Context: an optimization exercise on an open-source flow, tuned for small area and a short achievable clock period. The choices shown serve that exercise and are no tape-out recipe.
RTL that was checked went through simulation tests only; none was proved equivalent to the original.
Some runs may be left out. An edit can pass the tests and still lose a function that they never use.
Only the layout flow was run in run 2; the RTL was not checked for function there.
Power is estimated from default activity; no workload was simulated.

<file path="flow/design.v">
module InstDeco(
  input  [31:0] io_instruc,
  output [4:0]  io_rd,
  output [4:0]  io_rs1,
  output [4:0]  io_rs2,
  output [31:0] io_imm
);
  wire [6:0] opcode = io_instruc[6:0];  
  wire [2:0] funct3 = io_instruc[14:12];  
  wire [6:0] funct7 = io_instruc[31:25];  
  wire  _T_7 = 7'h37 == opcode;  
  wire [31:0] _T_10 = {io_instruc[31:12],12'h0};  
  wire  _T_11 = 7'h17 == opcode;  
  wire  _T_15 = 7'h6f == opcode;  
  wire [20:0] _T_24 = {io_instruc[31],io_instruc[19:12],io_instruc[20],io_instruc[30:21],1'h0};  
  wire  _T_25 = 7'h67 == opcode;  
  wire [11:0] _T_27 = io_instruc[31:20];  
  wire  _T_28 = 7'h63 == opcode;  
  wire [12:0] _T_37 = {io_instruc[31],io_instruc[7],io_instruc[30:25],io_instruc[11:8],1'h0};  
  wire  _T_38 = 3'h0 == funct3;  
  wire  _T_39 = 3'h1 == funct3;  
  wire  _T_40 = 3'h4 == funct3;  
  wire  _T_41 = 3'h5 == funct3;  
  wire  _T_42 = 3'h6 == funct3;  
  wire  _T_43 = 3'h7 == funct3;  
  wire  _T_44 = 7'h3 == opcode;  
  wire  _T_49 = 3'h2 == funct3;  
  wire  _T_52 = 7'h23 == opcode;  
  wire [11:0] _T_56 = {funct7,io_instruc[11:7]};  
  wire  _T_60 = 7'h13 == opcode;  
  wire  _T_65 = 3'h3 == funct3;  
  wire [4:0] _T_71 = io_instruc[24:20];  
  wire [11:0] _GEN_16 = _T_41 ? $signed({{7{_T_71[4]}},_T_71}) : $signed(_T_27);  
  wire [11:0] _GEN_18 = _T_39 ? $signed({{7{_T_71[4]}},_T_71}) : $signed(_GEN_16);  
  wire [11:0] _GEN_21 = _T_43 ? $signed(_T_27) : $signed(_GEN_18);  
  wire [11:0] _GEN_23 = _T_42 ? $signed(_T_27) : $signed(_GEN_21);  
  wire [11:0] _GEN_25 = _T_40 ? $signed(_T_27) : $signed(_GEN_23);  
  wire [11:0] _GEN_27 = _T_65 ? $signed(_T_27) : $signed(_GEN_25);  
  wire [11:0] _GEN_29 = _T_49 ? $signed(_T_27) : $signed(_GEN_27);  
  wire [11:0] _GEN_31 = _T_38 ? $signed(_T_27) : $signed(_GEN_29);  
  wire  _T_77 = 7'h33 == opcode;  
  wire  _T_104 = 7'h73 == opcode;  
  wire [31:0] _T_107 = {20'h0,io_instruc[31:20]};  
  wire [31:0] _GEN_65 = _T_104 ? $signed(_T_107) : $signed(32'sh0);  
  wire [31:0] _GEN_68 = _T_77 ? $signed(32'sh0) : $signed(_GEN_65);  
  wire [31:0] _GEN_69 = _T_60 ? $signed({{20{_GEN_31[11]}},_GEN_31}) : $signed(_GEN_68);  
  wire [31:0] _GEN_71 = _T_52 ? $signed({{20{_T_56[11]}},_T_56}) : $signed(_GEN_69);  
  wire [31:0] _GEN_73 = _T_44 ? $signed({{20{_T_27[11]}},_T_27}) : $signed(_GEN_71);  
  wire [31:0] _GEN_75 = _T_28 ? $signed({{19{_T_37[12]}},_T_37}) : $signed(_GEN_73);  
  wire [31:0] _GEN_78 = _T_25 ? $signed({{20{_T_27[11]}},_T_27}) : $signed(_GEN_75);  
  wire [31:0] _GEN_80 = _T_15 ? $signed({{11{_T_24[20]}},_T_24}) : $signed(_GEN_78);  
  wire [31:0] _GEN_82 = _T_11 ? $signed(_T_10) : $signed(_GEN_80);  
  assign io_rd = io_instruc[11:7];  
  assign io_rs1 = io_instruc[19:15];  
  assign io_rs2 = io_instruc[24:20];  
  assign io_imm = _T_7 ? $signed(_T_10) : $signed(_GEN_82);  
endmodule
module ALU(
  input  [31:0] io_instruc,
  input  [31:0] io_in1,
  input  [31:0] io_in2,
  output [31:0] io_out
);
  wire [6:0] opcode = io_instruc[6:0];  
  wire [2:0] funct3 = io_instruc[14:12];  
  wire [6:0] funct7 = io_instruc[31:25];  
  wire  _T_3 = opcode == 7'h37;  
  wire  _T_4 = opcode == 7'h17;  
  wire  _T_5 = opcode == 7'h13;  
  wire  _T_6 = funct3 == 3'h0;  
  wire [31:0] _T_8 = io_in1 + io_in2;  
  wire  _T_9 = funct3 == 3'h2;  
  wire  _T_12 = $signed(io_in1) < $signed(io_in2);  
  wire  _T_13 = funct3 == 3'h3;  
  wire  _T_14 = io_in1 < io_in2;  
  wire  _T_16 = funct3 == 3'h4;  
  wire [31:0] _T_17 = io_in1 ^ io_in2;  
  wire  _T_18 = funct3 == 3'h6;  
  wire [31:0] _T_19 = io_in1 | io_in2;  
  wire  _T_20 = funct3 == 3'h7;  
  wire [31:0] _T_21 = io_in1 & io_in2;  
  wire  _T_22 = funct3 == 3'h1;  
  wire [62:0] _GEN_34 = {{31'd0}, io_in1};  
  wire [62:0] _T_24 = _GEN_34 << io_in2[4:0];  
  wire  _T_25 = funct3 == 3'h5;  
  wire  _T_26 = funct7 == 7'h0;  
  wire [31:0] _T_28 = io_in1 >> io_in2[4:0];  
  wire  _T_29 = funct7 == 7'h20;  
  wire  _T_31 = ~io_in1[31];  
  wire [5:0] _GEN_35 = {{1'd0}, io_in2[4:0]};  
  wire [5:0] _T_38 = 6'h20 - _GEN_35;  
  wire [94:0] _T_39 = 95'hffffffff << _T_38;  
  wire [94:0] _GEN_36 = {{63'd0}, _T_28};  
  wire [94:0] _T_40 = _GEN_36 | _T_39;  
  wire [94:0] _GEN_0 = _T_31 ? {{63'd0}, _T_28} : _T_40;  
  wire [94:0] _GEN_1 = _T_29 ? _GEN_0 : 95'h0;  
  wire [94:0] _GEN_2 = _T_26 ? {{63'd0}, _T_28} : _GEN_1;  
  wire [94:0] _GEN_3 = _T_25 ? _GEN_2 : 95'h0;  
  wire [94:0] _GEN_4 = _T_22 ? {{32'd0}, _T_24} : _GEN_3;  
  wire [94:0] _GEN_5 = _T_20 ? {{63'd0}, _T_21} : _GEN_4;  
  wire [94:0] _GEN_6 = _T_18 ? {{63'd0}, _T_19} : _GEN_5;  
  wire [94:0] _GEN_7 = _T_16 ? {{63'd0}, _T_17} : _GEN_6;  
  wire [94:0] _GEN_8 = _T_13 ? {{94'd0}, _T_14} : _GEN_7;  
  wire [94:0] _GEN_9 = _T_9 ? {{94'd0}, _T_12} : _GEN_8;  
  wire [94:0] _GEN_10 = _T_6 ? {{63'd0}, _T_8} : _GEN_9;  
  wire  _T_41 = opcode == 7'h33;  
  wire [31:0] _T_48 = io_in1 - io_in2;  
  wire [31:0] _GEN_11 = _T_29 ? _T_48 : 32'h0;  
  wire [31:0] _GEN_12 = _T_26 ? _T_8 : _GEN_11;  
  wire [62:0] _GEN_13 = _T_26 ? _T_24 : 63'h0;  
  wire  _GEN_14 = _T_26 & _T_12;  
  wire  _GEN_15 = _T_26 & _T_14;  
  wire [31:0] _GEN_16 = _T_26 ? _T_17 : 32'h0;  
  wire [31:0] _GEN_20 = _T_26 ? _T_19 : 32'h0;  
  wire [31:0] _GEN_21 = _T_26 ? _T_21 : 32'h0;  
  wire [31:0] _GEN_22 = _T_20 ? _GEN_21 : 32'h0;  
  wire [31:0] _GEN_23 = _T_18 ? _GEN_20 : _GEN_22;  
  wire [94:0] _GEN_24 = _T_25 ? _GEN_2 : {{63'd0}, _GEN_23};  
  wire [94:0] _GEN_25 = _T_16 ? {{63'd0}, _GEN_16} : _GEN_24;  
  wire [94:0] _GEN_26 = _T_13 ? {{94'd0}, _GEN_15} : _GEN_25;  
  wire [94:0] _GEN_27 = _T_9 ? {{94'd0}, _GEN_14} : _GEN_26;  
  wire [94:0] _GEN_28 = _T_22 ? {{32'd0}, _GEN_13} : _GEN_27;  
  wire [94:0] _GEN_29 = _T_6 ? {{63'd0}, _GEN_12} : _GEN_28;  
  wire [94:0] _GEN_30 = _T_41 ? _GEN_29 : 95'h0;  
  wire [94:0] _GEN_31 = _T_5 ? _GEN_10 : _GEN_30;  
  wire [94:0] _GEN_32 = _T_4 ? 95'h0 : _GEN_31;  
  wire [94:0] _GEN_33 = _T_3 ? 95'h0 : _GEN_32;  
  assign io_out = _GEN_33[31:0];  
endmodule
module mary_top(
  input         clock,
  input         reset,
  input         io_reset,
  input  [31:0] io_instr,
  output [4:0]  io_addr,
  output [31:0] io_out
);
  wire [31:0] InstDeco_io_instruc;  
  wire [4:0] InstDeco_io_rd;  
  wire [4:0] InstDeco_io_rs1;  
  wire [4:0] InstDeco_io_rs2;  
  wire [31:0] InstDeco_io_imm;  
  wire [31:0] ALU_io_instruc;  
  wire [31:0] ALU_io_in1;  
  wire [31:0] ALU_io_in2;  
  wire [31:0] ALU_io_out;  
  reg [6:0] opcode;  
  reg [31:0] RegOfVec_0;  
  reg [31:0] RegOfVec_1;  
  reg [31:0] RegOfVec_2;  
  reg [31:0] RegOfVec_3;  
  reg [31:0] RegOfVec_4;  
  reg [31:0] RegOfVec_5;  
  reg [31:0] RegOfVec_6;  
  reg [31:0] RegOfVec_7;  
  reg [31:0] RegOfVec_8;  
  reg [31:0] RegOfVec_9;  
  reg [31:0] RegOfVec_10;  
  reg [31:0] RegOfVec_11;  
  reg [31:0] RegOfVec_12;  
  reg [31:0] RegOfVec_13;  
  reg [31:0] RegOfVec_14;  
  reg [31:0] RegOfVec_15;  
  reg [31:0] RegOfVec_16;  
  reg [31:0] RegOfVec_17;  
  reg [31:0] RegOfVec_18;  
  reg [31:0] RegOfVec_19;  
  reg [31:0] RegOfVec_20;  
  reg [31:0] RegOfVec_21;  
  reg [31:0] RegOfVec_22;  
  reg [31:0] RegOfVec_23;  
  reg [31:0] RegOfVec_24;  
  reg [31:0] RegOfVec_25;  
  reg [31:0] RegOfVec_26;  
  reg [31:0] RegOfVec_27;  
  reg [31:0] RegOfVec_28;  
  reg [31:0] RegOfVec_29;  
  reg [31:0] RegOfVec_30;  
  reg [31:0] RegOfVec_31;  
  reg [31:0] instruc;  
  reg [4:0] addrI;  
  reg [31:0] pc;  
  reg [31:0] reg_out;  
  wire [31:0] _GEN_1 = 5'h1 == InstDeco_io_rs1 ? RegOfVec_1 : RegOfVec_0;  
  wire [31:0] _GEN_2 = 5'h2 == InstDeco_io_rs1 ? RegOfVec_2 : _GEN_1;  
  wire [31:0] _GEN_3 = 5'h3 == InstDeco_io_rs1 ? RegOfVec_3 : _GEN_2;  
  wire [31:0] _GEN_4 = 5'h4 == InstDeco_io_rs1 ? RegOfVec_4 : _GEN_3;  
  wire [31:0] _GEN_5 = 5'h5 == InstDeco_io_rs1 ? RegOfVec_5 : _GEN_4;  
  wire [31:0] _GEN_6 = 5'h6 == InstDeco_io_rs1 ? RegOfVec_6 : _GEN_5;  
  wire [31:0] _GEN_7 = 5'h7 == InstDeco_io_rs1 ? RegOfVec_7 : _GEN_6;  
  wire [31:0] _GEN_8 = 5'h8 == InstDeco_io_rs1 ? RegOfVec_8 : _GEN_7;  
  wire [31:0] _GEN_9 = 5'h9 == InstDeco_io_rs1 ? RegOfVec_9 : _GEN_8;  
  wire [31:0] _GEN_10 = 5'ha == InstDeco_io_rs1 ? RegOfVec_10 : _GEN_9;  
  wire [31:0] _GEN_11 = 5'hb == InstDeco_io_rs1 ? RegOfVec_11 : _GEN_10;  
  wire [31:0] _GEN_12 = 5'hc == InstDeco_io_rs1 ? RegOfVec_12 : _GEN_11;  
  wire [31:0] _GEN_13 = 5'hd == InstDeco_io_rs1 ? RegOfVec_13 : _GEN_12;  
  wire [31:0] _GEN_14 = 5'he == InstDeco_io_rs1 ? RegOfVec_14 : _GEN_13;  
  wire [31:0] _GEN_15 = 5'hf == InstDeco_io_rs1 ? RegOfVec_15 : _GEN_14;  
  wire [31:0] _GEN_16 = 5'h10 == InstDeco_io_rs1 ? RegOfVec_16 : _GEN_15;  
  wire [31:0] _GEN_17 = 5'h11 == InstDeco_io_rs1 ? RegOfVec_17 : _GEN_16;  
  wire [31:0] _GEN_18 = 5'h12 == InstDeco_io_rs1 ? RegOfVec_18 : _GEN_17;  
  wire [31:0] _GEN_19 = 5'h13 == InstDeco_io_rs1 ? RegOfVec_19 : _GEN_18;  
  wire [31:0] _GEN_20 = 5'h14 == InstDeco_io_rs1 ? RegOfVec_20 : _GEN_19;  
  wire [31:0] _GEN_21 = 5'h15 == InstDeco_io_rs1 ? RegOfVec_21 : _GEN_20;  
  wire [31:0] _GEN_22 = 5'h16 == InstDeco_io_rs1 ? RegOfVec_22 : _GEN_21;  
  wire [31:0] _GEN_23 = 5'h17 == InstDeco_io_rs1 ? RegOfVec_23 : _GEN_22;  
  wire [31:0] _GEN_24 = 5'h18 == InstDeco_io_rs1 ? RegOfVec_24 : _GEN_23;  
  wire [31:0] _GEN_25 = 5'h19 == InstDeco_io_rs1 ? RegOfVec_25 : _GEN_24;  
  wire [31:0] _GEN_26 = 5'h1a == InstDeco_io_rs1 ? RegOfVec_26 : _GEN_25;  
  wire [31:0] _GEN_27 = 5'h1b == InstDeco_io_rs1 ? RegOfVec_27 : _GEN_26;  
  wire [31:0] _GEN_28 = 5'h1c == InstDeco_io_rs1 ? RegOfVec_28 : _GEN_27;  
  wire [31:0] _GEN_29 = 5'h1d == InstDeco_io_rs1 ? RegOfVec_29 : _GEN_28;  
  wire [31:0] _GEN_30 = 5'h1e == InstDeco_io_rs1 ? RegOfVec_30 : _GEN_29;  
  wire [31:0] _GEN_33 = 5'h1 == InstDeco_io_rs2 ? RegOfVec_1 : RegOfVec_0;  
  wire [31:0] _GEN_34 = 5'h2 == InstDeco_io_rs2 ? RegOfVec_2 : _GEN_33;  
  wire [31:0] _GEN_35 = 5'h3 == InstDeco_io_rs2 ? RegOfVec_3 : _GEN_34;  
  wire [31:0] _GEN_36 = 5'h4 == InstDeco_io_rs2 ? RegOfVec_4 : _GEN_35;  
  wire [31:0] _GEN_37 = 5'h5 == InstDeco_io_rs2 ? RegOfVec_5 : _GEN_36;  
  wire [31:0] _GEN_38 = 5'h6 == InstDeco_io_rs2 ? RegOfVec_6 : _GEN_37;  
  wire [31:0] _GEN_39 = 5'h7 == InstDeco_io_rs2 ? RegOfVec_7 : _GEN_38;  
  wire [31:0] _GEN_40 = 5'h8 == InstDeco_io_rs2 ? RegOfVec_8 : _GEN_39;  
  wire [31:0] _GEN_41 = 5'h9 == InstDeco_io_rs2 ? RegOfVec_9 : _GEN_40;  
  wire [31:0] _GEN_42 = 5'ha == InstDeco_io_rs2 ? RegOfVec_10 : _GEN_41;  
  wire [31:0] _GEN_43 = 5'hb == InstDeco_io_rs2 ? RegOfVec_11 : _GEN_42;  
  wire [31:0] _GEN_44 = 5'hc == InstDeco_io_rs2 ? RegOfVec_12 : _GEN_43;  
  wire [31:0] _GEN_45 = 5'hd == InstDeco_io_rs2 ? RegOfVec_13 : _GEN_44;  
  wire [31:0] _GEN_46 = 5'he == InstDeco_io_rs2 ? RegOfVec_14 : _GEN_45;  
  wire [31:0] _GEN_47 = 5'hf == InstDeco_io_rs2 ? RegOfVec_15 : _GEN_46;  
  wire [31:0] _GEN_48 = 5'h10 == InstDeco_io_rs2 ? RegOfVec_16 : _GEN_47;  
  wire [31:0] _GEN_49 = 5'h11 == InstDeco_io_rs2 ? RegOfVec_17 : _GEN_48;  
  wire [31:0] _GEN_50 = 5'h12 == InstDeco_io_rs2 ? RegOfVec_18 : _GEN_49;  
  wire [31:0] _GEN_51 = 5'h13 == InstDeco_io_rs2 ? RegOfVec_19 : _GEN_50;  
  wire [31:0] _GEN_52 = 5'h14 == InstDeco_io_rs2 ? RegOfVec_20 : _GEN_51;  
  wire [31:0] _GEN_53 = 5'h15 == InstDeco_io_rs2 ? RegOfVec_21 : _GEN_52;  
  wire [31:0] _GEN_54 = 5'h16 == InstDeco_io_rs2 ? RegOfVec_22 : _GEN_53;  
  wire [31:0] _GEN_55 = 5'h17 == InstDeco_io_rs2 ? RegOfVec_23 : _GEN_54;  
  wire [31:0] _GEN_56 = 5'h18 == InstDeco_io_rs2 ? RegOfVec_24 : _GEN_55;  
  wire [31:0] _GEN_57 = 5'h19 == InstDeco_io_rs2 ? RegOfVec_25 : _GEN_56;  
  wire [31:0] _GEN_58 = 5'h1a == InstDeco_io_rs2 ? RegOfVec_26 : _GEN_57;  
  wire [31:0] _GEN_59 = 5'h1b == InstDeco_io_rs2 ? RegOfVec_27 : _GEN_58;  
  wire [31:0] _GEN_60 = 5'h1c == InstDeco_io_rs2 ? RegOfVec_28 : _GEN_59;  
  wire [31:0] _GEN_61 = 5'h1d == InstDeco_io_rs2 ? RegOfVec_29 : _GEN_60;  
  wire [31:0] _GEN_62 = 5'h1e == InstDeco_io_rs2 ? RegOfVec_30 : _GEN_61;  
  wire [31:0] _GEN_63 = 5'h1f == InstDeco_io_rs2 ? RegOfVec_31 : _GEN_62;  
  wire  _T_7 = ~io_reset;  
  wire  _T_8 = pc != 32'h3;  
  wire  _T_9 = _T_7 & _T_8;  
  wire [31:0] _T_11 = pc + 32'h1;  
  wire [4:0] _T_13 = addrI + 5'h1;  
  wire  _T_14 = pc == 32'h3;  
  InstDeco InstDeco (  
    .io_instruc(InstDeco_io_instruc),
    .io_rd(InstDeco_io_rd),
    .io_rs1(InstDeco_io_rs1),
    .io_rs2(InstDeco_io_rs2),
    .io_imm(InstDeco_io_imm)
  );
  ALU ALU (  
    .io_instruc(ALU_io_instruc),
    .io_in1(ALU_io_in1),
    .io_in2(ALU_io_in2),
    .io_out(ALU_io_out)
  );
  assign io_out = reg_out;  
  assign io_addr = addrI;
  assign InstDeco_io_instruc = instruc;  
  assign ALU_io_instruc = instruc;  
  assign ALU_io_in1 = 5'h1f == InstDeco_io_rs1 ? RegOfVec_31 : _GEN_30;  
  assign ALU_io_in2 = opcode[5] ? _GEN_63 : InstDeco_io_imm;  
  always @(posedge clock) begin
    if (reset) begin
      opcode <= 7'h0;
    end else begin
      opcode <= instruc[6:0];
    end
    if (reset) begin
      RegOfVec_0 <= 32'h0;
    end else if (_T_14) begin
      if (5'h0 == InstDeco_io_rd) begin
        RegOfVec_0 <= reg_out;
      end
    end
    if (reset) begin
      RegOfVec_1 <= 32'h0;
    end else if (_T_14) begin
      if (5'h1 == InstDeco_io_rd) begin
        RegOfVec_1 <= reg_out;
      end
    end
    if (reset) begin
      RegOfVec_2 <= 32'h0;
    end else if (_T_14) begin
      if (5'h2 == InstDeco_io_rd) begin
        RegOfVec_2 <= reg_out;
      end
    end
    if (reset) begin
      RegOfVec_3 <= 32'h0;
    end else if (_T_14) begin
      if (5'h3 == InstDeco_io_rd) begin
        RegOfVec_3 <= reg_out;
      end
    end
    if (reset) begin
      RegOfVec_4 <= 32'h0;
    end else if (_T_14) begin
      if (5'h4 == InstDeco_io_rd) begin
        RegOfVec_4 <= reg_out;
      end
    end
    if (reset) begin
      RegOfVec_5 <= 32'h0;
    end else if (_T_14) begin
      if (5'h5 == InstDeco_io_rd) begin
        RegOfVec_5 <= reg_out;
      end
    end
    if (reset) begin
      RegOfVec_6 <= 32'h0;
    end else if (_T_14) begin
      if (5'h6 == InstDeco_io_rd) begin
        RegOfVec_6 <= reg_out;
      end
    end
    if (reset) begin
      RegOfVec_7 <= 32'h0;
    end else if (_T_14) begin
      if (5'h7 == InstDeco_io_rd) begin
        RegOfVec_7 <= reg_out;
      end
    end
    if (reset) begin
      RegOfVec_8 <= 32'h0;
    end else if (_T_14) begin
      if (5'h8 == InstDeco_io_rd) begin
        RegOfVec_8 <= reg_out;
      end
    end
    if (reset) begin
      RegOfVec_9 <= 32'h0;
    end else if (_T_14) begin
      if (5'h9 == InstDeco_io_rd) begin
        RegOfVec_9 <= reg_out;
      end
    end
    if (reset) begin
      RegOfVec_10 <= 32'h0;
    end else if (_T_14) begin
      if (5'ha == InstDeco_io_rd) begin
        RegOfVec_10 <= reg_out;
      end
    end
    if (reset) begin
      RegOfVec_11 <= 32'h0;
    end else if (_T_14) begin
      if (5'hb == InstDeco_io_rd) begin
        RegOfVec_11 <= reg_out;
      end
    end
    if (reset) begin
      RegOfVec_12 <= 32'h0;
    end else if (_T_14) begin
      if (5'hc == InstDeco_io_rd) begin
        RegOfVec_12 <= reg_out;
      end
    end
    if (reset) begin
      RegOfVec_13 <= 32'h0;
    end else if (_T_14) begin
      if (5'hd == InstDeco_io_rd) begin
        RegOfVec_13 <= reg_out;
      end
    end
    if (reset) begin
      RegOfVec_14 <= 32'h0;
    end else if (_T_14) begin
      if (5'he == InstDeco_io_rd) begin
        RegOfVec_14 <= reg_out;
      end
    end
    if (reset) begin
      RegOfVec_15 <= 32'h0;
    end else if (_T_14) begin
      if (5'hf == InstDeco_io_rd) begin
        RegOfVec_15 <= reg_out;
      end
    end
    if (reset) begin
      RegOfVec_16 <= 32'h0;
    end else if (_T_14) begin
      if (5'h10 == InstDeco_io_rd) begin
        RegOfVec_16 <= reg_out;
      end
    end
    if (reset) begin
      RegOfVec_17 <= 32'h0;
    end else if (_T_14) begin
      if (5'h11 == InstDeco_io_rd) begin
        RegOfVec_17 <= reg_out;
      end
    end
    if (reset) begin
      RegOfVec_18 <= 32'h0;
    end else if (_T_14) begin
      if (5'h12 == InstDeco_io_rd) begin
        RegOfVec_18 <= reg_out;
      end
    end
    if (reset) begin
      RegOfVec_19 <= 32'h0;
    end else if (_T_14) begin
      if (5'h13 == InstDeco_io_rd) begin
        RegOfVec_19 <= reg_out;
      end
    end
    if (reset) begin
      RegOfVec_20 <= 32'h0;
    end else if (_T_14) begin
      if (5'h14 == InstDeco_io_rd) begin
        RegOfVec_20 <= reg_out;
      end
    end
    if (reset) begin
      RegOfVec_21 <= 32'h0;
    end else if (_T_14) begin
      if (5'h15 == InstDeco_io_rd) begin
        RegOfVec_21 <= reg_out;
      end
    end
    if (reset) begin
      RegOfVec_22 <= 32'h0;
    end else if (_T_14) begin
      if (5'h16 == InstDeco_io_rd) begin
        RegOfVec_22 <= reg_out;
      end
    end
    if (reset) begin
      RegOfVec_23 <= 32'h0;
    end else if (_T_14) begin
      if (5'h17 == InstDeco_io_rd) begin
        RegOfVec_23 <= reg_out;
      end
    end
    if (reset) begin
      RegOfVec_24 <= 32'h0;
    end else if (_T_14) begin
      if (5'h18 == InstDeco_io_rd) begin
        RegOfVec_24 <= reg_out;
      end
    end
    if (reset) begin
      RegOfVec_25 <= 32'h0;
    end else if (_T_14) begin
      if (5'h19 == InstDeco_io_rd) begin
        RegOfVec_25 <= reg_out;
      end
    end
    if (reset) begin
      RegOfVec_26 <= 32'h0;
    end else if (_T_14) begin
      if (5'h1a == InstDeco_io_rd) begin
        RegOfVec_26 <= reg_out;
      end
    end
    if (reset) begin
      RegOfVec_27 <= 32'h0;
    end else if (_T_14) begin
      if (5'h1b == InstDeco_io_rd) begin
        RegOfVec_27 <= reg_out;
      end
    end
    if (reset) begin
      RegOfVec_28 <= 32'h0;
    end else if (_T_14) begin
      if (5'h1c == InstDeco_io_rd) begin
        RegOfVec_28 <= reg_out;
      end
    end
    if (reset) begin
      RegOfVec_29 <= 32'h0;
    end else if (_T_14) begin
      if (5'h1d == InstDeco_io_rd) begin
        RegOfVec_29 <= reg_out;
      end
    end
    if (reset) begin
      RegOfVec_30 <= 32'h0;
    end else if (_T_14) begin
      if (5'h1e == InstDeco_io_rd) begin
        RegOfVec_30 <= reg_out;
      end
    end
    if (reset) begin
      RegOfVec_31 <= 32'h0;
    end else if (_T_14) begin
      if (5'h1f == InstDeco_io_rd) begin
        RegOfVec_31 <= reg_out;
      end
    end
    if (reset) begin
      instruc <= 32'h0;
    end else begin
      instruc <= io_instr;
    end
    if (reset) begin
      addrI <= 5'h0;
    end else if (!(_T_9)) begin
      addrI <= _T_13;
    end
    if (reset) begin
      pc <= 32'h0;
    end else if (_T_9) begin
      pc <= _T_11;
    end else begin
      pc <= 32'h0;
    end
    if (reset) begin
      reg_out <= 32'h0;
    end else begin
      reg_out <= ALU_io_out;
    end
  end
endmodule
</file>
<file path="flow/run.sh">
#!/bin/bash
# synth_recipe.tcl (not shown) runs the flow's synth.tcl, then flattens the netlist and writes it again
# the make line also repeats each setting of config.mk as NAME=value (left out here)
make -C /OpenROAD-flow-scripts/flow DESIGN_CONFIG=/design/flow/config.mk WORK_HOME=/design/flow/orfs CLKGATE_MAP_FILE= SYNTH_SCRIPT=/design/flow/synth_recipe.tcl finish
</file>
<file path="flow/config.mk">
export PLATFORM = sky130hd
export DESIGN_NAME = mary_top
export DESIGN_NICKNAME = mary_top
export VERILOG_FILES = /design/flow/design.v
export SDC_FILE = /design/flow/constraint.sdc
export NUM_CORES = 4
export LEC_CHECK = 0
export CAP_MARGIN = 40
export CORE_MARGIN = 2
export CORE_UTILIZATION = 30
export SLEW_MARGIN = 40
</file>
<file path="flow/constraint.sdc">
create_clock -name core_clock -period 12.0 [get_ports {clock}]
set_input_delay 2.4000 -clock core_clock [delete_from_list [all_inputs] [get_ports {clock}]]
set_output_delay 2.4000 -clock core_clock [all_outputs]
set_load 0.01 [all_outputs]
</file>
==> run_1/floorplan.png <==
Pins as bars on the die edge. Tap cells in gray.
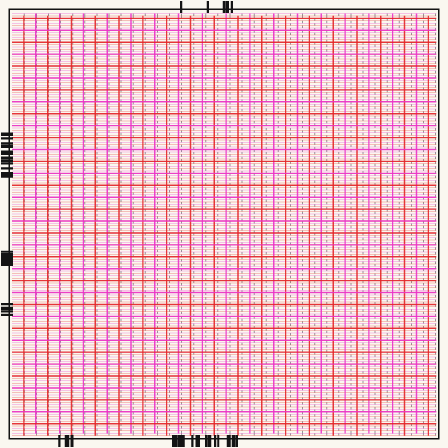
| net | color |
|---|---|
| VDD | magenta |
| VSS | red |
signal pins: 72
met5 straps: 35
area of the core region: 0.233 sq mm
Die Y: 488 microns

==> run_1/class_map.png <==
Scale bar: 100 microns. Fill, decap, tap and diode cells in gray.
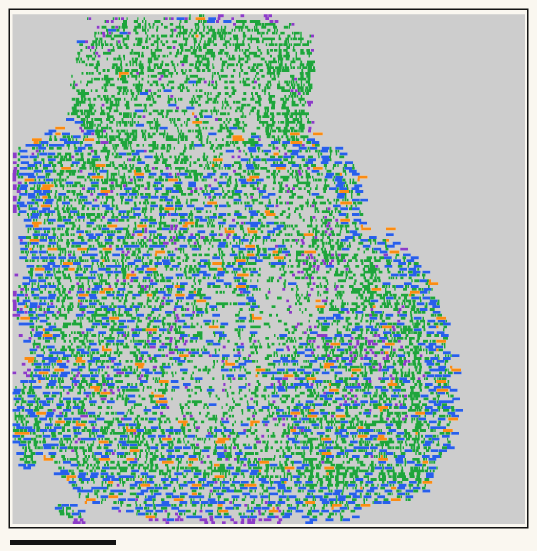
| class | color | cells | share of their area |
|---|---|---|---|
| remaining buffers and delay cells | purple | 510 | 5.4% |
| registers | blue | 1126 | 30% |
| remaining logic cells | green | 8004 | 59% |
| clock drivers and dummy loads | orange | 240 | 6.0% |
post-route core utilization: 34.3%
flip-flop and latch share of the layout cell area: 28.3%
FP Rows: 177
cell area after layout: 0.0800 sq mm

==> run_1/clock_wires.png <==
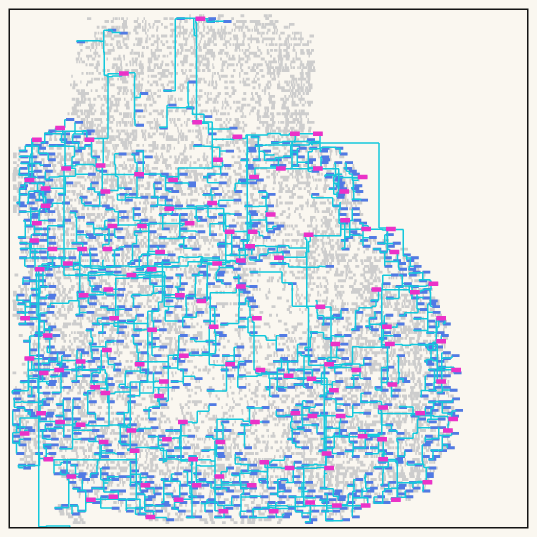
[clock wires] cyan | length: 18000 microns
[flip-flops] blue | count: 1126
[clock-net drivers] magenta | count: 134
flops lie: all over the die
routed clock nets: 135
Post-Route Skew: 0.0654 ns
Clk network pwr share: 43.3%
clk latency of the worst-skew pair: 0.87 ns
total clock network power: 4.36 mW

[run 1: power by group through the flow]
stage	combinational, mW	clock (mW)	sequential (mW)
after floorplan	0.969	0	3.83
after global placement	1.73	0	3.86
after detailed placement	1.73	0	3.86
after CTS	1.74	4.33	3.78
after global routing	1.91	4.48	3.78
final	1.92	4.36	3.78
[run 1: layout by cell type, fill, tap and decap left out, drive strengths merged, types with 72 or more instances in the layout]
cell    Yosys  layout
inv       106     111
nor2      629     629
a221oi     84      84
a211oi    159     159
mux2i     194     194
ha        104     104
dfxtp    1126    1126
nor2b      76      76
a22oi     150     150
o21ai     470     470
buf       243     437
nor3      166     166
a21oi    1549    1549
nand3     149     149
o22ai     246     246
nand2    2561    2561
o211ai     80      80
diode       0      72
clkbuf    689     197
[run 1: metrics by stage]
stage	cell area [sq um]	utilization [%]	power, mW
final	80000	34.3	10.1
after global routing	79800	34.3	10.2
after detailed placement	75000	32.2	5.59
after CTS	79600	34.1	9.84
after global placement	74600	32.0	5.58
after floorplan	70400	-	4.80
[run 1: cell usage after synthesis (57+ instances only)]
library cell,instances
sky130_fd_sc_hd__nand2_1,2559
sky130_fd_sc_hd__a21oi_1,1545
sky130_fd_sc_hd__dfxtp_1,1126
sky130_fd_sc_hd__clkbuf_1,688
sky130_fd_sc_hd__nor2_1,625
sky130_fd_sc_hd__o21ai_0,447
sky130_fd_sc_hd__o22ai_1,246
sky130_fd_sc_hd__mux2i_1,192
sky130_fd_sc_hd__nor3_1,159
sky130_fd_sc_hd__a211oi_1,157
sky130_fd_sc_hd__a22oi_1,150
sky130_fd_sc_hd__nand3_1,146
sky130_fd_sc_hd__buf_2,145
sky130_fd_sc_hd__ha_1,104
sky130_fd_sc_hd__inv_1,100
sky130_fd_sc_hd__a221oi_1,81
sky130_fd_sc_hd__o211ai_1,79
sky130_fd_sc_hd__nor2b_1,76
sky130_fd_sc_hd__o221ai_1,61
sky130_fd_sc_hd__a21o_1,57
[run 1: worst max-delay path by stage]
| stage | end | startpoint |
|---|---|---|
| after detailed placement | reg_out[0] | instruc[20] |
| after global routing | reg_out[0] | instruc[20] |
| after global placement | reg_out[0] | instruc[20] |
| after floorplan | reg_out[28] | instruc[23] |
| final | reg_out[0] | instruc[20] |
| after CTS | reg_out[0] | instruc[20] |
==> results.py, run 1 <==
metrics = {
    "outcome": {
        "outcome": "complete, no violations",
    },
    "worst_setup_path": {
        "timing.critical_path.slowest_cell_delay_ns": 0.85,
        "rrSetupSlack_ns": 1.68,
        "worstSetupEndpointType": "register",
        "timing.critical_path.depth": 30,
        "cp.buffers_inverters": 1,
        "crit_slowest_cell": "sky130_fd_sc_hd__dfxtp_2",
        "crit_fanout": 34,
    },
    "grt": {
        "wire_length_of_the_first_global_routing_pass_microns": 636000,
        "grt_antenna_before_repair": 63,
        "total_routing_usage_gr_pct": 37.7,
        "grtUsageMet1_pct": 46.3,
        "met3_use_gr_pct": 17.9,
        "grt_most_used_layer": "met2",
    },
    "route": {
        "drt_first_pass_iters": 10,
        "wl_met2_microns": 177000,
        "top_layer_used": "met5",
        "final_antenna_net_count": 0,
        "drt_first_iter_violations": 16700,
    },
    "power_and_ir_drop": {
        "worst_ir_drop_vdd_mv": 0.122,
        "p_switching_mw": 3.38,
        "swShare_pct": 33.7,
        "share_comb_of_total_power_pct": 19.1,
        "power.share.sequential_pct": 37.6,
    },
    "layout": {
        "number_of_fill_cells_in_the_layout": 25300,
        "drive_above_1_share_pct": 10.1,
        "largest_cell_class_by_area": "multi-input combinational cells",
        "final-clk-cell-share_pct": 5.66,
        "sequential_cell_total": 1126,
        "num-nonclk-inverters": 111,
    },
    "min_path": {
        "worst_hold_endpoint": "RegOfVec_21[6]",
    },
    "yosys": {
        "number_of_enable_type_register_cells_in_the_synthesized_netlist": 0,
        "mappedNetlistNets": 10200,
        "synth-async-reset-ratio_pct": 0,
        "ys_seq_area_share_pct": 32.0,
        "netlist_instances": 10100,
    },
    "place": {
        "post-place-cells": 12800,
        "post-place-ws_ns": 2.39,
        "io_buffer_count": 71,
        "post-dp-hpwl_microns": 329000,
        "gp_congestion": 1.09,
    },
    "sta": {
        "layout_worst_path_cycle_share_pct": 86.0,
        "hold_ws_ns": 0.459,
        "final-setup-viol-count": 0,
    },
    "clock_tree": {
        "path_clk_slew_ns": 0.07,
        "ctsHtreeMaxLevel": 4,
        "tritoncts": "done",
    },
    "job": {
        "maxCapViolCount": 0,
    },
    "floorplan": {
        "starting_density_of_the_core_pct": 30.2,
    },
}
==> run_1/congestion_map.png <==
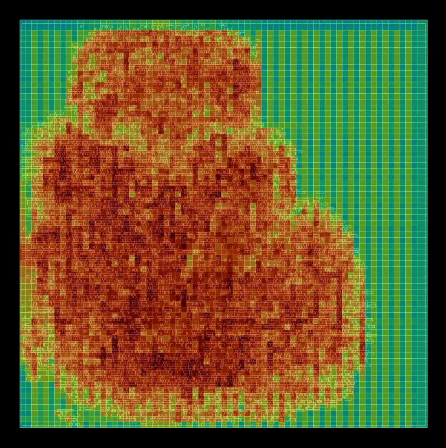

--- run 2 (changed files replaced; the others as in run 1) ---
==> flow/design.v <==
module mary_top(
  input         clock,
  input         reset,
  input         io_reset,
  input  [31:0] io_instr,
  output [4:0]  io_addr,
  output [31:0] io_out
);
  reg  [1:0]    ph;
  reg  [4:0]    addr;
  reg  [4:0]    t;
  reg  [1023:0] ring;
  reg  [31:0]   vld;
  reg  [31:0]   opa;
  reg  [31:0]   opb;
  reg  [31:0]   res;
  reg  [4:0]    prd;
  reg           pend;
  reg           c_add, c_sll, c_slt, c_sltu, c_xor, c_srl, c_or, c_and;
  reg           c_cin, c_sra, c_left;
  assign io_addr = addr;
  assign io_out  = res;
  wire [6:0] opcode = io_instr[6:0];
  wire [2:0] f3     = io_instr[14:12];
  wire [6:0] f7     = io_instr[31:25];
  wire [4:0] rs1    = io_instr[19:15];
  wire [4:0] rs2    = io_instr[24:20];
  wire last = (ph == 2'd3) | io_reset;
  wire rd_ph = ~ph[1];                       
  wire [4:0] sa = rs1 + t;
  wire [4:0] sb = rs2 + t;
  wire byp_a = pend & (rs1 == prd);
  wire byp_b = pend & (rs2 == prd);
  reg  [31:0] tap_a, tap_b;
  integer j;
  always @* begin
    tap_a = {32{byp_a}} & res;
    tap_b = {32{byp_b}} & res;
    for (j = 0; j < 16; j = j + 1) begin
      tap_a = tap_a | ({32{~byp_a & (sa[4:1] == j) & vld[2*j]}} & ring[64*j +: 32]);
      tap_b = tap_b | ({32{~byp_b & (sb[4:1] == j) & vld[2*j]}} & ring[64*j +: 32]);
    end
  end
  wire use_imm = ~opcode[5];
  wire cap_a = rd_ph & ~sa[0];
  wire cap_b = (rd_ph & ~sb[0]) | (ph == 2'd1 & use_imm);
  wire [31:0] imm = {{20{io_instr[31]}}, io_instr[31:20]};
  wire [4:0] ws = prd + t + 5'd1;
  wire do_wr = pend & (ws[1:0] == 2'b00);
  integer s;
  always @(posedge clock) begin
    for (s = 0; s < 32; s = s + 1) begin
      if ((s % 4) == 0 && do_wr && ws[4:2] == s / 4) begin
        ring[32*s +: 32] <= res;
        vld[s] <= ~reset;
      end else begin
        ring[32*s +: 32] <= ring[32*((s + 31) % 32) +: 32];
        vld[s] <= ~reset & vld[(s + 31) % 32];
      end
    end
  end
  wire [31:0] bx  = opb ^ {32{c_cin}};
  wire [32:0] sum = {1'b0, opa} + {1'b0, bx} + {32'd0, c_cin};
  wire ltu = ~sum[32];
  wire lt  = (opa[31] ^ opb[31]) ? opa[31] : sum[31];
  reg  [31:0] sh_in, sh_rev;
  integer k;
  always @* begin
    for (k = 0; k < 32; k = k + 1) sh_in[k] = c_left ? opa[31 - k] : opa[k];
  end
  wire [31:0] shr = $signed({c_sra & opa[31], sh_in}) >>> opb[4:0];
  always @* begin
    for (k = 0; k < 32; k = k + 1) sh_rev[k] = shr[31 - k];
  end
  wire [31:0] alu = ({32{c_add}}  & sum[31:0])
                  | ({32{c_sll}}  & sh_rev)
                  | ({31'd0, c_slt  & lt})
                  | ({31'd0, c_sltu & ltu})
                  | ({32{c_xor}}  & (opa ^ opb))
                  | ({32{c_srl}}  & shr)
                  | ({32{c_or}}   & (opa | opb))
                  | ({32{c_and}}  & (opa & opb));
  wire is_opi = opcode == 7'h13;
  wire is_op  = opcode == 7'h33;
  wire f7z    = f7 == 7'h00;
  wire f7s    = f7 == 7'h20;
  wire opz    = is_op & f7z;
  wire oki    = is_opi | opz;
  always @(posedge clock) begin
    c_add  <= f3 == 3'd0 & (oki | (is_op & f7s));
    c_sll  <= f3 == 3'd1 & oki;
    c_slt  <= f3 == 3'd2 & oki;
    c_sltu <= f3 == 3'd3 & oki;
    c_xor  <= f3 == 3'd4 & oki;
    c_srl  <= f3 == 3'd5 & ((is_opi | is_op) & (f7z | f7s));
    c_or   <= f3 == 3'd6 & oki;
    c_and  <= f3 == 3'd7 & oki;
    c_cin  <= (f3 == 3'd0 & is_op & f7s) | f3 == 3'd2 | f3 == 3'd3;
    c_sra  <= f7s & f3 == 3'd5;
    c_left <= f3 == 3'd1;
    if (cap_a) opa <= tap_a;
    if (cap_b) opb <= use_imm ? imm : tap_b;
    if (ph == 2'd2) begin
      res <= alu;
      prd <= io_instr[11:7];
    end
    if (reset) begin
      ph   <= 2'd0;
      addr <= 5'd0;
      t    <= 5'd0;
      pend <= 1'b0;
    end else begin
      ph   <= last ? 2'd0 : ph + 2'd1;
      if (last) addr <= addr + 5'd1;
      t    <= t + 5'd1;
      pend <= (ph == 2'd2 & ~io_reset) | (pend & ~do_wr);
    end
  end
endmodule
==> run_2/congestion_map.png <==
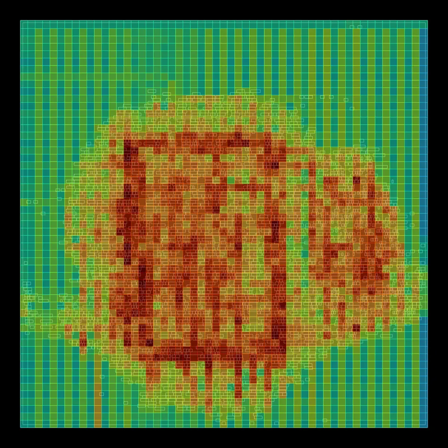
global-route track usage on met2: 31.0%
routing usage on met1: 29.1%
Total Routing Usage GR: 21.6%
met3 Use GR: 7.24%

==> run_2/layers.png <==
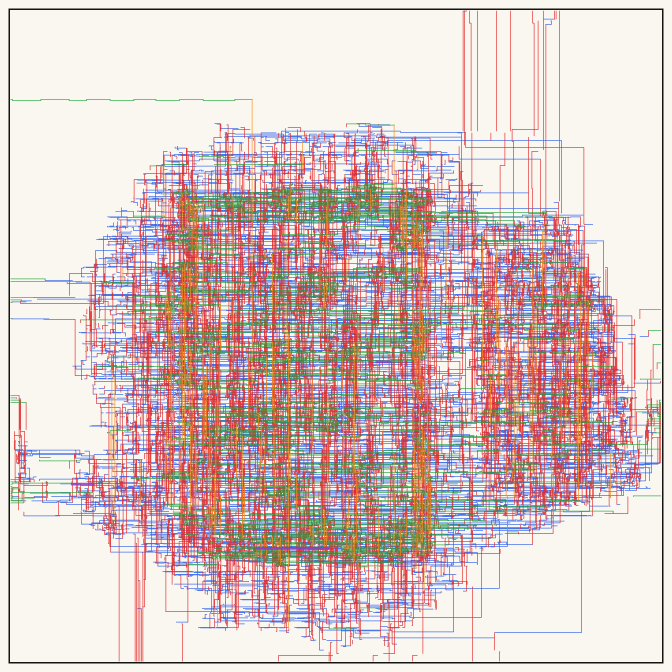
| layer | color | wire length |
|---|---|---|
| M5 | purple | 60.7 microns |
| M3 | green | 21.7 mm |
| M1 | blue | 65.5 mm |
| M4 | orange | 8530 microns |
| M2 | red | 66.0 mm |
post-detailed-routing wire length: 162000 microns
overall via count from detail_route: 32100

==> results.py, run 2 <==
metrics = {
    "outcome": {
        "outcome": "complete, no violations",
    },
    "floorplan": {
        "starting_density_of_the_core_pct": 30.1,
        "floorplan.core_area_sq_mm": 0.141,
        "die_w_microns": 380,
        "std_cell_rows": 138,
        "die_y_microns": 380,
    },
    "place": {
        "post-dp-hpwl_microns": 101000,
        "io_buffer_count": 71,
        "post-place-ws_ns": 5.25,
        "gp_congestion": 0.939,
    },
    "worst_setup_path": {
        "worst_ep_arrival_time_ns": 6.56,
        "cp.buffers_inverters": 3,
        "timing.critical_path.slowest_cell_delay_ns": 0.55,
        "crit_fanout": 20,
        "worstSetupEndpointType": "register",
        "crit_slowest_cell": "sky130_fd_sc_hd__or3_1",
        "crit_start": "io_instr[20]",
    },
    "power_and_ir_drop": {
        "totalPowerFinal_mw": 8.43,
        "worst_ir_drop_vdd_mv": 0.133,
    },
    "yosys": {
        "mappedNetlistNets": 3706,
        "netlist.area_leader.share_pct": 50.9,
        "yosysMostFrequentCell": "sky130_fd_sc_hd__dfxtp_1",
        "synth-async-reset-ratio_pct": 0,
        "yosys_most_used_dff": "sky130_fd_sc_hd__dfxtp_1",
        "synth_common_cells": "1080 x sky130_fd_sc_hd__dfxtp_1, 272 x sky130_fd_sc_hd__mux2_2, 220 x sky130_fd_sc_hd__a22oi_1, 197 x sky130_fd_sc_hd__nand2_1, 128 x sky130_fd_sc_hd__clkbuf_1",
        "netlist_instances": 3556,
        "ys_types": 94,
        "number_of_enable_type_register_cells_in_the_synthesized_netlist": 101,
        "synth.area.top_cells": "sky130_fd_sc_hd__dfxtp_1 51%, sky130_fd_sc_hd__mux2_2 7.2%, sky130_fd_sc_hd__edfxtp_1 7.1%",
        "ys_seq_area_share_pct": 58.1,
    },
    "clock_tree": {
        "clock_insertion_delay_worst_skew_ns": 0.76,
        "cts.repair.resized": 0,
        "path_clk_slew_ns": 0.06,
        "postCtsSetupRepairBufs": 0,
        "ctsHtreeMaxLevel": 3,
        "clk_path_buf_depth": 3,
        "tritoncts": "done",
        "tritoncts.num_buffers": 109,
    },
    "sta": {
        "fin_skew_ns": 0.0692,
        "layout_worst_path_cycle_share_pct": 50.5,
        "hold_ws_ns": 0.296,
        "final-setup-viol-count": 0,
        "finalHoldViolCount": 0,
    },
    "layout": {
        "mostFrequentLayoutCell": "sky130_fd_sc_hd__dfxtp_1",
        "commonest_cells_after_routing_fill_and_taps_aside": "1078 x sky130_fd_sc_hd__dfxtp_1, 272 x sky130_fd_sc_hd__mux2_2, 220 x sky130_fd_sc_hd__a22oi_1, 196 x sky130_fd_sc_hd__nand2_1, 116 x sky130_fd_sc_hd__clkbuf_16",
        "largest-register": "ring",
        "post-route-util_pct": 35.0,
        "drive_above_1_share_pct": 17.8,
        "number_of_fill_cells_in_the_layout": 13800,
    },
    "route": {
        "drt_first_iter_violations": 6146,
        "final_antenna_net_count": 0,
        "post_drt_wl_per_cell_microns": 29.0,
        "drt_first_pass_iters": 14,
    },
    "grt": {
        "grt_antenna_before_repair": 9,
        "wire_length_of_the_first_global_routing_pass_microns": 227000,
    },
    "job": {
        "maxCapViolCount": 0,
    },
}
==> run 2: changes by cell type after synthesis, sizes merged, moves of 245 or more <==
| cell | previous run | this run |
|---|---|---|
| o21ai | 470 | 105 |
| o22ai | 246 | 1 |
| nor2 | 629 | 120 |
| a21oi | 1549 | 102 |
| nand2 | 2561 | 197 |
| clkbuf | 689 | 132 |
==> run 2: power by group <==
part / total, mW / switching [mW] / internal (mW)
registers: 4.16 / 0.112 / 4.05
clock network: 3.56 / 1.58 / 1.98
logic: 0.712 / 0.459 / 0.253
==> run 2: through the flow <==
step / cell area (sq um) / instances
after floorplan: 42500 / 3556
after global placement: 45300 / 5359
after detailed placement: 45500 / 5366
after CTS: 49200 / 5570
after global routing: 49300 / 5573
final: 49300 / 5575
==> run 2: kinds of logic (layout without fill, tap and decap cells) <==
| group | after synthesis | after routing | synth area share [%] |
|---|---|---|---|
| multiplexers | 340 | 340 | 9.88 |
| other | 0 | 2 | 0 |
| AND/OR/NAND/NOR | 606 | 606 | 7.21 |
| buffers and inverters | 339 | 466 | 3.39 |
| flip-flops | 1181 | 1181 | 58.1 |
| adder cells (fa/ha/maj) | 115 | 115 | 3.44 |
| XOR/XNOR | 85 | 85 | 1.79 |
| AO/OA/AOI/OAI | 890 | 890 | 16.2 |
==> run 2: layout make-up <==
class	count	area [sq um]	area share [%]
Sequential cell	1181	24700	50.0
Multi-Input combinational cell	2036	16700	33.9
Clock buffer	169	3370	6.84
Tap cell	1890	2360	4.79
Timing Repair Buffer	159	1440	2.92
Clock inverter	35	394	0.799
Inverter	103	387	0.784
Antenna cell	2	5.00	0.0101
==> run 2: worst paths after layout <==
path | end | slack, ns | depth (start not counted)
setup / recovery | opb[9] | 5.94 | 13
hold / removal | ring[607] | 0.30 | 0
setup reg to reg | res[28] | 7.58 | 11
hold reg to reg | ring[607] | 0.30 | 0
==> run 2: layer usage <==
layer / track usage, % / share of wire, %
met5: 0.265 / 0.037
met4: 9.60 / 5.3
met3: 7.24 / 13
met2: 31.0 / 41
met1: 29.1 / 40
==> run_2/class_map.png <==
Scale bar: 100 microns. Fill, decap, tap and diode cells in gray.
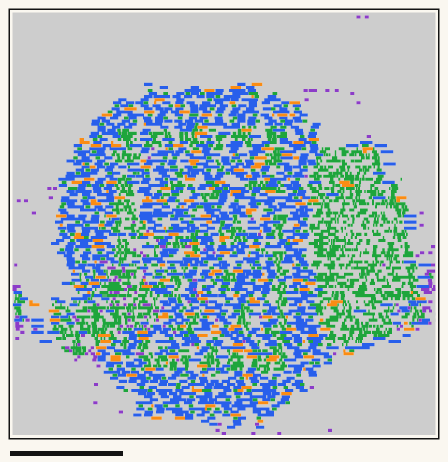

## Run 3: what changed since run 2
--- a/flow/design.v
+++ b/flow/design.v
@@ -25,26 +25,34 @@
   wire [6:0] f7     = io_instr[31:25];
   wire [4:0] rs1    = io_instr[19:15];
   wire [4:0] rs2    = io_instr[24:20];
-  wire last = (ph == 2'd3) | io_reset;
+  wire last  = (ph == 2'd3) | io_reset;
   wire rd_ph = ~ph[1];                       
-  wire [4:0] sa = rs1 + t;
-  wire [4:0] sb = rs2 + t;
-  wire byp_a = pend & (rs1 == prd);
-  wire byp_b = pend & (rs2 == prd);
-  reg  [31:0] tap_a, tap_b;
+  wire [3:0] hc = t[4:1] + {3'd0, t[0]};
+  reg  [15:0] hit_a, hit_b;
   integer j;
   always @* begin
-    tap_a = {32{byp_a}} & res;
-    tap_b = {32{byp_b}} & res;
     for (j = 0; j < 16; j = j + 1) begin
-      tap_a = tap_a | ({32{~byp_a & (sa[4:1] == j) & vld[2*j]}} & ring[64*j +: 32]);
-      tap_b = tap_b | ({32{~byp_b & (sb[4:1] == j) & vld[2*j]}} & ring[64*j +: 32]);
+      hit_a[j] = (rs1[4:1] == j[3:0] - hc) & vld[2*j];
+      hit_b[j] = (rs2[4:1] == j[3:0] - hc) & vld[2*j];
     end
   end
+  wire byp_a   = pend & (rs1 == prd);
+  wire byp_b   = pend & (rs2 == prd);
   wire use_imm = ~opcode[5];
-  wire cap_a = rd_ph & ~sa[0];
-  wire cap_b = (rd_ph & ~sb[0]) | (ph == 2'd1 & use_imm);
+  wire cap_a   = rd_ph & (rs1[0] == t[0]);
+  wire cap_b   = rd_ph & (rs2[0] == t[0]) & ~use_imm;
+  wire imm_b   = (ph == 2'd1) & use_imm;
   wire [31:0] imm = {{20{io_instr[31]}}, io_instr[31:20]};
+  reg  [31:0] nxt_a, nxt_b;
+  always @* begin
+    nxt_a = ({32{cap_a & byp_a}} & res) | ({32{~cap_a}} & opa);
+    nxt_b = ({32{cap_b & byp_b}} & res) | ({32{~cap_b & ~imm_b}} & opb)
+          | ({32{imm_b}} & imm);
+    for (j = 0; j < 16; j = j + 1) begin
+      nxt_a = nxt_a | ({32{cap_a & ~byp_a & hit_a[j]}} & ring[64*j +: 32]);
+      nxt_b = nxt_b | ({32{cap_b & ~byp_b & hit_b[j]}} & ring[64*j +: 32]);
+    end
+  end
   wire [4:0] ws = prd + t + 5'd1;
   wire do_wr = pend & (ws[1:0] == 2'b00);
   integer s;
@@ -98,8 +106,8 @@
     c_cin  <= (f3 == 3'd0 & is_op & f7s) | f3 == 3'd2 | f3 == 3'd3;
     c_sra  <= f7s & f3 == 3'd5;
     c_left <= f3 == 3'd1;
-    if (cap_a) opa <= tap_a;
-    if (cap_b) opb <= use_imm ? imm : tap_b;
+    opa <= nxt_a;
+    opb <= nxt_b;
     if (ph == 2'd2) begin
       res <= alu;
       prd <= io_instr[11:7];
==> flow/flow/run.sh (new file) <==
#!/bin/bash
set -euo pipefail
bash standard.sh \
  CORE_UTILIZATION=40 \
  SLEW_MARGIN=20 CAP_MARGIN=20 \
  SETUP_SLACK_MARGIN=8.3 \
  CTS_ARGS="-sink_clustering_enable -repair_clock_nets -dont_use_dummy_load" \
  finish > standard.log 2>&1
==> flow/standard.sh (new file) <==
#!/bin/bash
# synth_recipe.tcl (not shown) runs the flow's synth.tcl, then flattens the netlist and writes it again
# the make line also repeats each setting of config.mk as NAME=value (left out here)
make -C /OpenROAD-flow-scripts/flow DESIGN_CONFIG=/design/flow/config.mk WORK_HOME=/design/flow/orfs CLKGATE_MAP_FILE= SYNTH_SCRIPT=/design/flow/synth_recipe.tcl "${@:-finish}"
removed: flow/run.sh
==> run_3/class_map.png <==
Scale bar: 100 microns. Fill, decap, tap and diode cells in gray.
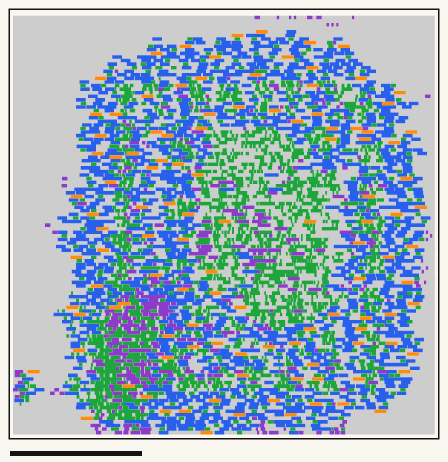
| class | color | cells | share of their area |
|---|---|---|---|
| clock-net drivers | orange | 114 | 5.7% |
| remaining buffers and delay cells | purple | 413 | 10% |
| remaining logic cells | green | 2126 | 36% |
| registers | blue | 1181 | 48% |
cell area after layout: 0.0516 sq mm
post-route core utilization: 50.6%

==> run_3/congestion_map.png <==
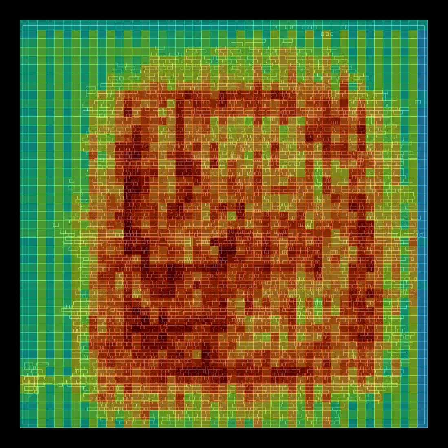
grt peak-use layer: met2
Total Routing Usage GR: 30.7%
global-route track usage on met2: 44.7%
met3 Use GR: 9.90%

==> results.py, run 3 <==
metrics = {
    "outcome": {
        "outcome": "complete, no violations",
    },
    "sta": {
        "fin_skew_ns": 0.0732,
        "hold_ws_ns": 0.260,
        "finalHoldViolCount": 0,
    },
    "floorplan": {
        "floorplan.core_area_sq_mm": 0.102,
        "die_w_microns": 325,
        "std_cell_rows": 117,
        "die_y_microns": 325,
    },
    "yosys": {
        "number_of_enable_type_register_cells_in_the_synthesized_netlist": 37,
        "synth_common_cells": "1144 x sky130_fd_sc_hd__dfxtp_1, 277 x sky130_fd_sc_hd__nand2_1, 267 x sky130_fd_sc_hd__mux2_2, 145 x sky130_fd_sc_hd__a22oi_1, 139 x sky130_fd_sc_hd__a222oi_1",
        "netlist.area_leader.share_pct": 55.4,
        "yosys_most_used_dff": "sky130_fd_sc_hd__dfxtp_1",
        "synth_compound_area_share_pct": 14.8,
        "ys_types": 83,
        "post_synth_xor_area_fraction_pct": 2.42,
        "synth_top_family_by_area": "compound AO/OA/AOI/OAI gates",
        "synth-async-reset-ratio_pct": 0,
        "synth.area.mux_share_pct": 9.90,
    },
    "job": {
        "maxCapViolCount": 0,
    },
    "route": {
        "drt_first_pass_iters": 10,
        "final_antenna_net_count": 0,
        "route.final.wire_length_microns": 172000,
        "drt_first_iter_violations": 5927,
    },
    "layout": {
        "drive_above_1_share_pct": 27.5,
        "commonest_cells_after_routing_fill_and_taps_aside": "1133 x sky130_fd_sc_hd__dfxtp_1, 271 x sky130_fd_sc_hd__nand2_1, 267 x sky130_fd_sc_hd__mux2_2, 177 x sky130_fd_sc_hd__buf_4, 139 x sky130_fd_sc_hd__a222oi_1",
        "mostFrequentLayoutCell": "sky130_fd_sc_hd__dfxtp_1",
        "post_layout_nonfiller_instances": 5207,
        "number_of_fill_cells_in_the_layout": 8743,
    },
    "place": {
        "io_buffer_count": 71,
        "gp_congestion": 0.993,
        "dpl_cell_area_sq_mm": 0.0438,
        "post-place-ws_ns": 5.92,
        "post-dp-hpwl_microns": 89200,
    },
    "grt": {
        "grt_antenna_before_repair": 5,
        "grtUsageMet1_pct": 38.9,
    },
    "worst_setup_path": {
        "crit_fanout": 4,
        "worstSetupEndpointType": "register",
        "worst_ep_arrival_time_ns": 4.77,
    },
    "clock_tree": {
        "path_clk_slew_ns": 0.06,
        "tritoncts.num_buffers": 114,
        "clk_path_buf_depth": 3,
        "ctsHtreeMaxLevel": 3,
    },
    "power_and_ir_drop": {
        "totalPowerFinal_mw": 7.58,
    },
}
[run 3: cell type report]
| cell class | count | area (sq um) | share of cell area (%) |
|---|---|---|---|
| diodes | 5 | 12.5 | 0.0243 |
| clock buffers | 114 | 2850 | 5.53 |
| inverters | 99 | 372 | 0.720 |
| multi-input cells | 2027 | 17500 | 33.9 |
| flip-flops and latches | 1181 | 24000 | 46.6 |
| well taps | 1368 | 1710 | 3.32 |
| repair buffers | 413 | 5120 | 9.93 |
[run 3: final timing paths]
check          startpoint         to  slack, ns  depth (start not counted)
max          io_instr[20]     opb[1]       7.80                         12
min             ring[939]  ring[971]       0.26                          0
max reg2reg          t[0]  ring[524]       8.03                          8
min reg2reg     ring[939]  ring[971]       0.26                          0
[run 3: report_power, final]
| part | total, mW | leakage [nW] | switching, mW | internal (mW) |
|---|---|---|---|---|
| clock network | 3.03 | 1.40 | 1.38 | 1.65 |
| logic | 0.503 | 9.41 | 0.298 | 0.205 |
| registers | 4.04 | 9.56 | 0.0511 | 3.99 |
| total | 7.58 | 20.4 | 1.73 | 5.84 |
[run 3: kinds of logic (layout without fill, tap and decap cells)]
family	after synthesis	in the layout
XOR/XNOR	107	107
buffers and inverters	339	626
multiplexers	334	334
other	0	5
AND/OR/NAND/NOR	676	678
AO/OA/AOI/OAI	795	795
adder cells (fa/ha/maj)	113	113
flip-flops	1181	1181
[run 3: layer usage]
metal / share of wire (%) / vias up
li1: - / 13700
met1: 37 / 16000
met2: 42 / 2781
met3: 13 / 797
met4: 7.7 / 6
met5: 0.037 / -
[run 3: repair_timing]
action / CTS / global route
pin swaps: 147 / 107
endpoints found under the setup margin: 111 / 193
cloned: 20 / 8
setup buffers: 189 / 61
gates resized for setup: 531 / 115
[run 3: worst max-delay path, cell delays in order]
cell	delay, ns
sky130_fd_sc_hd__buf_12	0.11
sky130_fd_sc_hd__xnor2_2	0.12
sky130_fd_sc_hd__nand4_1	0.13
sky130_fd_sc_hd__buf_6	0.14
sky130_fd_sc_hd__nor2_4	0.04
sky130_fd_sc_hd__and2_4	0.15
sky130_fd_sc_hd__buf_12	0.13
sky130_fd_sc_hd__a222oi_1	1.01
sky130_fd_sc_hd__nand2_1	0.11
sky130_fd_sc_hd__a21oi_1	0.15
sky130_fd_sc_hd__and4_1	0.19
sky130_fd_sc_hd__nand3_1	0.08
==> run_3/layers.png <==
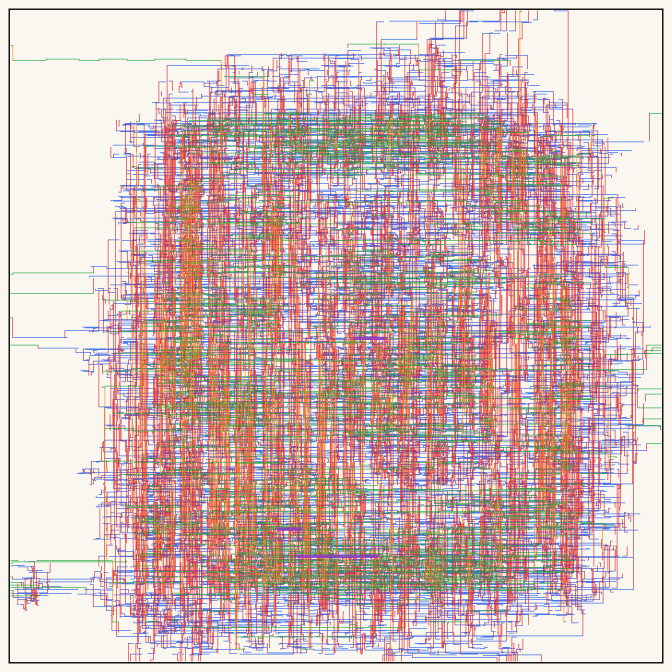

## Run 4: what changed since run 3
--- a/flow/design.v
+++ b/flow/design.v
@@ -9,17 +9,22 @@
   reg  [1:0]    ph;
   reg  [4:0]    addr;
   reg  [4:0]    t;
+  reg  [1:0]    ta1;
+  reg  [3:0]    ta2;
+  reg  [7:0]    ta3;
+  reg  [15:0]   ta4;
   reg  [1023:0] ring;
   reg  [31:0]   vld;
   reg  [31:0]   opa;
   reg  [31:0]   opb;
-  reg  [31:0]   res;
+  reg  [31:0]   res;         
+  reg  [31:0]   out;         
   reg  [4:0]    prd;
   reg           pend;
   reg           c_add, c_sll, c_slt, c_sltu, c_xor, c_srl, c_or, c_and;
   reg           c_cin, c_sra, c_left;
   assign io_addr = addr;
-  assign io_out  = res;
+  assign io_out  = out;
   wire [6:0] opcode = io_instr[6:0];
   wire [2:0] f3     = io_instr[14:12];
   wire [6:0] f7     = io_instr[31:25];
@@ -27,19 +32,36 @@
   wire [4:0] rs2    = io_instr[24:20];
   wire last  = (ph == 2'd3) | io_reset;
   wire rd_ph = ~ph[1];                       
-  wire [3:0] hc = t[4:1] + {3'd0, t[0]};
-  reg  [15:0] hit_a, hit_b;
+  wire use_imm = ~opcode[5];
+  reg  [4:0]  tr [0:15];
+  reg  [15:0] ok, hit_a, hit_b;
   integer j;
   always @* begin
     for (j = 0; j < 16; j = j + 1) begin
-      hit_a[j] = (rs1[4:1] == j[3:0] - hc) & vld[2*j];
-      hit_b[j] = (rs2[4:1] == j[3:0] - hc) & vld[2*j];
+      tr[j] = {ta4[j], ta3[j % 8], ta2[j % 4], ta1[j % 2], t[0]};
+      ok[j] = rd_ph & vld[2*j] & ~(pend & (prd == tr[j]));
+      hit_a[j] = (rs1 == tr[j]) & ok[j];
+      hit_b[j] = (rs2 == tr[j]) & ~use_imm & ok[j];
+    end
+  end
+  wire [4:0] t_nx = reset ? 5'd0 : t + 5'd1;
+  reg  [1:0]  ta1_nx;
+  reg  [3:0]  ta2_nx;
+  reg  [7:0]  ta3_nx;
+  reg  [15:0] ta4_nx;
+  reg  [4:0]  r_nx;
+  always @* begin
+    for (j = 0; j < 16; j = j + 1) begin
+      r_nx = {j[3:0], 1'b0} - t_nx;
+      if (j < 2) ta1_nx[j] = r_nx[1];
+      if (j < 4) ta2_nx[j] = r_nx[2];
+      if (j < 8) ta3_nx[j] = r_nx[3];
+      ta4_nx[j] = r_nx[4];
     end
   end
   wire byp_a   = pend & (rs1 == prd);
   wire byp_b   = pend & (rs2 == prd);
-  wire use_imm = ~opcode[5];
-  wire cap_a   = rd_ph & (rs1[0] == t[0]);
+  wire cap_a   = rd_ph & (rs1[0] == t[0]);    
   wire cap_b   = rd_ph & (rs2[0] == t[0]) & ~use_imm;
   wire imm_b   = (ph == 2'd1) & use_imm;
   wire [31:0] imm = {{20{io_instr[31]}}, io_instr[31:20]};
@@ -49,8 +71,8 @@
     nxt_b = ({32{cap_b & byp_b}} & res) | ({32{~cap_b & ~imm_b}} & opb)
           | ({32{imm_b}} & imm);
     for (j = 0; j < 16; j = j + 1) begin
-      nxt_a = nxt_a | ({32{cap_a & ~byp_a & hit_a[j]}} & ring[64*j +: 32]);
-      nxt_b = nxt_b | ({32{cap_b & ~byp_b & hit_b[j]}} & ring[64*j +: 32]);
+      nxt_a = nxt_a | ({32{hit_a[j]}} & ring[64*j +: 32]);
+      nxt_b = nxt_b | ({32{hit_b[j]}} & ring[64*j +: 32]);
     end
   end
   wire [4:0] ws = prd + t + 5'd1;
@@ -108,6 +130,12 @@
     c_left <= f3 == 3'd1;
     opa <= nxt_a;
     opb <= nxt_b;
+    out <= alu;                
+    t   <= t_nx;
+    ta1 <= ta1_nx;
+    ta2 <= ta2_nx;
+    ta3 <= ta3_nx;
+    ta4 <= ta4_nx;
     if (ph == 2'd2) begin
       res <= alu;
       prd <= io_instr[11:7];
@@ -115,12 +143,10 @@
     if (reset) begin
       ph   <= 2'd0;
       addr <= 5'd0;
-      t    <= 5'd0;
       pend <= 1'b0;
     end else begin
       ph   <= last ? 2'd0 : ph + 2'd1;
       if (last) addr <= addr + 5'd1;
-      t    <= t + 5'd1;
       pend <= (ph == 2'd2 & ~io_reset) | (pend & ~do_wr);
     end
   end
==> flow/flow/run.sh (replaced) <==
#!/bin/bash
set -euo pipefail
bash standard.sh \
  CORE_UTILIZATION=40 \
  SLEW_MARGIN=20 CAP_MARGIN=20 \
  SETUP_SLACK_MARGIN=8.2 \
  CTS_ARGS="-sink_clustering_enable -repair_clock_nets -dont_use_dummy_load" \
  finish > standard.log 2>&1
==> run_4/layers.png <==
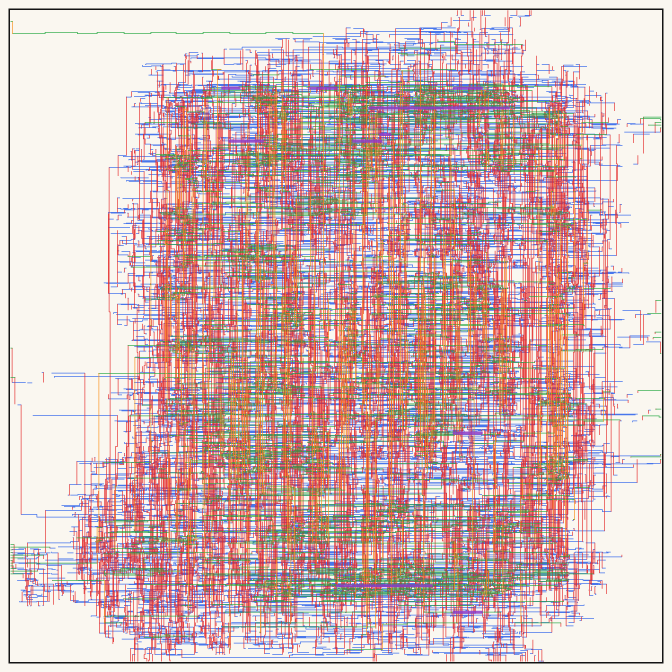
| layer | color | wire length |
|---|---|---|
| M3 | green | 22.2 mm |
| M5 | purple | 216 microns |
| M1 | blue | 67.3 mm |
| M2 | red | 76.1 mm |
| M4 | orange | 13000 microns |
post-detailed-routing wire length: 179000 microns
Total Routing Usage GR: 29.1%
routed length per instance: 33.5 microns
overall via count from detail_route: 34000

==> results.py, run 4 <==
metrics = {
    "layout": {
        "commonest_cells_after_routing_fill_and_taps_aside": "1199 x sky130_fd_sc_hd__dfxtp_1, 280 x sky130_fd_sc_hd__mux2_2, 280 x sky130_fd_sc_hd__a22oi_1, 174 x sky130_fd_sc_hd__nand2_1, 130 x sky130_fd_sc_hd__clkbuf_16",
        "post_layout_nonfiller_instances": 5335,
        "seqCellArea_sq_mm": 0.0253,
        "drive_above_1_share_pct": 21.6,
        "number_of_fill_cells_in_the_layout": 9522,
        "post-route-util_pct": 48.5,
    },
    "worst_setup_path": {
        "worstSetupEndpointType": "register",
        "worst_ep_arrival_time_ns": 4.63,
        "crit_start": "io_instr[16]",
        "critPathCapture": "opa[15]",
        "timing.critical_path.slowest_cell_delay_ns": 0.24,
        "crit_slowest_cell": "sky130_fd_sc_hd__nor3_4",
        "rrSetupSlack_ns": 8.07,
        "timing.reg2reg.worst_path_depth": 7,
        "crit_fanout": 7,
    },
    "place": {
        "post-place-cells": 5058,
        "gp_congestion": 0.997,
    },
    "yosys": {
        "netlist_instances": 3767,
        "synth-async-reset-ratio_pct": 0,
        "ys_seq_area_share_pct": 57.9,
        "synth.area.top_cells": "sky130_fd_sc_hd__dfxtp_1 55%, sky130_fd_sc_hd__mux2_2 7.2%, sky130_fd_sc_hd__a22oi_1 5.1%",
        "synth_common_cells": "1206 x sky130_fd_sc_hd__dfxtp_1, 295 x sky130_fd_sc_hd__a22oi_1, 280 x sky130_fd_sc_hd__mux2_2, 190 x sky130_fd_sc_hd__nand2_1, 135 x sky130_fd_sc_hd__clkbuf_1",
        "number_of_enable_type_register_cells_in_the_synthesized_netlist": 37,
        "yosysMostFrequentCell": "sky130_fd_sc_hd__dfxtp_1",
    },
    "power_and_ir_drop": {
        "intPower_mw": 6.07,
        "p_switching_mw": 1.79,
        "swShare_pct": 22.8,
        "p_clk_share_pct": 40.0,
        "worst_ir_drop_vdd_mv": 0.107,
        "share_comb_of_total_power_pct": 5.6,
    },
    "clock_tree": {
        "ctsHtreeMaxLevel": 3,
        "tritoncts": "done",
        "path_clk_slew_ns": 0.06,
        "tritoncts.num_buffers": 117,
        "clk_path_buf_depth": 3,
        "clock_insertion_delay_worst_skew_ns": 0.72,
    },
    "sta": {
        "fin_skew_ns": 0.0457,
        "hold_ws_ns": 0.291,
        "final-setup-viol-count": 0,
        "layout_worst_path_cycle_share_pct": 33.2,
        "finalHoldViolCount": 0,
    },
    "grt": {
        "wire_length_of_the_first_global_routing_pass_microns": 235000,
        "grt_antenna_before_repair": 17,
    },
    "route": {
        "drt_first_iter_violations": 5371,
        "final_antenna_net_count": 0,
        "drt_first_pass_iters": 9,
    },
    "job": {
        "maxCapViolCount": 0,
    },
    "floorplan": {
        "std_cell_rows": 121,
        "starting_density_of_the_core_pct": 40.2,
        "floorplan.core_area_sq_mm": 0.108,
        "die_w_microns": 334,
    },
    "outcome": {
        "outcome": "complete, no violations",
    },
}
==> run_4/congestion_map.png <==
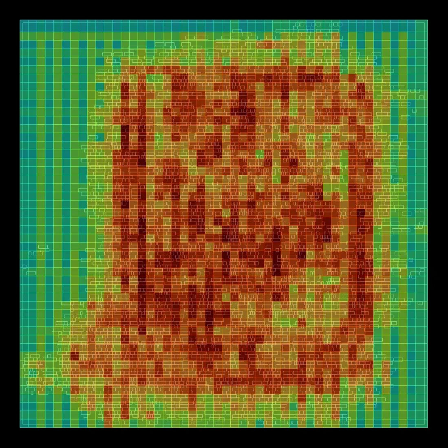
met3 Use GR: 7.54%
routing usage on met1: 37.5%
global-route track usage on met2: 43.9%

-- run 4: changes by cell type after synthesis, sizes merged, moves of 21 or more --
cell	previous run	this run
dfxtp	1144	1206
nor3	25	59
nand2	277	191
xor2	65	123
a22oi	145	295
a21oi	105	71
o21ai	110	89
nand3	72	128
a221o	38	12
a222oi	139	62
-- run 4: cell type report --
class                   count  area share (%)
flip-flops and latches   1243            48.1
multi-input cells        2158            34.8
clock buffers             117            5.57
repair buffers            284            7.29
inverters                 113           0.824
diodes                      6          0.0286
well taps                1414            3.37
-- run 4: critical path, delay by kind of cell --
| kind | cells | cell delay, ns |
|---|---|---|
| buffers and inverters | 5 | 0.94 |
| AO/OA/AOI/OAI | 2 | 0.27 |
| AND/OR/NAND/NOR | 5 | 0.82 |
| XOR/XNOR | 1 | 0.17 |
-- run 4: metal layers --
layer  wire length (microns)  GRT usage, %
met1                   67300          37.5
met2                   76100          43.9
met3                   22200          7.54
met4                   13000          17.5
met5                     216             0
-- run 4: cell families after synthesis --
family	count (synthesis)	synth area share, %
buffers and inverters	368	3.46
adders and majority gates	107	3.09
DFF	1243	57.9
xor gates and xnor gates	181	3.64
AOI/OAI and AO/OA	842	14.7
muxes	356	9.65
and+or+nand+nor	670	7.51
-- run 4: worst min path at each step --
stage / start / endpoint / slack (ns) / cells after the start
2_1_floorplan: ring[160] / ring[192] / 0.31 / 0
3_3_place_gp: ring[58] / ring[90] / 0.31 / 0
3_5_place_dp: ring[426] / ring[458] / 0.31 / 0
4_1_cts: ring[305] / ring[337] / 0.29 / 0
5_1_grt: ring[816] / ring[848] / 0.29 / 0
6_report: ring[816] / ring[848] / 0.29 / 0
-- run 4: power groups by stage --
stage | Clock (mW) | Combinational, mW | Sequential [mW]
finish | 3.15 | 0.438 | 4.27
global route | 3.33 | 0.463 | 4.28
CTS | 3.17 | 0.392 | 4.27
detailed placement | 0 | 0.361 | 4.35
global placement | 0 | 0.359 | 4.35
floorplan | 0 | 0.265 | 4.33
-- run 4: timing repair --
action / in CTS / in global routing
buffers inserted: 44 / 78
hold buffers: 0 / 0
resized for setup: 243 / 180
pin swaps: 28 / 70
endpoints found under the hold margin: 0 / 0
gates cloned: 14 / 18
endpoints found under the setup margin: 202 / 200
==> run_4/floorplan.png <==
Pins as bars on the die edge. Tap cells in gray.
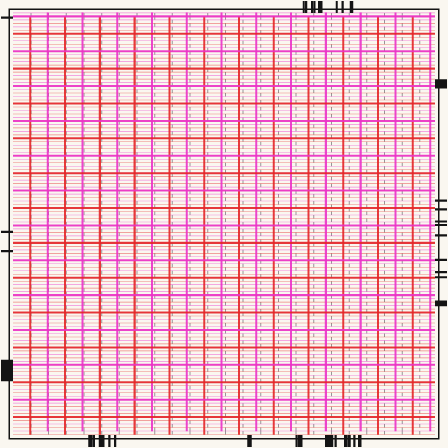

## Run 5: what changed since run 4
==> flow/flow/run.sh (replaced) <==
#!/bin/bash
set -euo pipefail
bash standard.sh \
  CORE_UTILIZATION=40 \
  SLEW_MARGIN=20 CAP_MARGIN=20 \
  SETUP_SLACK_MARGIN=8.0 \
  CTS_ARGS="-sink_clustering_enable -sink_clustering_size 30 -repair_clock_nets -dont_use_dummy_load" \
  finish > standard.log 2>&1
==> run_5/floorplan.png <==
Pins as bars on the die edge. Tap cells in gray.
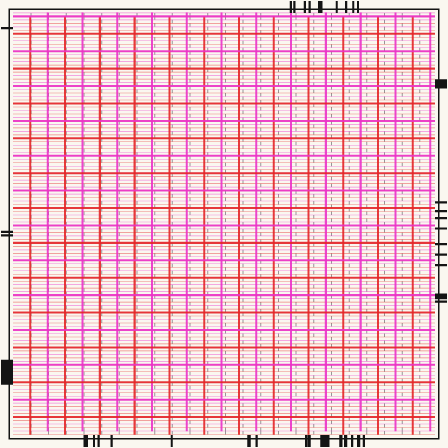
| net | color |
|---|---|
| VSS | red |
| VDD | magenta |
met5 straps: 24
met4 straps: 24

==> run_5/layers.png <==
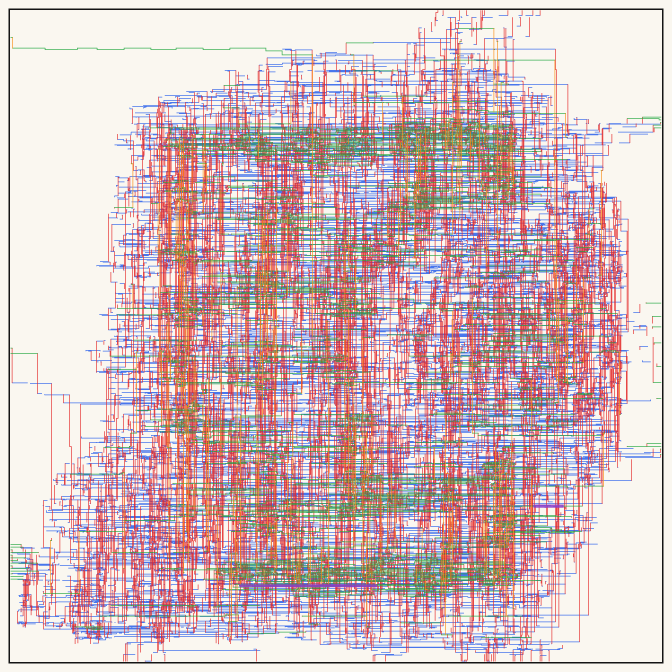
| layer | color | wire length |
|---|---|---|
| M5 | purple | 82.8 microns |
| M2 | red | 66.9 mm |
| M3 | green | 18200 microns |
| M1 | blue | 64.9 mm |
| M4 | orange | 7600 microns |
post-detailed-routing wire length: 158000 microns
routed length per instance: 30.1 microns
Total Routing Usage GR: 27.3%
overall via count from detail_route: 32600

==> results.py, run 5 <==
metrics = {
    "outcome": {
        "outcome": "complete, no violations",
    },
    "layout": {
        "final_cell_area_sq_mm": 0.0501,
        "post_layout_nonfiller_instances": 5229,
        "post-route-util_pct": 46.2,
        "largest-register": "ring",
        "drive_above_1_share_pct": 16.9,
        "mostFrequentLayoutCell": "sky130_fd_sc_hd__dfxtp_1",
    },
    "clock_tree": {
        "ctsHtreeMaxLevel": 3,
        "tritoncts": "done",
        "clock_insertion_delay_worst_skew_ns": 0.71,
        "clk_path_buf_depth": 3,
        "tritoncts.num_buffers": 117,
        "clock_tree.root_cell": "sky130_fd_sc_hd__clkbuf_16",
        "path_clk_slew_ns": 0.06,
    },
    "yosys": {
        "number_of_enable_type_register_cells_in_the_synthesized_netlist": 37,
        "netlist_instances": 3767,
        "mappedNetlistNets": 3909,
        "netlist.area_leader.share_pct": 55.4,
        "synth_common_cells": "1206 x sky130_fd_sc_hd__dfxtp_1, 295 x sky130_fd_sc_hd__a22oi_1, 280 x sky130_fd_sc_hd__mux2_2, 190 x sky130_fd_sc_hd__nand2_1, 135 x sky130_fd_sc_hd__clkbuf_1",
        "synth.area.top_cells": "sky130_fd_sc_hd__dfxtp_1 55%, sky130_fd_sc_hd__mux2_2 7.2%, sky130_fd_sc_hd__a22oi_1 5.1%",
        "yosysMostFrequentCell": "sky130_fd_sc_hd__dfxtp_1",
        "ys_types": 81,
        "synth-async-reset-ratio_pct": 0,
        "ys_seq_area_share_pct": 57.9,
        "yosys_most_used_dff": "sky130_fd_sc_hd__dfxtp_1",
    },
    "worst_setup_path": {
        "cp_cell_sequence": "clkdlybuf4s15_2, xor2_1, nor4b_2, nand2_1, nor3_4, buf_4, a22o_1, a221oi_1, nand4_1, a211o_1",
        "cp.buffers_inverters": 2,
        "worstSetupPathType": "input pin to register",
        "worst_ep_arrival_time_ns": 4.59,
        "timing.critical_path.slowest_cell_delay_ns": 0.32,
        "rr_endpoint": "ring[275]",
        "rrSetupSlack_ns": 8.07,
        "crit_start": "io_instr[21]",
        "timing.reg2reg.worst_path_depth": 7,
        "crit_slowest_cell": "sky130_fd_sc_hd__xor2_1",
        "worstReg2RegStart": "t[0]",
        "worstSetupEndpointType": "register",
        "crit_fanout": 15,
        "cp_data_required_time_ns": 12.55,
        "critPathCapture": "opb[15]",
        "cp_top_family": "compound AO/OA/AOI/OAI gates",
    },
    "floorplan": {
        "die_w_microns": 334,
        "std_cell_rows": 121,
        "floorplan.core_area_sq_mm": 0.108,
        "starting_density_of_the_core_pct": 40.2,
        "die_y_microns": 334,
    },
    "place": {
        "dpl_cell_area_sq_mm": 0.0460,
        "io_buffer_count": 71,
        "post-dp-hpwl_microns": 90600,
        "post-place-cells": 5073,
        "gp_congestion": 0.947,
    },
    "sta": {
        "fin_ws_ns": 7.96,
        "fin_skew_ns": 0.0819,
        "hold_ws_ns": 0.278,
        "finalHoldViolCount": 0,
        "final-setup-viol-count": 0,
        "layout_worst_path_cycle_share_pct": 33.7,
    },
    "power_and_ir_drop": {
        "intPower_mw": 6.04,
        "cellLeakagePower_nw": 19.5,
        "totalPowerFinal_mw": 7.78,
        "power.share.sequential_pct": 55.0,
        "share_comb_of_total_power_pct": 4.9,
        "worst_ir_drop_vdd_mv": 0.116,
        "swShare_pct": 22.3,
        "p_switching_mw": 1.73,
        "p_clk_share_pct": 40.1,
    },
    "grt": {
        "grt_antenna_before_repair": 11,
        "wire_length_of_the_first_global_routing_pass_microns": 223000,
    },
    "route": {
        "final_antenna_net_count": 0,
        "drt_first_pass_iters": 13,
        "drt_first_iter_violations": 5326,
    },
    "job": {
        "maxCapViolCount": 0,
    },
}
==> run 5: cell counts after synthesis <==
Identical to the previous run, type by type.
==> run 5: worst reg2reg max path: cells and delay by family, from the launching register on <==
family	cells	cell delay (ns)
multiplexers	1	0.72
XOR/XNOR	1	0.13
buffers and inverters	1	0.10
adder cells (fa/ha/maj)	1	0.24
flip-flops	1	0.71
AND/OR/NAND/NOR	3	1.90
==> run 5: worst min path at each step <==
stage / depth (start not counted) / slack [ns] / to / startpoint
after floorplan: 0 / 0.31 / ring[192] / ring[160]
after global placement: 0 / 0.31 / ring[850] / ring[818]
after detailed placement: 0 / 0.31 / ring[460] / ring[428]
after CTS: 0 / 0.28 / ring[334] / ring[302]
after global routing: 0 / 0.30 / ring[832] / ring[800]
final: 0 / 0.28 / ring[334] / ring[302]
==> run 5: metal layers <==
layer / wire length [microns] / global-route usage (%) / vias up
met2: 66900 / 40.6 / 2215
met5: 82 / 0.912 / -
met4: 7600 / 12.0 / 4
met1: 64900 / 37.0 / 16000
li1: - / - / 13900
met3: 18200 / 7.72 / 527
==> run 5: cell families after synthesis <==
family	share of synthesized area (%)
AOI/OAI and AO/OA	14.7
xor gates and xnor gates	3.64
adders and majority gates	3.09
buffers and inverters	3.46
DFF	57.9
muxes	9.65
and+or+nand+nor	7.51
==> run 5: area by class of cell <==
class / count / area, sq um
diodes: 2 / 5.00
clock buffers: 117 / 2930
fillers: 9886 / 58300
inverters: 113 / 433
multi-input cells: 2156 / 17500
flip-flops and latches: 1243 / 25300
well taps: 1414 / 1770
repair buffers: 184 / 2170
==> run 5: repair_timing <==
| item | CTS | global route |
|---|---|---|
| hold buffers | 0 | 0 |
| gates cloned | 6 | 3 |
| setup buffers | 23 | 5 |
| endpoints found under the setup margin | 90 | 123 |
| pin swaps | 14 | 8 |
| gates resized for setup | 139 | 54 |
==> run 5: power by group through the flow <==
stage	registers, mW	logic, mW	clock network [mW]
final	4.28	0.383	3.12
after global routing	4.28	0.411	3.31
after CTS	4.27	0.368	3.16
after detailed placement	4.36	0.350	0
after global placement	4.36	0.347	0
after floorplan	4.33	0.255	0
==> run_5/class_map.png <==
Scale bar: 100 microns. Fill, decap, tap and diode cells in gray.
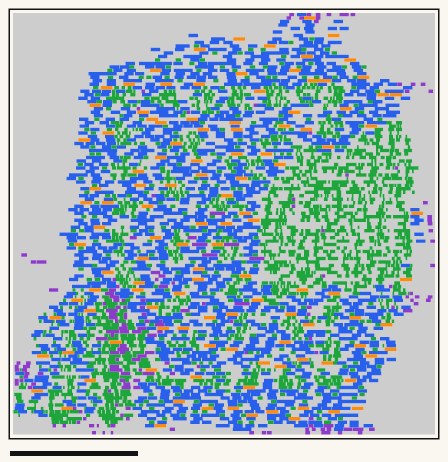

==> run 6: a larger rewrite; changed files in full <==
==> flow/design.v <==
module mary_top(
  input         clock,
  input         reset,
  input         io_reset,
  input  [31:0] io_instr,
  output [4:0]  io_addr,
  output [31:0] io_out
);
  reg  [1:0]    ph;
  reg  [4:0]    addr;
  reg  [4:0]    t;
  reg  [1:0]    ta1;
  reg  [3:0]    ta2;
  reg  [7:0]    ta3;
  reg  [15:0]   ta4;
  reg  [1023:0] ring;
  reg  [31:0]   vld;
  reg  [31:0]   opa;
  reg  [31:0]   opb;
  reg  [31:0]   res;         
  reg  [31:0]   out;         
  reg  [4:0]    prd;
  reg           pend;
  reg  [7:0]    wen;         
  reg           c_add, c_sll, c_slt, c_sltu, c_x, c_g, c_srl;
  reg           c_cin, c_sra, c_left;
  assign io_addr = addr;
  assign io_out  = out;
  wire [6:0] opcode = io_instr[6:0];
  wire [2:0] f3     = io_instr[14:12];
  wire [6:0] f7     = io_instr[31:25];
  wire [4:0] rs1    = io_instr[19:15];
  wire [4:0] rs2    = io_instr[24:20];
  wire last  = (ph == 2'd3) | io_reset;
  wire rd_ph = ~ph[1];                       
  wire use_imm = ~opcode[5];
  reg  [4:0]  tr [0:15];
  reg  [15:0] ok, hit_a, hit_b;
  integer j;
  always @* begin
    for (j = 0; j < 16; j = j + 1) begin
      tr[j] = {ta4[j], ta3[j % 8], ta2[j % 4], ta1[j % 2], t[0]};
      ok[j] = rd_ph & vld[2*j] & ~(pend & (prd == tr[j]));
      hit_a[j] = (rs1 == tr[j]) & ok[j];
      hit_b[j] = (rs2 == tr[j]) & ~use_imm & ok[j];
    end
  end
  wire [4:0] t_nx = reset ? 5'd0 : t + 5'd1;
  reg  [1:0]  ta1_nx;
  reg  [3:0]  ta2_nx;
  reg  [7:0]  ta3_nx;
  reg  [15:0] ta4_nx;
  reg  [4:0]  r_nx;
  always @* begin
    for (j = 0; j < 16; j = j + 1) begin
      r_nx = {j[3:0], 1'b0} - t_nx;
      if (j < 2) ta1_nx[j] = r_nx[1];
      if (j < 4) ta2_nx[j] = r_nx[2];
      if (j < 8) ta3_nx[j] = r_nx[3];
      ta4_nx[j] = r_nx[4];
    end
  end
  wire byp_a   = pend & (rs1 == prd);
  wire byp_b   = pend & (rs2 == prd);
  wire cap_a   = rd_ph & (rs1[0] == t[0]);    
  wire cap_b   = rd_ph & (rs2[0] == t[0]) & ~use_imm;
  wire imm_b   = (ph == 2'd1) & use_imm;
  wire [31:0] imm = {{20{io_instr[31]}}, io_instr[31:20]};
  reg  [31:0] nxt_a, nxt_b;
  always @* begin
    nxt_a = ({32{cap_a & byp_a}} & res) | ({32{~cap_a}} & opa);
    nxt_b = ({32{cap_b & byp_b}} & res) | ({32{~cap_b & ~imm_b}} & opb)
          | ({32{imm_b}} & imm);
    for (j = 0; j < 16; j = j + 1) begin
      nxt_a = nxt_a | ({32{hit_a[j]}} & ring[64*j +: 32]);
      nxt_b = nxt_b | ({32{hit_b[j]}} & ring[64*j +: 32]);
    end
  end
  wire       wr_now  = |wen;
  wire       pend_nx = ~reset & ((ph == 2'd2 & ~io_reset) | (pend & ~wr_now));
  wire [4:0] prd_nx  = (ph == 2'd2) ? io_instr[11:7] : prd;
  wire [4:0] ws_nx   = prd_nx + t_nx + 5'd1;
  reg  [7:0] wen_nx;
  always @* begin
    for (j = 0; j < 8; j = j + 1)
      wen_nx[j] = pend_nx & (ws_nx == 4 * j);
  end
  integer s;
  always @(posedge clock) begin
    for (s = 0; s < 32; s = s + 1) begin
      if ((s % 4) == 0 && wen[s / 4]) begin
        ring[32*s +: 32] <= res;
        vld[s] <= ~reset;
      end else begin
        ring[32*s +: 32] <= ring[32*((s + 31) % 32) +: 32];
        vld[s] <= ~reset & vld[(s + 31) % 32];
      end
    end
  end
  wire [31:0] bx = opb ^ {32{c_cin}};
  wire [31:0] p  = opa ^ bx;
  wire [31:0] g  = opa & bx;
  wire [32:0] sum = {1'b0, opa} + {1'b0, bx} + {32'd0, c_cin};
  wire ltu = ~sum[32];
  wire lt  = (opa[31] ^ opb[31]) ? opa[31] : sum[31];
  wire [4:0]  sh  = opb[4:0];
  wire [4:0]  amt = c_left ? (~sh + 5'd1) : sh;
  wire [31:0] r0  = amt[0] ? {opa[0],     opa[31:1]} : opa;
  wire [31:0] r1  = amt[1] ? {r0[1:0],    r0[31:2]}  : r0;
  wire [31:0] r2  = amt[2] ? {r1[3:0],    r1[31:4]}  : r1;
  wire [31:0] r3  = amt[3] ? {r2[7:0],    r2[31:8]}  : r2;
  wire [31:0] r4  = amt[4] ? {r3[15:0],   r3[31:16]} : r3;
  reg  [31:0] th, shv;                   
  integer k;
  always @* begin
    for (k = 0; k < 32; k = k + 1) th[k] = (sh <= k);
    for (k = 0; k < 32; k = k + 1)
      shv[k] = (c_sll & th[k] & r4[k]) | (c_srl & th[31 - k] & r4[k])
             | (c_sra & ~th[31 - k] & opa[31]);
  end
  wire [31:0] alu = ({32{c_add}} & sum[31:0])
                  | shv
                  | {31'd0, (c_slt & lt) | (c_sltu & ltu)}
                  | ({32{c_x}} & p)
                  | ({32{c_g}} & g);
  wire is_opi = opcode == 7'h13;
  wire is_op  = opcode == 7'h33;
  wire f7z    = f7 == 7'h00;
  wire f7s    = f7 == 7'h20;
  wire opz    = is_op & f7z;
  wire oki    = is_opi | opz;
  always @(posedge clock) begin
    c_add  <= f3 == 3'd0 & (oki | (is_op & f7s));
    c_sll  <= f3 == 3'd1 & oki;
    c_slt  <= f3 == 3'd2 & oki;
    c_sltu <= f3 == 3'd3 & oki;
    c_x    <= (f3 == 3'd4 | f3 == 3'd6) & oki;
    c_g    <= (f3 == 3'd7 | f3 == 3'd6) & oki;
    c_srl  <= f3 == 3'd5 & ((is_opi | is_op) & (f7z | f7s));
    c_cin  <= (f3 == 3'd0 & is_op & f7s) | f3 == 3'd2 | f3 == 3'd3;
    c_sra  <= f3 == 3'd5 & (is_opi | is_op) & f7s;
    c_left <= f3 == 3'd1;
    opa <= nxt_a;
    opb <= nxt_b;
    out <= alu;                
    t   <= t_nx;
    ta1 <= ta1_nx;
    ta2 <= ta2_nx;
    ta3 <= ta3_nx;
    ta4 <= ta4_nx;
    if (ph == 2'd2) res <= alu;
    prd <= prd_nx;
    pend <= pend_nx;
    wen <= wen_nx;
    if (reset) begin
      ph   <= 2'd0;
      addr <= 5'd0;
    end else begin
      ph   <= last ? 2'd0 : ph + 2'd1;
      if (last) addr <= addr + 5'd1;
    end
  end
endmodule
==> flow/flow/run.sh <==
#!/bin/bash
set -euo pipefail
bash standard.sh \
  CORE_UTILIZATION=40 \
  SLEW_MARGIN=20 CAP_MARGIN=20 \
  SETUP_SLACK_MARGIN=8.0 \
  CTS_ARGS="-sink_clustering_enable -repair_clock_nets -dont_use_dummy_load" \
  finish > standard.log 2>&1
==> run_6/class_map.png <==
Scale bar: 100 microns. Fill, decap, tap and diode cells in gray.
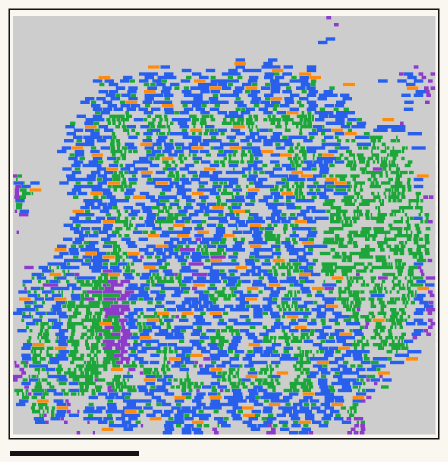
| class | color | cells | share of their area |
|---|---|---|---|
| registers | blue | 1250 | 54% |
| remaining buffers and delay cells | purple | 163 | 4.3% |
| clock-net drivers | orange | 121 | 6.4% |
| remaining logic cells | green | 2054 | 36% |

==> results.py, run 6 <==
metrics = {
    "clock_tree": {
        "tritoncts": "done",
        "path_clk_slew_ns": 0.06,
        "tritoncts.num_buffers": 121,
        "clock_tree.root_cell": "sky130_fd_sc_hd__clkbuf_16",
        "clk_path_buf_depth": 3,
    },
    "worst_setup_path": {
        "crit_fanout": 16,
        "cp_data_required_time_ns": 12.59,
        "timing.critical_path.slowest_cell_delay_ns": 0.52,
        "crit_slowest_cell": "sky130_fd_sc_hd__nor4b_2",
        "worstSetupPathType": "input pin to register",
    },
    "route": {
        "post_drt_wl_per_cell_microns": 30.2,
        "final_antenna_net_count": 0,
        "detailroute.via_count": 31100,
        "drt_first_iter_violations": 4416,
        "drt_first_pass_iters": 10,
        "route.final.wire_length_microns": 150000,
    },
    "layout": {
        "commonest_cells_after_routing_fill_and_taps_aside": "1207 x sky130_fd_sc_hd__dfxtp_1, 298 x sky130_fd_sc_hd__a22oi_1, 264 x sky130_fd_sc_hd__mux2_2, 129 x sky130_fd_sc_hd__a221oi_1, 126 x sky130_fd_sc_hd__nand2_1",
        "drive_above_1_share_pct": 17.3,
        "diodes_inserted": 0,
        "post_layout_nonfiller_instances": 4979,
        "multiInputGateArea_sq_mm": 0.0168,
        "largest-register": "ring",
        "post-route-util_pct": 46.4,
    },
    "yosys": {
        "netlist.area_leader.share_pct": 57.0,
        "synth_top_family_by_area": "compound AO/OA/AOI/OAI gates",
        "synth-adder-area-share_pct": 1.45,
        "synth-async-reset-ratio_pct": 0,
        "synth_compound_area_share_pct": 15.0,
        "ys_types": 73,
        "yosys_most_used_dff": "sky130_fd_sc_hd__dfxtp_1",
        "mappedNetlistNets": 3651,
        "number_of_enable_type_register_cells_in_the_synthesized_netlist": 32,
        "post_synth_and_or_nand_nor_area_fraction_pct": 6.64,
        "synth_common_cells": "1218 x sky130_fd_sc_hd__dfxtp_1, 298 x sky130_fd_sc_hd__a22oi_1, 264 x sky130_fd_sc_hd__mux2_2, 149 x sky130_fd_sc_hd__clkbuf_1, 129 x sky130_fd_sc_hd__a221oi_1",
        "ys_seq_area_share_pct": 59.2,
    },
    "power_and_ir_drop": {
        "share_comb_of_total_power_pct": 5.9,
        "swShare_pct": 22.8,
        "power.share.sequential_pct": 54.5,
        "intPower_mw": 6.23,
        "cellLeakagePower_nw": 19.2,
        "worst_ir_drop_vdd_mv": 0.115,
    },
    "floorplan": {
        "starting_density_of_the_core_pct": 40.5,
        "die_y_microns": 331,
        "std_cell_rows": 119,
    },
    "place": {
        "io_buffer_count": 71,
        "dpl_cell_area_sq_mm": 0.0451,
        "post-place-ws_ns": 6.60,
    },
    "sta": {
        "hold_ws_ns": 0.260,
        "fin_ws_ns": 8.01,
    },
    "grt": {
        "wire_length_of_the_first_global_routing_pass_microns": 213000,
        "grt_antenna_before_repair": 6,
    },
    "job": {
        "maxCapViolCount": 0,
    },
    "outcome": {
        "outcome": "complete, no violations",
    },
}
==> run_6/clock_wires.png <==
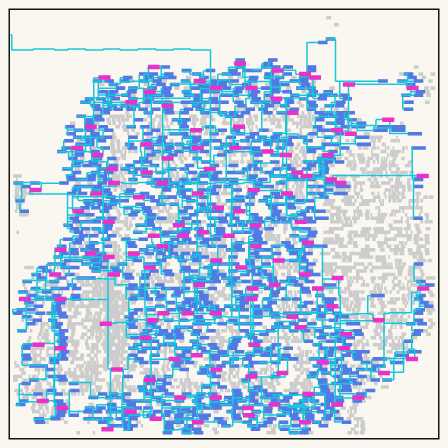
[clock-net drivers] magenta | count: 121
[flip-flops] blue | count: 1250
[clock wires] cyan | length: 13100 microns
routed clock nets: 122
clk latency of the worst-skew pair: 0.72 ns
total clock network power: 3.20 mW
Post-Route Skew: 0.116 ns
Clk network pwr share: 39.6%

==> run 6: cell families (layout without fill, tap and decap cells) <==
group	after synthesis	after routing
flip-flops	1250	1250
AO/OA/AOI/OAI	821	821
AND/OR/NAND/NOR	569	569
multiplexers	394	394
buffers and inverters	306	327
XOR/XNOR	178	178
adder cells (fa/ha/maj)	49	49
==> run 6: what timing repair did <==
| action | in CTS | in global routing |
|---|---|---|
| hold buffers | 0 | 0 |
| buffers inserted | 11 | 5 |
| endpoints found under the setup margin | 110 | 63 |
| pin swaps | 8 | 4 |
| gates cloned | 6 | 2 |
| hold endpoints to repair | 0 | 0 |
| gates resized for setup | 150 | 40 |
==> run 6: area by class of cell <==
class	instances	share of cell area, %
clock buffers	121	6.17
inverters	43	0.329
multi-input cells	2011	34.2
flip-flops and latches	1250	51.7
well taps	1391	3.55
repair buffers	163	4.13
==> run 6: path summary, 6_finish.rpt <==
path                     start        end  slack (ns)  cells past startpoint
hold reg to reg      ring[563]  ring[595]        0.26                      0
hold / removal       ring[563]  ring[595]        0.26                      0
setup reg to reg         c_cin    res[28]        8.12                     11
setup / recovery  io_instr[20]    opb[31]        8.01                     11
==> run 6: routing by layer <==
layer | GRT usage [%] | vias up | routed length, microns
li1 | - | 13200 | -
met1 | 35.8 | 15100 | 61300
met2 | 39.9 | 2191 | 63900
met3 | 8.29 | 525 | 17900
met4 | 11.3 | 2 | 7270
met5 | 0 | - | 15
==> run 6: worst max-delay path: cells and delay by family <==
family | cells | cell delay (ns)
AOI/OAI and AO/OA | 1 | 0.15
xor gates and xnor gates | 1 | 0.20
buffers and inverters | 3 | 0.64
and+or+nand+nor | 6 | 1.16
==> run 6: power by group through the flow <==
stage               Sequential (mW)  Clock [mW]  Combinational (mW)
floorplan                      4.41           0               0.360
global placement               4.48           0               0.446
detailed placement             4.48           0               0.451
CTS                            4.39        3.24               0.471
global route                   4.40        3.39               0.515
finish                         4.39        3.20               0.478
==> run_6/congestion_map.png <==
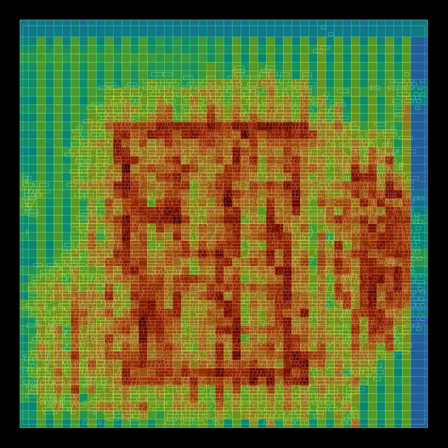

## Run 7: what changed since run 6
==> flow/flow/run.sh (replaced) <==
#!/bin/bash
set -euo pipefail
bash standard.sh \
  CORE_UTILIZATION=40 \
  SLEW_MARGIN=20 CAP_MARGIN=20 \
  SETUP_SLACK_MARGIN=7.8 \
  CTS_ARGS="-sink_clustering_enable -sink_clustering_size 25 -sink_clustering_max_diameter 120 -repair_clock_nets -dont_use_dummy_load" \
  finish > standard.log 2>&1
==> run_7/congestion_map.png <==
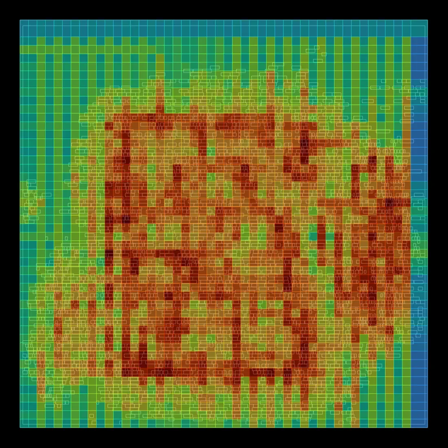
met3 Use GR: 7.96%
routing usage on met1: 36.7%
global-route track usage on met2: 38.6%
Total Routing Usage GR: 26.6%

==> run_7/clock_wires.png <==
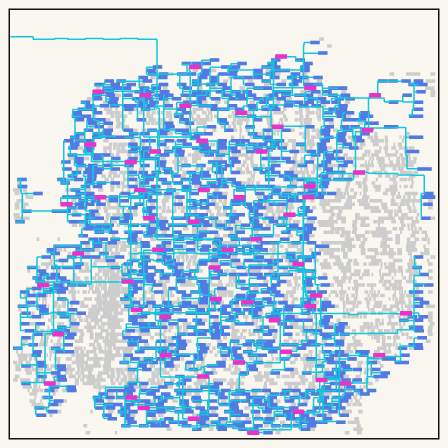
[clock-net drivers] magenta | count: 56
[clock wires] cyan | length: 12000 microns
[flip-flops] blue | count: 1250
routed clock nets: 57
Post-Route Skew: 0.0440 ns
total clock network power: 2.09 mW
clk latency of the worst-skew pair: 0.67 ns

==> results.py, run 7 <==
metrics = {
    "sta": {
        "maxSlewViolCount": 0,
        "peak_clock_frequency_supported_by_timing_mhz": 241,
        "setup_tns_ns": 0,
        "layout_worst_path_cycle_share_pct": 34.6,
        "worst_pin_slew_ns": 1.25,
        "rsz_0062_raised_after_global_routing": "no",
        "period_needed_ns": 4.15,
        "max-slew-margin-rel_pct": 16.0,
        "finalHoldViolCount": 0,
        "final-setup-viol-count": 0,
    },
    "floorplan": {
        "floorplan.core_area_sq_mm": 0.106,
        "starting_density_of_the_core_pct": 40.5,
        "pin_count": 72,
        "die_w_microns": 331,
        "die_y_microns": 331,
        "std_cell_rows": 119,
        "die-area_sq_mm": 0.110,
    },
    "route": {
        "post_drt_wl_per_cell_microns": 30.8,
        "avgViaCountPerCell": 6.28,
        "final_antenna_net_count": 0,
        "drt_first_pass_iters": 9,
        "route.final.wire_length_microns": 152000,
        "remaining_drc_errors": 0,
        "detailroute.via_count": 30900,
        "drt_first_iter_violations": 5127,
    },
    "layout": {
        "fin_nets": 3615,
        "largest_register_ffs": 1024,
        "drive_above_1_share_pct": 15.5,
        "mostFrequentLayoutCell": "sky130_fd_sc_hd__dfxtp_1",
        "number_of_fill_cells_in_the_layout": 9727,
        "commonest_cells_after_routing_fill_and_taps_aside": "1208 x sky130_fd_sc_hd__dfxtp_1, 298 x sky130_fd_sc_hd__a22oi_1, 264 x sky130_fd_sc_hd__mux2_2, 129 x sky130_fd_sc_hd__a221oi_1, 126 x sky130_fd_sc_hd__nand2_1",
        "largest-register": "ring",
        "area_growth_syn_to_layout_pct": 10.9,
    },
    "yosys": {
        "ys_types": 73,
        "synth-async-reset-ratio_pct": 0,
        "synth_compound_area_share_pct": 15.0,
        "synth-adder-area-share_pct": 1.45,
        "ys_seq_area_share_pct": 59.2,
        "ys_warn_count": 2,
        "netlist_instances": 3567,
        "postSynthRegisterBits": 1250,
        "synth.area.mux_share_pct": 11.0,
        "syn_area_sq_mm": 0.0428,
        "synth_top_family_by_area": "compound AO/OA/AOI/OAI gates",
        "synth.area.top_cells": "sky130_fd_sc_hd__dfxtp_1 57%, sky130_fd_sc_hd__mux2_2 6.9%, sky130_fd_sc_hd__a22oi_1 5.2%",
        "synth_common_cells": "1218 x sky130_fd_sc_hd__dfxtp_1, 298 x sky130_fd_sc_hd__a22oi_1, 264 x sky130_fd_sc_hd__mux2_2, 149 x sky130_fd_sc_hd__clkbuf_1, 129 x sky130_fd_sc_hd__a221oi_1",
        "post_synth_and_or_nand_nor_area_fraction_pct": 6.64,
        "mappedNetlistNets": 3651,
        "post_synth_xor_area_fraction_pct": 3.68,
        "netlist.area_leader.share_pct": 57.0,
        "synth_top_cell_by_area": "sky130_fd_sc_hd__dfxtp_1",
        "yosysMostFrequentCell": "sky130_fd_sc_hd__dfxtp_1",
        "yosys_most_used_dff": "sky130_fd_sc_hd__dfxtp_1",
        "avgSynthCellArea_sq_um": 12.0,
        "number_of_enable_type_register_cells_in_the_synthesized_netlist": 32,
    },
    "grt": {
        "first_global_vias": 29300,
        "grt_start_max_net_pins": 48,
        "wire_length_of_the_first_global_routing_pass_microns": 211000,
        "grt_most_used_layer": "met2",
        "grt-ovfl-total": 0,
        "grt_antenna_before_repair": 8,
    },
    "worst_setup_path": {
        "cp_cell_sequence": "dlygate4sd2_1, xor2_2, nor4b_4, buf_4, nand2_2, nor3_4, buf_12, bufbuf_16, a22o_1, a221oi_1, nand4_1",
        "cp_data_required_time_ns": 12.61,
        "cp_top_family": "buffers and inverters",
        "worstSetupPathType": "input pin to register",
        "worst_ep_arrival_time_ns": 4.77,
        "timing.critical_path.slowest_cell_delay_ns": 0.41,
        "crit_slowest_cell": "sky130_fd_sc_hd__nor4b_4",
        "critPathLaunchType": "input pin",
        "worstSetupEndpointType": "register",
        "cp.buffers_inverters": 4,
        "crit_fanout": 16,
    },
    "clock_tree": {
        "cts_hold_buffers": 0,
        "postCtsSetupRepairBufs": 9,
        "clock_tree.root_cell": "sky130_fd_sc_hd__clkbuf_16",
        "tritoncts": "done",
        "path_clk_slew_ns": 0.10,
        "cts_sinks": 1250,
        "tritoncts.num_buffers": 56,
        "cts.repair.resized": 119,
        "ctsHtreeMaxLevel": 2,
        "clk_path_buf_depth": 3,
    },
    "power_and_ir_drop": {
        "cellLeakagePower_nw": 18.3,
        "totalPowerFinal_mw": 6.96,
        "pwr_density_cell_mw_per_mm2": 147,
        "worst_ir_drop_vdd_mv": 0.114,
    },
    "job": {
        "maxCapViolCount": 0,
    },
    "place": {
        "gp_congestion": 0.912,
        "io_buffer_count": 71,
        "post-dp-hpwl_microns": 84800,
    },
    "outcome": {
        "outcome": "complete, no violations",
    },
    "min_path": {
        "hold_class": "register to register",
    },
}
-- run 7: cell count changes in the layout (fill, tap and decap cells not counted), moves of 5 or more --
| cell | delta |
|---|---|
| sky130_fd_sc_hd__xor2_1 | +5 |
| sky130_fd_sc_hd__clkbuf_16 | -62 |
| sky130_fd_sc_hd__nor3_4 | -12 |
| sky130_fd_sc_hd__buf_12 | -8 |
| sky130_fd_sc_hd__nor3_2 | +13 |
-- run 7: final timing paths --
| path | startpoint | end | slack (ns) | depth (start not counted) |
|---|---|---|---|---|
| worst min register to register | ring[436] | ring[468] | 0.31 | 0 |
| worst max-delay path | io_instr[21] | opb[4] | 7.85 | 11 |
| worst min-delay path | ring[436] | ring[468] | 0.31 | 0 |
| worst max register to register | c_cin | res[28] | 7.90 | 11 |
-- run 7: area by class of cell --
class | instances | area, sq um | area share, %
flip-flops and latches | 1250 | 25400 | 53.5
multi-input cells | 2011 | 16600 | 35.1
repair buffers | 169 | 2120 | 4.47
well taps | 1391 | 1740 | 3.67
clock buffers | 56 | 1400 | 2.95
inverters | 43 | 161 | 0.340
diodes | 2 | 5.00 | 0.0106
-- run 7: per-stage QoR --
step / setup slack [ns] / instance area, sq um / cells / hold WS [ns] / util (%)
finish: 7.85 / 47400 / 4922 / 0.313 / 44.9
CTS: 7.79 / 47100 / 4905 / 0.316 / 44.6
global route: 7.79 / 47400 / 4920 / 0.321 / 44.9
floorplan: 7.81 / 42800 / 3567 / 0.310 / -
detailed placement: 6.24 / 44900 / 4834 / 0.312 / 42.5
global placement: 6.33 / 44900 / 4834 / 0.310 / 42.5
-- run 7: logic make-up after synthesis --
logic type                 Yosys count
adders and majority gates           49
buffers and inverters              306
muxes                              394
xor gates and xnor gates           178
and+or+nand+nor                    569
AOI/OAI and AO/OA                  821
DFF                               1250
-- run 7: report_power, final --
group | switching, mW | internal [mW]
logic | 0.278 | 0.199
registers | 0.118 | 4.27
clock network | 1.26 | 0.834
total | 1.65 | 5.30
-- run 7: layer usage --
| metal | vias to the layer above | routed length (microns) | share of wire (%) |
|---|---|---|---|
| met3 | 476 | 19200 | 13 |
| met1 | 15100 | 62000 | 41 |
| met5 | - | 49 | 0.032 |
| li1 | 13100 | - | - |
| met2 | 2249 | 62800 | 41 |
| met4 | 8 | 7540 | 5.0 |
==> run_7/layers.png <==
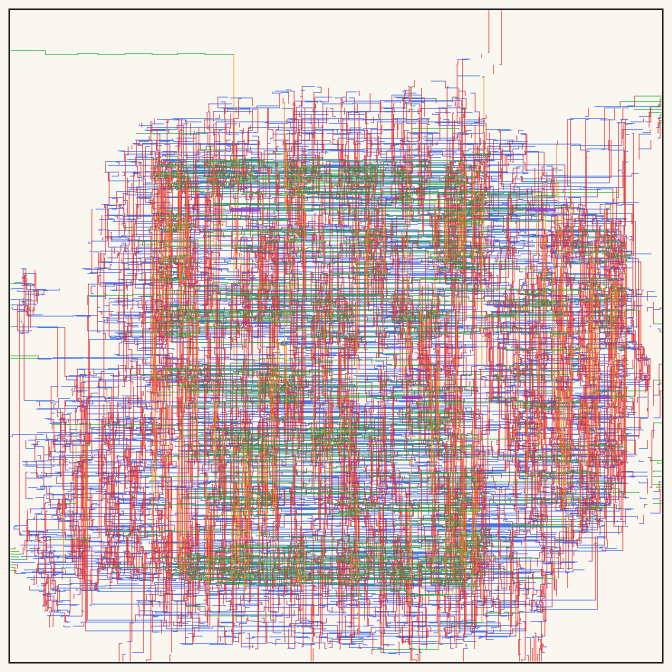

## Run 8: what changed since run 7
==> flow/flow/run.sh (replaced) <==
#!/bin/bash
set -euo pipefail
bash standard.sh \
  CORE_UTILIZATION=40 \
  SLEW_MARGIN=20 CAP_MARGIN=20 \
  SETUP_SLACK_MARGIN=8.1 \
  CTS_ARGS="-sink_clustering_enable -sink_clustering_size 25 -sink_clustering_max_diameter 120 -repair_clock_nets -dont_use_dummy_load" \
  finish > standard.log 2>&1
==> run_8/layers.png <==
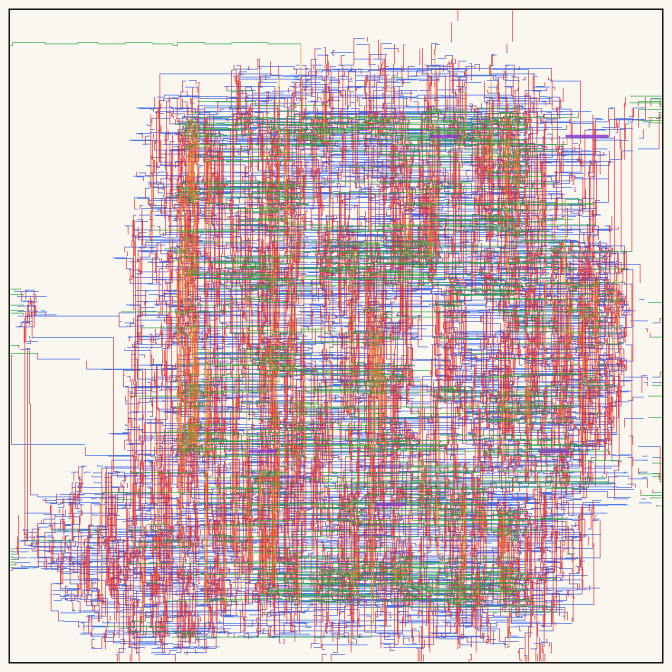
| layer | color | wire length |
|---|---|---|
| M5 | purple | 74.5 microns |
| M2 | red | 65.3 mm |
| M4 | orange | 6620 microns |
| M3 | green | 19000 microns |
| M1 | blue | 63.1 mm |

==> run_8/clock_wires.png <==
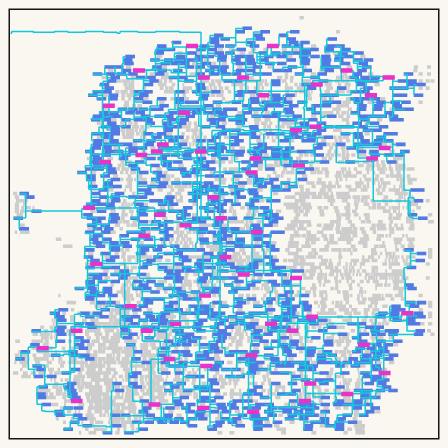
[clock-net drivers] magenta | count: 57
[flip-flops] blue | count: 1250
[clock wires] cyan | length: 12100 microns
routed clock nets: 58
total clock network power: 2.12 mW
clk latency of the worst-skew pair: 0.69 ns

==> results.py, run 8 <==
metrics = {
    "floorplan": {
        "starting_density_of_the_core_pct": 40.5,
        "die_y_microns": 331,
        "die_w_microns": 331,
        "die-area_sq_mm": 0.110,
        "floorplan.core_area_sq_mm": 0.106,
        "std_cell_rows": 119,
    },
    "yosys": {
        "yosys_most_used_dff": "sky130_fd_sc_hd__dfxtp_1",
        "synth_common_cells": "1218 x sky130_fd_sc_hd__dfxtp_1, 298 x sky130_fd_sc_hd__a22oi_1, 264 x sky130_fd_sc_hd__mux2_2, 149 x sky130_fd_sc_hd__clkbuf_1, 129 x sky130_fd_sc_hd__a221oi_1",
        "yosysMostFrequentCell": "sky130_fd_sc_hd__dfxtp_1",
        "netlist_instances": 3567,
        "netlist.area_leader.share_pct": 57.0,
        "mappedNetlistNets": 3651,
        "syn_area_sq_mm": 0.0428,
        "number_of_enable_type_register_cells_in_the_synthesized_netlist": 32,
        "synth_top_cell_by_area": "sky130_fd_sc_hd__dfxtp_1",
        "avgSynthCellArea_sq_um": 12.0,
        "ys_types": 73,
        "synth.area.top_cells": "sky130_fd_sc_hd__dfxtp_1 57%, sky130_fd_sc_hd__mux2_2 6.9%, sky130_fd_sc_hd__a22oi_1 5.2%",
        "synth-async-reset-ratio_pct": 0,
        "ys_warn_count": 2,
        "ys_seq_area_share_pct": 59.2,
    },
    "worst_setup_path": {
        "cp_data_required_time_ns": 12.62,
        "worst_ep_arrival_time_ns": 4.61,
        "worstSetupPathType": "input pin to register",
        "worstSetupEndpointType": "register",
        "critPathLaunchType": "input pin",
    },
    "sta": {
        "rsz_0062_raised_after_global_routing": "yes",
        "final-setup-viol-count": 0,
        "worst_pin_slew_ns": 1.02,
        "setup_tns_ns": 0,
        "fin_skew_ns": 0.0636,
        "layout_worst_path_cycle_share_pct": 33.3,
        "maxSlewViolCount": 0,
        "period_needed_ns": 3.99,
        "finalHoldViolCount": 0,
        "peak_clock_frequency_supported_by_timing_mhz": 250,
        "max-slew-margin-rel_pct": 31.6,
    },
    "clock_tree": {
        "cts_sinks": 1250,
        "tritoncts": "done",
        "ctsHtreeMaxLevel": 2,
        "tritoncts.num_buffers": 57,
        "path_clk_slew_ns": 0.10,
        "clk_path_buf_depth": 3,
    },
    "route": {
        "top_layer_used": "met5",
        "drt_first_pass_iters": 11,
        "drt_first_iter_violations": 4819,
        "avgViaCountPerCell": 6.34,
        "met3_length_microns": 19000,
        "detailroute.via_count": 31300,
        "route.final.wire_length_microns": 154000,
        "drt-met1-wl_microns": 63100,
        "post_drt_wl_per_cell_microns": 31.2,
    },
    "layout": {
        "drive_above_1_share_pct": 17.4,
        "mostFrequentLayoutCell": "sky130_fd_sc_hd__dfxtp_1",
        "largest_register_ffs": 1024,
        "fin_nets": 3632,
        "final_cell_area_sq_mm": 0.0481,
        "commonest_cells_after_routing_fill_and_taps_aside": "1206 x sky130_fd_sc_hd__dfxtp_1, 291 x sky130_fd_sc_hd__a22oi_1, 264 x sky130_fd_sc_hd__mux2_2, 124 x sky130_fd_sc_hd__a221oi_1, 118 x sky130_fd_sc_hd__nand2_1",
        "number_of_fill_cells_in_the_layout": 9760,
    },
    "power_and_ir_drop": {
        "pwr_density_cell_mw_per_mm2": 146,
        "worst_ir_drop_vdd_mv": 0.120,
        "cellLeakagePower_nw": 18.8,
    },
    "grt": {
        "grt_most_used_layer": "met2",
        "wire_length_of_the_first_global_routing_pass_microns": 217000,
        "grt-ovfl-total": 0,
        "grtUsageMet1_pct": 37.9,
        "grt_use_met2_pct": 40.5,
        "grt_start_max_net_pins": 48,
        "met3_use_gr_pct": 7.69,
        "total_routing_usage_gr_pct": 27.4,
        "grt_antenna_before_repair": 14,
    },
    "outcome": {
        "outcome": "complete, no violations",
    },
    "place": {
        "post-dp-hpwl_microns": 85100,
        "io_buffer_count": 71,
    },
    "job": {
        "maxCapViolCount": 0,
    },
}
-- run 8: report_power, final --
| part | leakage [nW] | switching [mW] | internal [mW] |
|---|---|---|---|
| clock | 0.702 | 1.27 | 0.848 |
| sequential | 10.1 | 0.107 | 4.27 |
| combinational | 7.95 | 0.307 | 0.213 |
| total | 18.8 | 1.69 | 5.33 |
-- run 8: stage by stage --
stage	hold WS, ns	cells	setup WS (ns)	total power, mW
after CTS	0.330	4930	8.03	7.02
after floorplan	0.310	3567	8.05	4.78
after global placement	0.310	4839	6.27	4.94
after detailed placement	0.312	4839	6.18	4.94
after global routing	0.333	4938	8.01	7.23
final	0.322	4941	8.01	7.02
-- run 8: kinds of logic (layout without fill, tap and decap cells) --
group | after synthesis | after routing | synth area share [%]
flip-flops | 1250 | 1250 | 59.2
AO/OA/AOI/OAI | 821 | 821 | 15.0
AND/OR/NAND/NOR | 569 | 570 | 6.64
multiplexers | 394 | 394 | 11.0
buffers and inverters | 306 | 284 | 2.98
XOR/XNOR | 178 | 178 | 3.68
adder cells (fa/ha/maj) | 49 | 49 | 1.45
other | 0 | 4 | 0
-- run 8: what timing repair did --
action	CTS	global route
pin swaps	14	10
buffers inserted	24	6
cloned	10	1
hold buffers	0	0
gates resized for setup	215	52
setup endpoints to repair	154	86
-- run 8: path summary, 6_finish.rpt --
path	start	endpoint	slack, ns	cells past startpoint
worst max-delay path	io_instr[5]	opb[0]	8.01	9
worst min-delay path	ring[443]	ring[475]	0.32	0
worst max register to register	c_cin	res[25]	8.21	12
worst min register to register	ring[443]	ring[475]	0.32	0
-- run 8: area by class of cell --
cell class                      instances  share of cell area, %
Antenna cell                            4                 0.0208
Clock buffer                           57                   2.97
Inverter                               43                  0.341
Multi-Input combinational cell       2012                   35.6
Sequential cell                      1250                   52.7
Tap cell                             1391                   3.62
Timing Repair Buffer                  184                   4.76
-- run 8: worst max-delay path, cell delays in order --
cell                              delay, ns
sky130_fd_sc_hd__clkdlybuf4s15_2       0.43
sky130_fd_sc_hd__nor4b_4               0.37
sky130_fd_sc_hd__nand2_2               0.15
sky130_fd_sc_hd__nor3_4                0.28
sky130_fd_sc_hd__buf_12                0.17
sky130_fd_sc_hd__buf_6                 0.35
sky130_fd_sc_hd__a22oi_1               0.14
sky130_fd_sc_hd__and4_1                0.21
sky130_fd_sc_hd__nand4_1               0.07
==> run_8/congestion_map.png <==
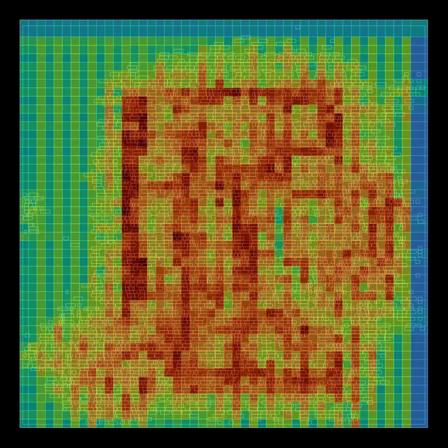

## Run 9: what changed since run 8
==> flow/flow/run.sh (replaced) <==
#!/bin/bash
set -euo pipefail
bash standard.sh \
  CORE_UTILIZATION=40 \
  SLEW_MARGIN=20 CAP_MARGIN=20 \
  SETUP_SLACK_MARGIN=8.0 \
  CTS_ARGS="-sink_clustering_enable -sink_clustering_size 25 -sink_clustering_max_diameter 120 -repair_clock_nets -dont_use_dummy_load" \
  finish > standard.log 2>&1
==> run_9/congestion_map.png <==
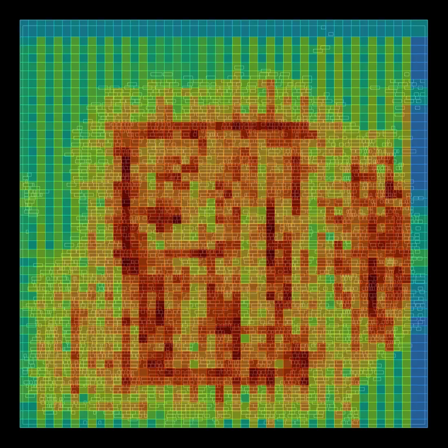
met3 Use GR: 7.55%
Total Routing Usage GR: 26.7%

==> results.py, run 9 <==
metrics = {
    "outcome": {
        "outcome": "complete, no violations",
    },
    "yosys": {
        "syn_area_sq_mm": 0.0428,
        "mappedNetlistNets": 3651,
        "ys_warn_count": 2,
        "synth_top_cell_by_area": "sky130_fd_sc_hd__dfxtp_1",
        "synth_common_cells": "1218 x sky130_fd_sc_hd__dfxtp_1, 298 x sky130_fd_sc_hd__a22oi_1, 264 x sky130_fd_sc_hd__mux2_2, 149 x sky130_fd_sc_hd__clkbuf_1, 129 x sky130_fd_sc_hd__a221oi_1",
        "yosysMostFrequentCell": "sky130_fd_sc_hd__dfxtp_1",
        "synth-async-reset-ratio_pct": 0,
        "ys_types": 73,
        "ys_seq_area_share_pct": 59.2,
        "number_of_enable_type_register_cells_in_the_synthesized_netlist": 32,
        "netlist_instances": 3567,
        "postSynthRegisterBits": 1250,
        "synth.area.top_cells": "sky130_fd_sc_hd__dfxtp_1 57%, sky130_fd_sc_hd__mux2_2 6.9%, sky130_fd_sc_hd__a22oi_1 5.2%",
        "avgSynthCellArea_sq_um": 12.0,
        "yosys_most_used_dff": "sky130_fd_sc_hd__dfxtp_1",
        "netlist.area_leader.share_pct": 57.0,
    },
    "sta": {
        "layout_worst_path_cycle_share_pct": 32.9,
        "period_needed_ns": 3.95,
        "maxSlewViolCount": 0,
        "fin_skew_ns": 0.0932,
        "worst_pin_slew_ns": 1.07,
        "peak_clock_frequency_supported_by_timing_mhz": 253,
        "max-slew-margin-rel_pct": 28.6,
        "final-setup-viol-count": 0,
        "fin_ws_ns": 8.05,
        "rsz_0062_raised_after_global_routing": "no",
    },
    "route": {
        "drt_first_iter_violations": 4592,
        "drt_first_pass_iters": 9,
        "post_drt_wl_per_cell_microns": 30.8,
        "avgViaCountPerCell": 6.28,
        "drt-met1-wl_microns": 62600,
        "final_antenna_net_count": 0,
        "remaining_drc_errors": 0,
        "wl_met2_microns": 63700,
        "met3_length_microns": 17600,
        "route.final.wire_length_microns": 152000,
        "top_layer_used": "met4",
    },
    "worst_setup_path": {
        "crit_fanout": 32,
        "cp_top_family": "simple AND/OR/NAND/NOR gates",
        "critPathLaunchType": "input pin",
        "worstSetupEndpointType": "register",
        "critical-path-top-cell-by-count": "sky130_fd_sc_hd__nand3_1",
        "worstSetupPathType": "input pin to register",
        "cp_cell_sequence": "clkdlybuf4s15_1, xor2_2, nor3_1, nand2_1, nor3_4, buf_6, a22oi_1, nand3_1, a221oi_1, nand3_1",
        "cp.buffers_inverters": 2,
        "timing.critical_path.slowest_cell_delay_ns": 0.44,
        "crit_slowest_cell": "sky130_fd_sc_hd__buf_6",
        "worst_ep_arrival_time_ns": 4.56,
        "cp_data_required_time_ns": 12.60,
    },
    "layout": {
        "largest-register": "ring",
        "mostFrequentLayoutCell": "sky130_fd_sc_hd__dfxtp_1",
        "drive_above_1_share_pct": 16.3,
        "post-route-util_pct": 45.2,
        "commonest_cells_after_routing_fill_and_taps_aside": "1205 x sky130_fd_sc_hd__dfxtp_1, 298 x sky130_fd_sc_hd__a22oi_1, 264 x sky130_fd_sc_hd__mux2_2, 128 x sky130_fd_sc_hd__a221oi_1, 121 x sky130_fd_sc_hd__nand2_1",
        "post_layout_nonfiller_instances": 4924,
        "area_growth_syn_to_layout_pct": 11.7,
        "largest_register_ffs": 1024,
        "fin_nets": 3618,
    },
    "floorplan": {
        "floorplan.core_area_sq_mm": 0.106,
        "die_y_microns": 331,
        "starting_density_of_the_core_pct": 40.5,
        "die-area_sq_mm": 0.110,
        "die_w_microns": 331,
        "std_cell_rows": 119,
    },
    "clock_tree": {
        "clock_tree.root_cell": "sky130_fd_sc_hd__clkbuf_16",
        "ctsHtreeMaxLevel": 2,
        "clock_insertion_delay_worst_skew_ns": 0.70,
        "tritoncts.num_buffers": 57,
        "cts_sinks": 1250,
        "path_clk_slew_ns": 0.10,
        "cts_hold_buffers": 0,
        "tritoncts": "done",
    },
    "power_and_ir_drop": {
        "swShare_pct": 23.8,
        "intPower_mw": 5.32,
        "cellLeakagePower_nw": 18.5,
        "p_switching_mw": 1.66,
        "p_clk_share_pct": 30.2,
        "pwr_density_cell_mw_per_mm2": 146,
        "totalPowerFinal_mw": 6.99,
        "worst_ir_drop_vdd_mv": 0.114,
        "share_comb_of_total_power_pct": 7.0,
        "power.share.sequential_pct": 62.8,
    },
    "place": {
        "post-place-ws_ns": 6.60,
        "post-place-cells": 4834,
        "post-dp-hpwl_microns": 84400,
        "gp_congestion": 0.910,
        "io_buffer_count": 71,
    },
    "min_path": {
        "hold_class": "register to register",
    },
    "job": {
        "maxCapViolCount": 0,
    },
    "grt": {
        "first_global_vias": 29200,
        "grt_start_max_net_pins": 48,
        "wire_length_of_the_first_global_routing_pass_microns": 212000,
        "grt_antenna_before_repair": 3,
        "grt-ovfl-total": 0,
    },
}
==> run_9/floorplan.png <==
Pins as bars on the die edge. Tap cells in gray.
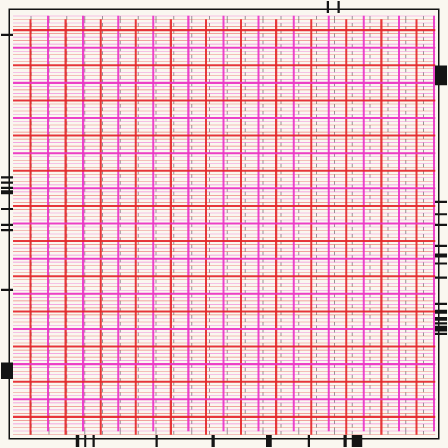
| net | color |
|---|---|
| VSS | red |
| VDD | magenta |
met4 straps: 24
tap cells: 1391
met1 rails: 120

==> run 9: metal layers <==
metal | global-route usage, % | vias to the layer above
met2 | 39.5 | 2095
met5 | 0 | -
met3 | 7.55 | 500
met1 | 36.3 | 15200
li1 | - | 13100
met4 | 11.5 | 0
==> run 9: cell type report <==
class,count,area [sq um]
diodes,1,2.50
inverters,43,161
clock buffers,57,1430
fillers,9671,57900
repair buffers,171,2220
flip-flops and latches,1250,25400
well taps,1391,1740
multi-input cells,2011,16900
==> run 9: final timing paths <==
kind,from,endpoint,slack (ns),cells after the start
setup / recovery,io_instr[15],opa[16],8.05,10
hold / removal,ring[185],ring[217],0.29,0
setup reg to reg,c_cin,res[28],8.12,11
hold reg to reg,ring[185],ring[217],0.29,0
==> run 9: timing repair <==
action / in CTS / in global routing
gates resized for setup: 171 / 42
endpoints found under the setup margin: 113 / 42
pin swaps: 9 / 6
cloned: 9 / 3
buffers inserted: 10 / 10
==> run 9: power groups by stage <==
stage / sequential, mW / clock (mW) / combinational [mW]
floorplan: 4.41 / 0 / 0.360
global placement: 4.48 / 0 / 0.446
detailed placement: 4.48 / 0 / 0.451
CTS: 4.38 / 2.14 / 0.474
global route: 4.40 / 2.28 / 0.524
finish: 4.39 / 2.11 / 0.487
==> run 9: cell families after synthesis <==
logic type	share of synthesized area, %
multiplexers	11.0
AND/OR/NAND/NOR	6.64
flip-flops	59.2
AO/OA/AOI/OAI	15.0
XOR/XNOR	3.68
buffers and inverters	2.98
adder cells (fa/ha/maj)	1.45
==> run 9: per-stage QoR <==
stage | hold WS [ns] | instance area, sq um
2_1_floorplan | 0.310 | 43100
3_3_place_gp | 0.310 | 45100
3_5_place_dp | 0.312 | 45100
4_1_cts | 0.297 | 47500
5_1_grt | 0.312 | 47800
6_report | 0.291 | 47800
==> run_9/layers.png <==
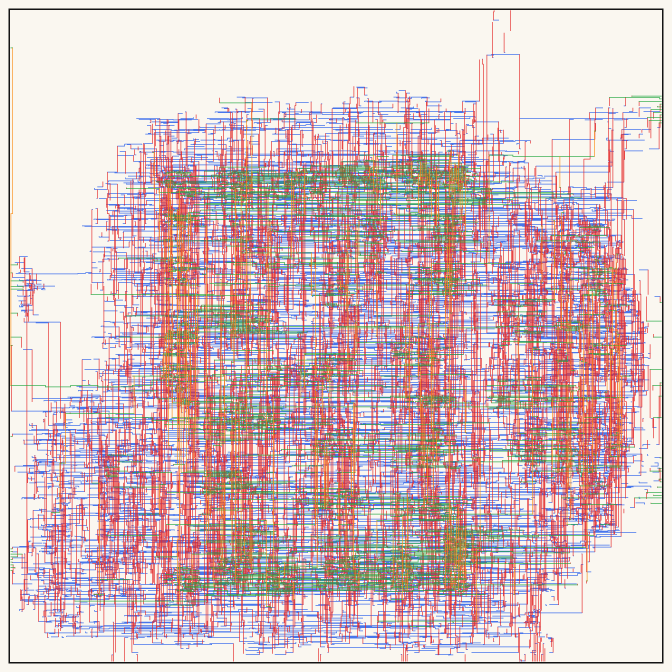

## Run 10: what changed since run 9
==> flow/flow/run.sh (replaced) <==
#!/bin/bash
set -euo pipefail
bash standard.sh \
  CORE_UTILIZATION=45 \
  SLEW_MARGIN=20 CAP_MARGIN=20 \
  SETUP_SLACK_MARGIN=8.0 \
  CTS_ARGS="-sink_clustering_enable -sink_clustering_size 25 -sink_clustering_max_diameter 120 -repair_clock_nets -dont_use_dummy_load" \
  finish > standard.log 2>&1
==> run_10/layers.png <==
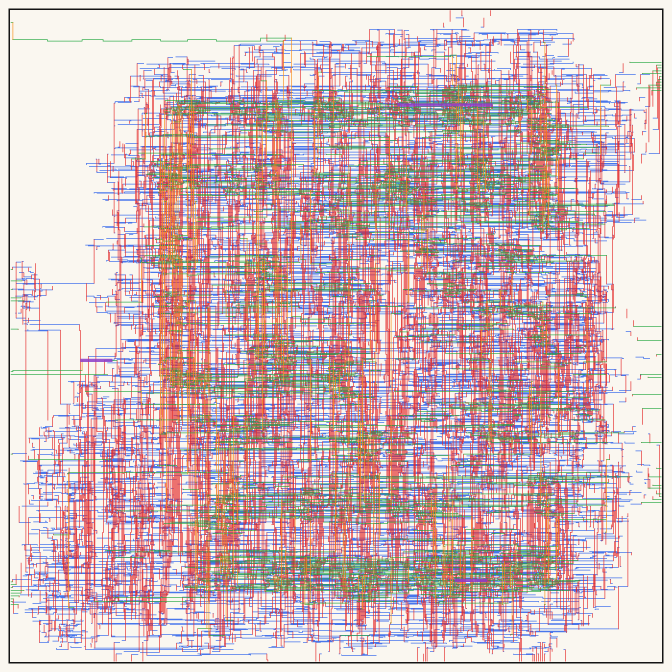
| layer | color | wire length |
|---|---|---|
| M1 | blue | 63.3 mm |
| M5 | purple | 71.8 microns |
| M2 | red | 65.1 mm |
| M3 | green | 19500 microns |
| M4 | orange | 6700 microns |

==> results.py, run 10 <==
metrics = {
    "outcome": {
        "outcome": "complete, no violations",
    },
    "worst_setup_path": {
        "cp_data_required_time_ns": 12.60,
        "crit_slowest_cell": "sky130_fd_sc_hd__nor4b_2",
        "worstSetupEndpointType": "register",
        "critPathLaunchType": "input pin",
        "cp_cell_sequence": "buf_2, xor2_4, nor4b_2, nand2_2, nor3_4, buf_12, buf_6, a22oi_1, and4_1, nand4_1",
        "worst_ep_arrival_time_ns": 4.57,
        "cp_top_family": "simple AND/OR/NAND/NOR gates",
        "worstReg2RegStart": "opb[0]",
        "crit_fanout": 16,
    },
    "yosys": {
        "synth_top_family_by_area": "compound AO/OA/AOI/OAI gates",
        "ys_warn_count": 2,
        "ys_types": 73,
        "synth_common_cells": "1218 x sky130_fd_sc_hd__dfxtp_1, 298 x sky130_fd_sc_hd__a22oi_1, 264 x sky130_fd_sc_hd__mux2_2, 149 x sky130_fd_sc_hd__clkbuf_1, 129 x sky130_fd_sc_hd__a221oi_1",
        "synth-adder-area-share_pct": 1.45,
        "synth-async-reset-ratio_pct": 0,
        "avgSynthCellArea_sq_um": 12.0,
        "mappedNetlistNets": 3651,
        "postSynthRegisterBits": 1250,
        "post_synth_xor_area_fraction_pct": 3.68,
    },
    "layout": {
        "mostFrequentLayoutCell": "sky130_fd_sc_hd__dfxtp_1",
        "area_growth_syn_to_layout_pct": 11.4,
        "seqCellArea_sq_mm": 0.0254,
        "drive_above_1_share_pct": 16.2,
        "largest_register_ffs": 1024,
        "fin_nets": 3615,
        "number_of_fill_cells_in_the_layout": 8286,
    },
    "sta": {
        "maxSlewViolCount": 0,
        "rsz_0062_raised_after_global_routing": "yes",
        "max-slew-margin-rel_pct": 17.8,
        "setup_tns_ns": 0,
        "worst_pin_slew_ns": 1.22,
        "fin_skew_ns": 0.0757,
    },
    "grt": {
        "grt_most_used_layer": "met2",
        "met3_use_gr_pct": 9.63,
        "first_global_vias": 29500,
        "wire_length_of_the_first_global_routing_pass_microns": 215000,
        "grt_antenna_before_repair": 15,
    },
    "route": {
        "drt-met1-wl_microns": 63300,
        "drt_first_pass_iters": 14,
    },
    "floorplan": {
        "starting_density_of_the_core_pct": 45.2,
        "die_w_microns": 312,
        "die_y_microns": 312,
        "floorplan.core_area_sq_mm": 0.0946,
        "pin_count": 72,
    },
    "power_and_ir_drop": {
        "intPower_mw": 5.33,
        "power.share.sequential_pct": 62.7,
        "worst_ir_drop_vdd_mv": 0.109,
        "share_comb_of_total_power_pct": 6.9,
        "p_switching_mw": 1.67,
        "pwr_density_cell_mw_per_mm2": 147,
        "cellLeakagePower_nw": 18.5,
        "p_clk_share_pct": 30.4,
    },
    "place": {
        "io_buffer_count": 71,
        "post-dp-hpwl_microns": 83100,
        "gp_congestion": 0.965,
    },
    "clock_tree": {
        "tritoncts.num_buffers": 58,
        "tritoncts": "done",
        "ctsHtreeMaxLevel": 2,
        "clk_path_buf_depth": 3,
        "clock_tree.root_cell": "sky130_fd_sc_hd__clkbuf_16",
    },
    "min_path": {
        "hold_class": "register to register",
        "worstHoldStart": "ring[702]",
    },
}
==> run_10/congestion_map.png <==
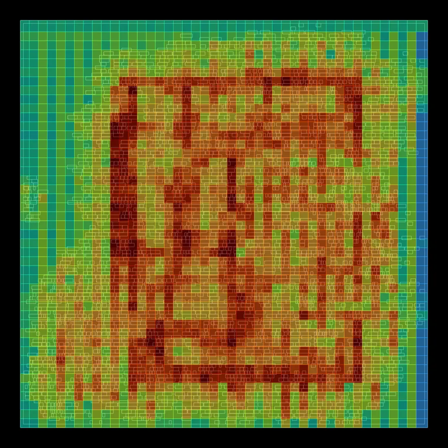
routing usage on met1: 41.6%
post-route core utilization: 50.4%
Total Routing Usage GR: 30.4%
global-route track usage on met2: 44.6%
routed length per instance: 32.2 microns

## run 10: power groups by stage
stage | combinational (mW) | clock [mW] | sequential (mW)
2_1_floorplan | 0.360 | 0 | 4.41
3_3_place_gp | 0.446 | 0 | 4.47
3_5_place_dp | 0.450 | 0 | 4.47
4_1_cts | 0.473 | 2.15 | 4.38
5_1_grt | 0.520 | 2.29 | 4.39
6_report | 0.485 | 2.13 | 4.38
## run 10: cells by family (layout without fill, tap and decap cells)
family,count (synthesis),in the layout
AOI/OAI and AO/OA,821,821
xor gates and xnor gates,178,178
adders and majority gates,49,49
buffers and inverters,306,268
DFF,1250,1250
muxes,394,394
other,0,6
and+or+nand+nor,569,569
## run 10: what timing repair did
| item | 4_1_cts | 5_1_grt |
|---|---|---|
| setup endpoints to repair | 116 | 68 |
| resized for setup | 157 | 45 |
| setup buffers | 12 | 8 |
| gates cloned | 12 | 2 |
| hold buffers | 0 | 0 |
| pin swaps | 12 | 6 |
| hold endpoints to repair | 0 | 0 |
## run 10: path summary, 6_finish.rpt
path,end,slack (ns),cells past startpoint
hold / removal,ring[734],0.30,0
setup reg to reg,res[0],8.08,11
hold reg to reg,ring[734],0.30,0
setup / recovery,opb[0],8.03,10
## run 10: layout make-up
| cell class | instances | share of cell area, % |
|---|---|---|
| Antenna cell | 6 | 0.0315 |
| Clock buffer | 58 | 3.04 |
| Inverter | 43 | 0.339 |
| Multi-Input combinational cell | 2011 | 35.3 |
| Sequential cell | 1250 | 53.2 |
| Tap cell | 1265 | 3.32 |
| Timing Repair Buffer | 167 | 4.74 |
## run 10: worst reg2reg max path, delay by kind of cell, from the launching register on
family	cells	cell delay [ns]
DFF	1	0.37
adders and majority gates	1	0.46
and+or+nand+nor	1	0.18
AOI/OAI and AO/OA	7	2.08
buffers and inverters	1	0.32
muxes	1	0.19
## run 10: metrics by stage
step | worst slack (ns) | total power, mW | hold slack (ns) | cells
2_1_floorplan | 8.00 | 4.77 | 0.310 | 3567
3_3_place_gp | 6.60 | 4.92 | 0.310 | 4702
3_5_place_dp | 6.56 | 4.92 | 0.312 | 4702
4_1_cts | 7.96 | 7.00 | 0.299 | 4784
5_1_grt | 7.97 | 7.20 | 0.301 | 4794
6_report | 8.03 | 7.00 | 0.301 | 4800

-- re-timing with driven ports --
Ports are ideal in the flow. The routed layouts listed here were re-timed in OpenROAD.
Step 1: set_driving_cell puts a clkbuf_16 on clock and a buf_2 on each other input, an assumption about the parent block.
Step 2 also shifts input and output timing later by t, the mid clock arrival at the registers, as if the neighbouring blocks saw the same clock.
a / b / c = ideal ports / drivers / drivers and shift; a / b = the first two.
| run | shift t [ns] | slack for setup (ns) |
|---|---|---|
| run 1 | 0.953 | 1.684 / 1.684 / 1.684 |
| run 2 | 0.802 | 5.939 / 5.951 / 5.149 |
| run 3 | 0.746 | 7.795 / 7.822 / 7.076 |
| run 4 | 0.760 | 8.021 / 8.066 / 7.306 |
| run 5 | 0.746 | 7.959 / 7.978 / 7.257 |
| run 6 | 0.729 | 8.012 / 8.004 / 7.326 |
| run 7 | 0.724 | 7.846 / 7.892 / 7.177 |
| run 8 | 0.724 | 8.006 / 8.053 / 7.329 |
| run 9 | 0.728 | 8.047 / 8.017 / 7.362 |
| run 10 | 0.720 | 8.029 / 8.000 / 7.356 |
After both steps every run listed still meets setup and hold.
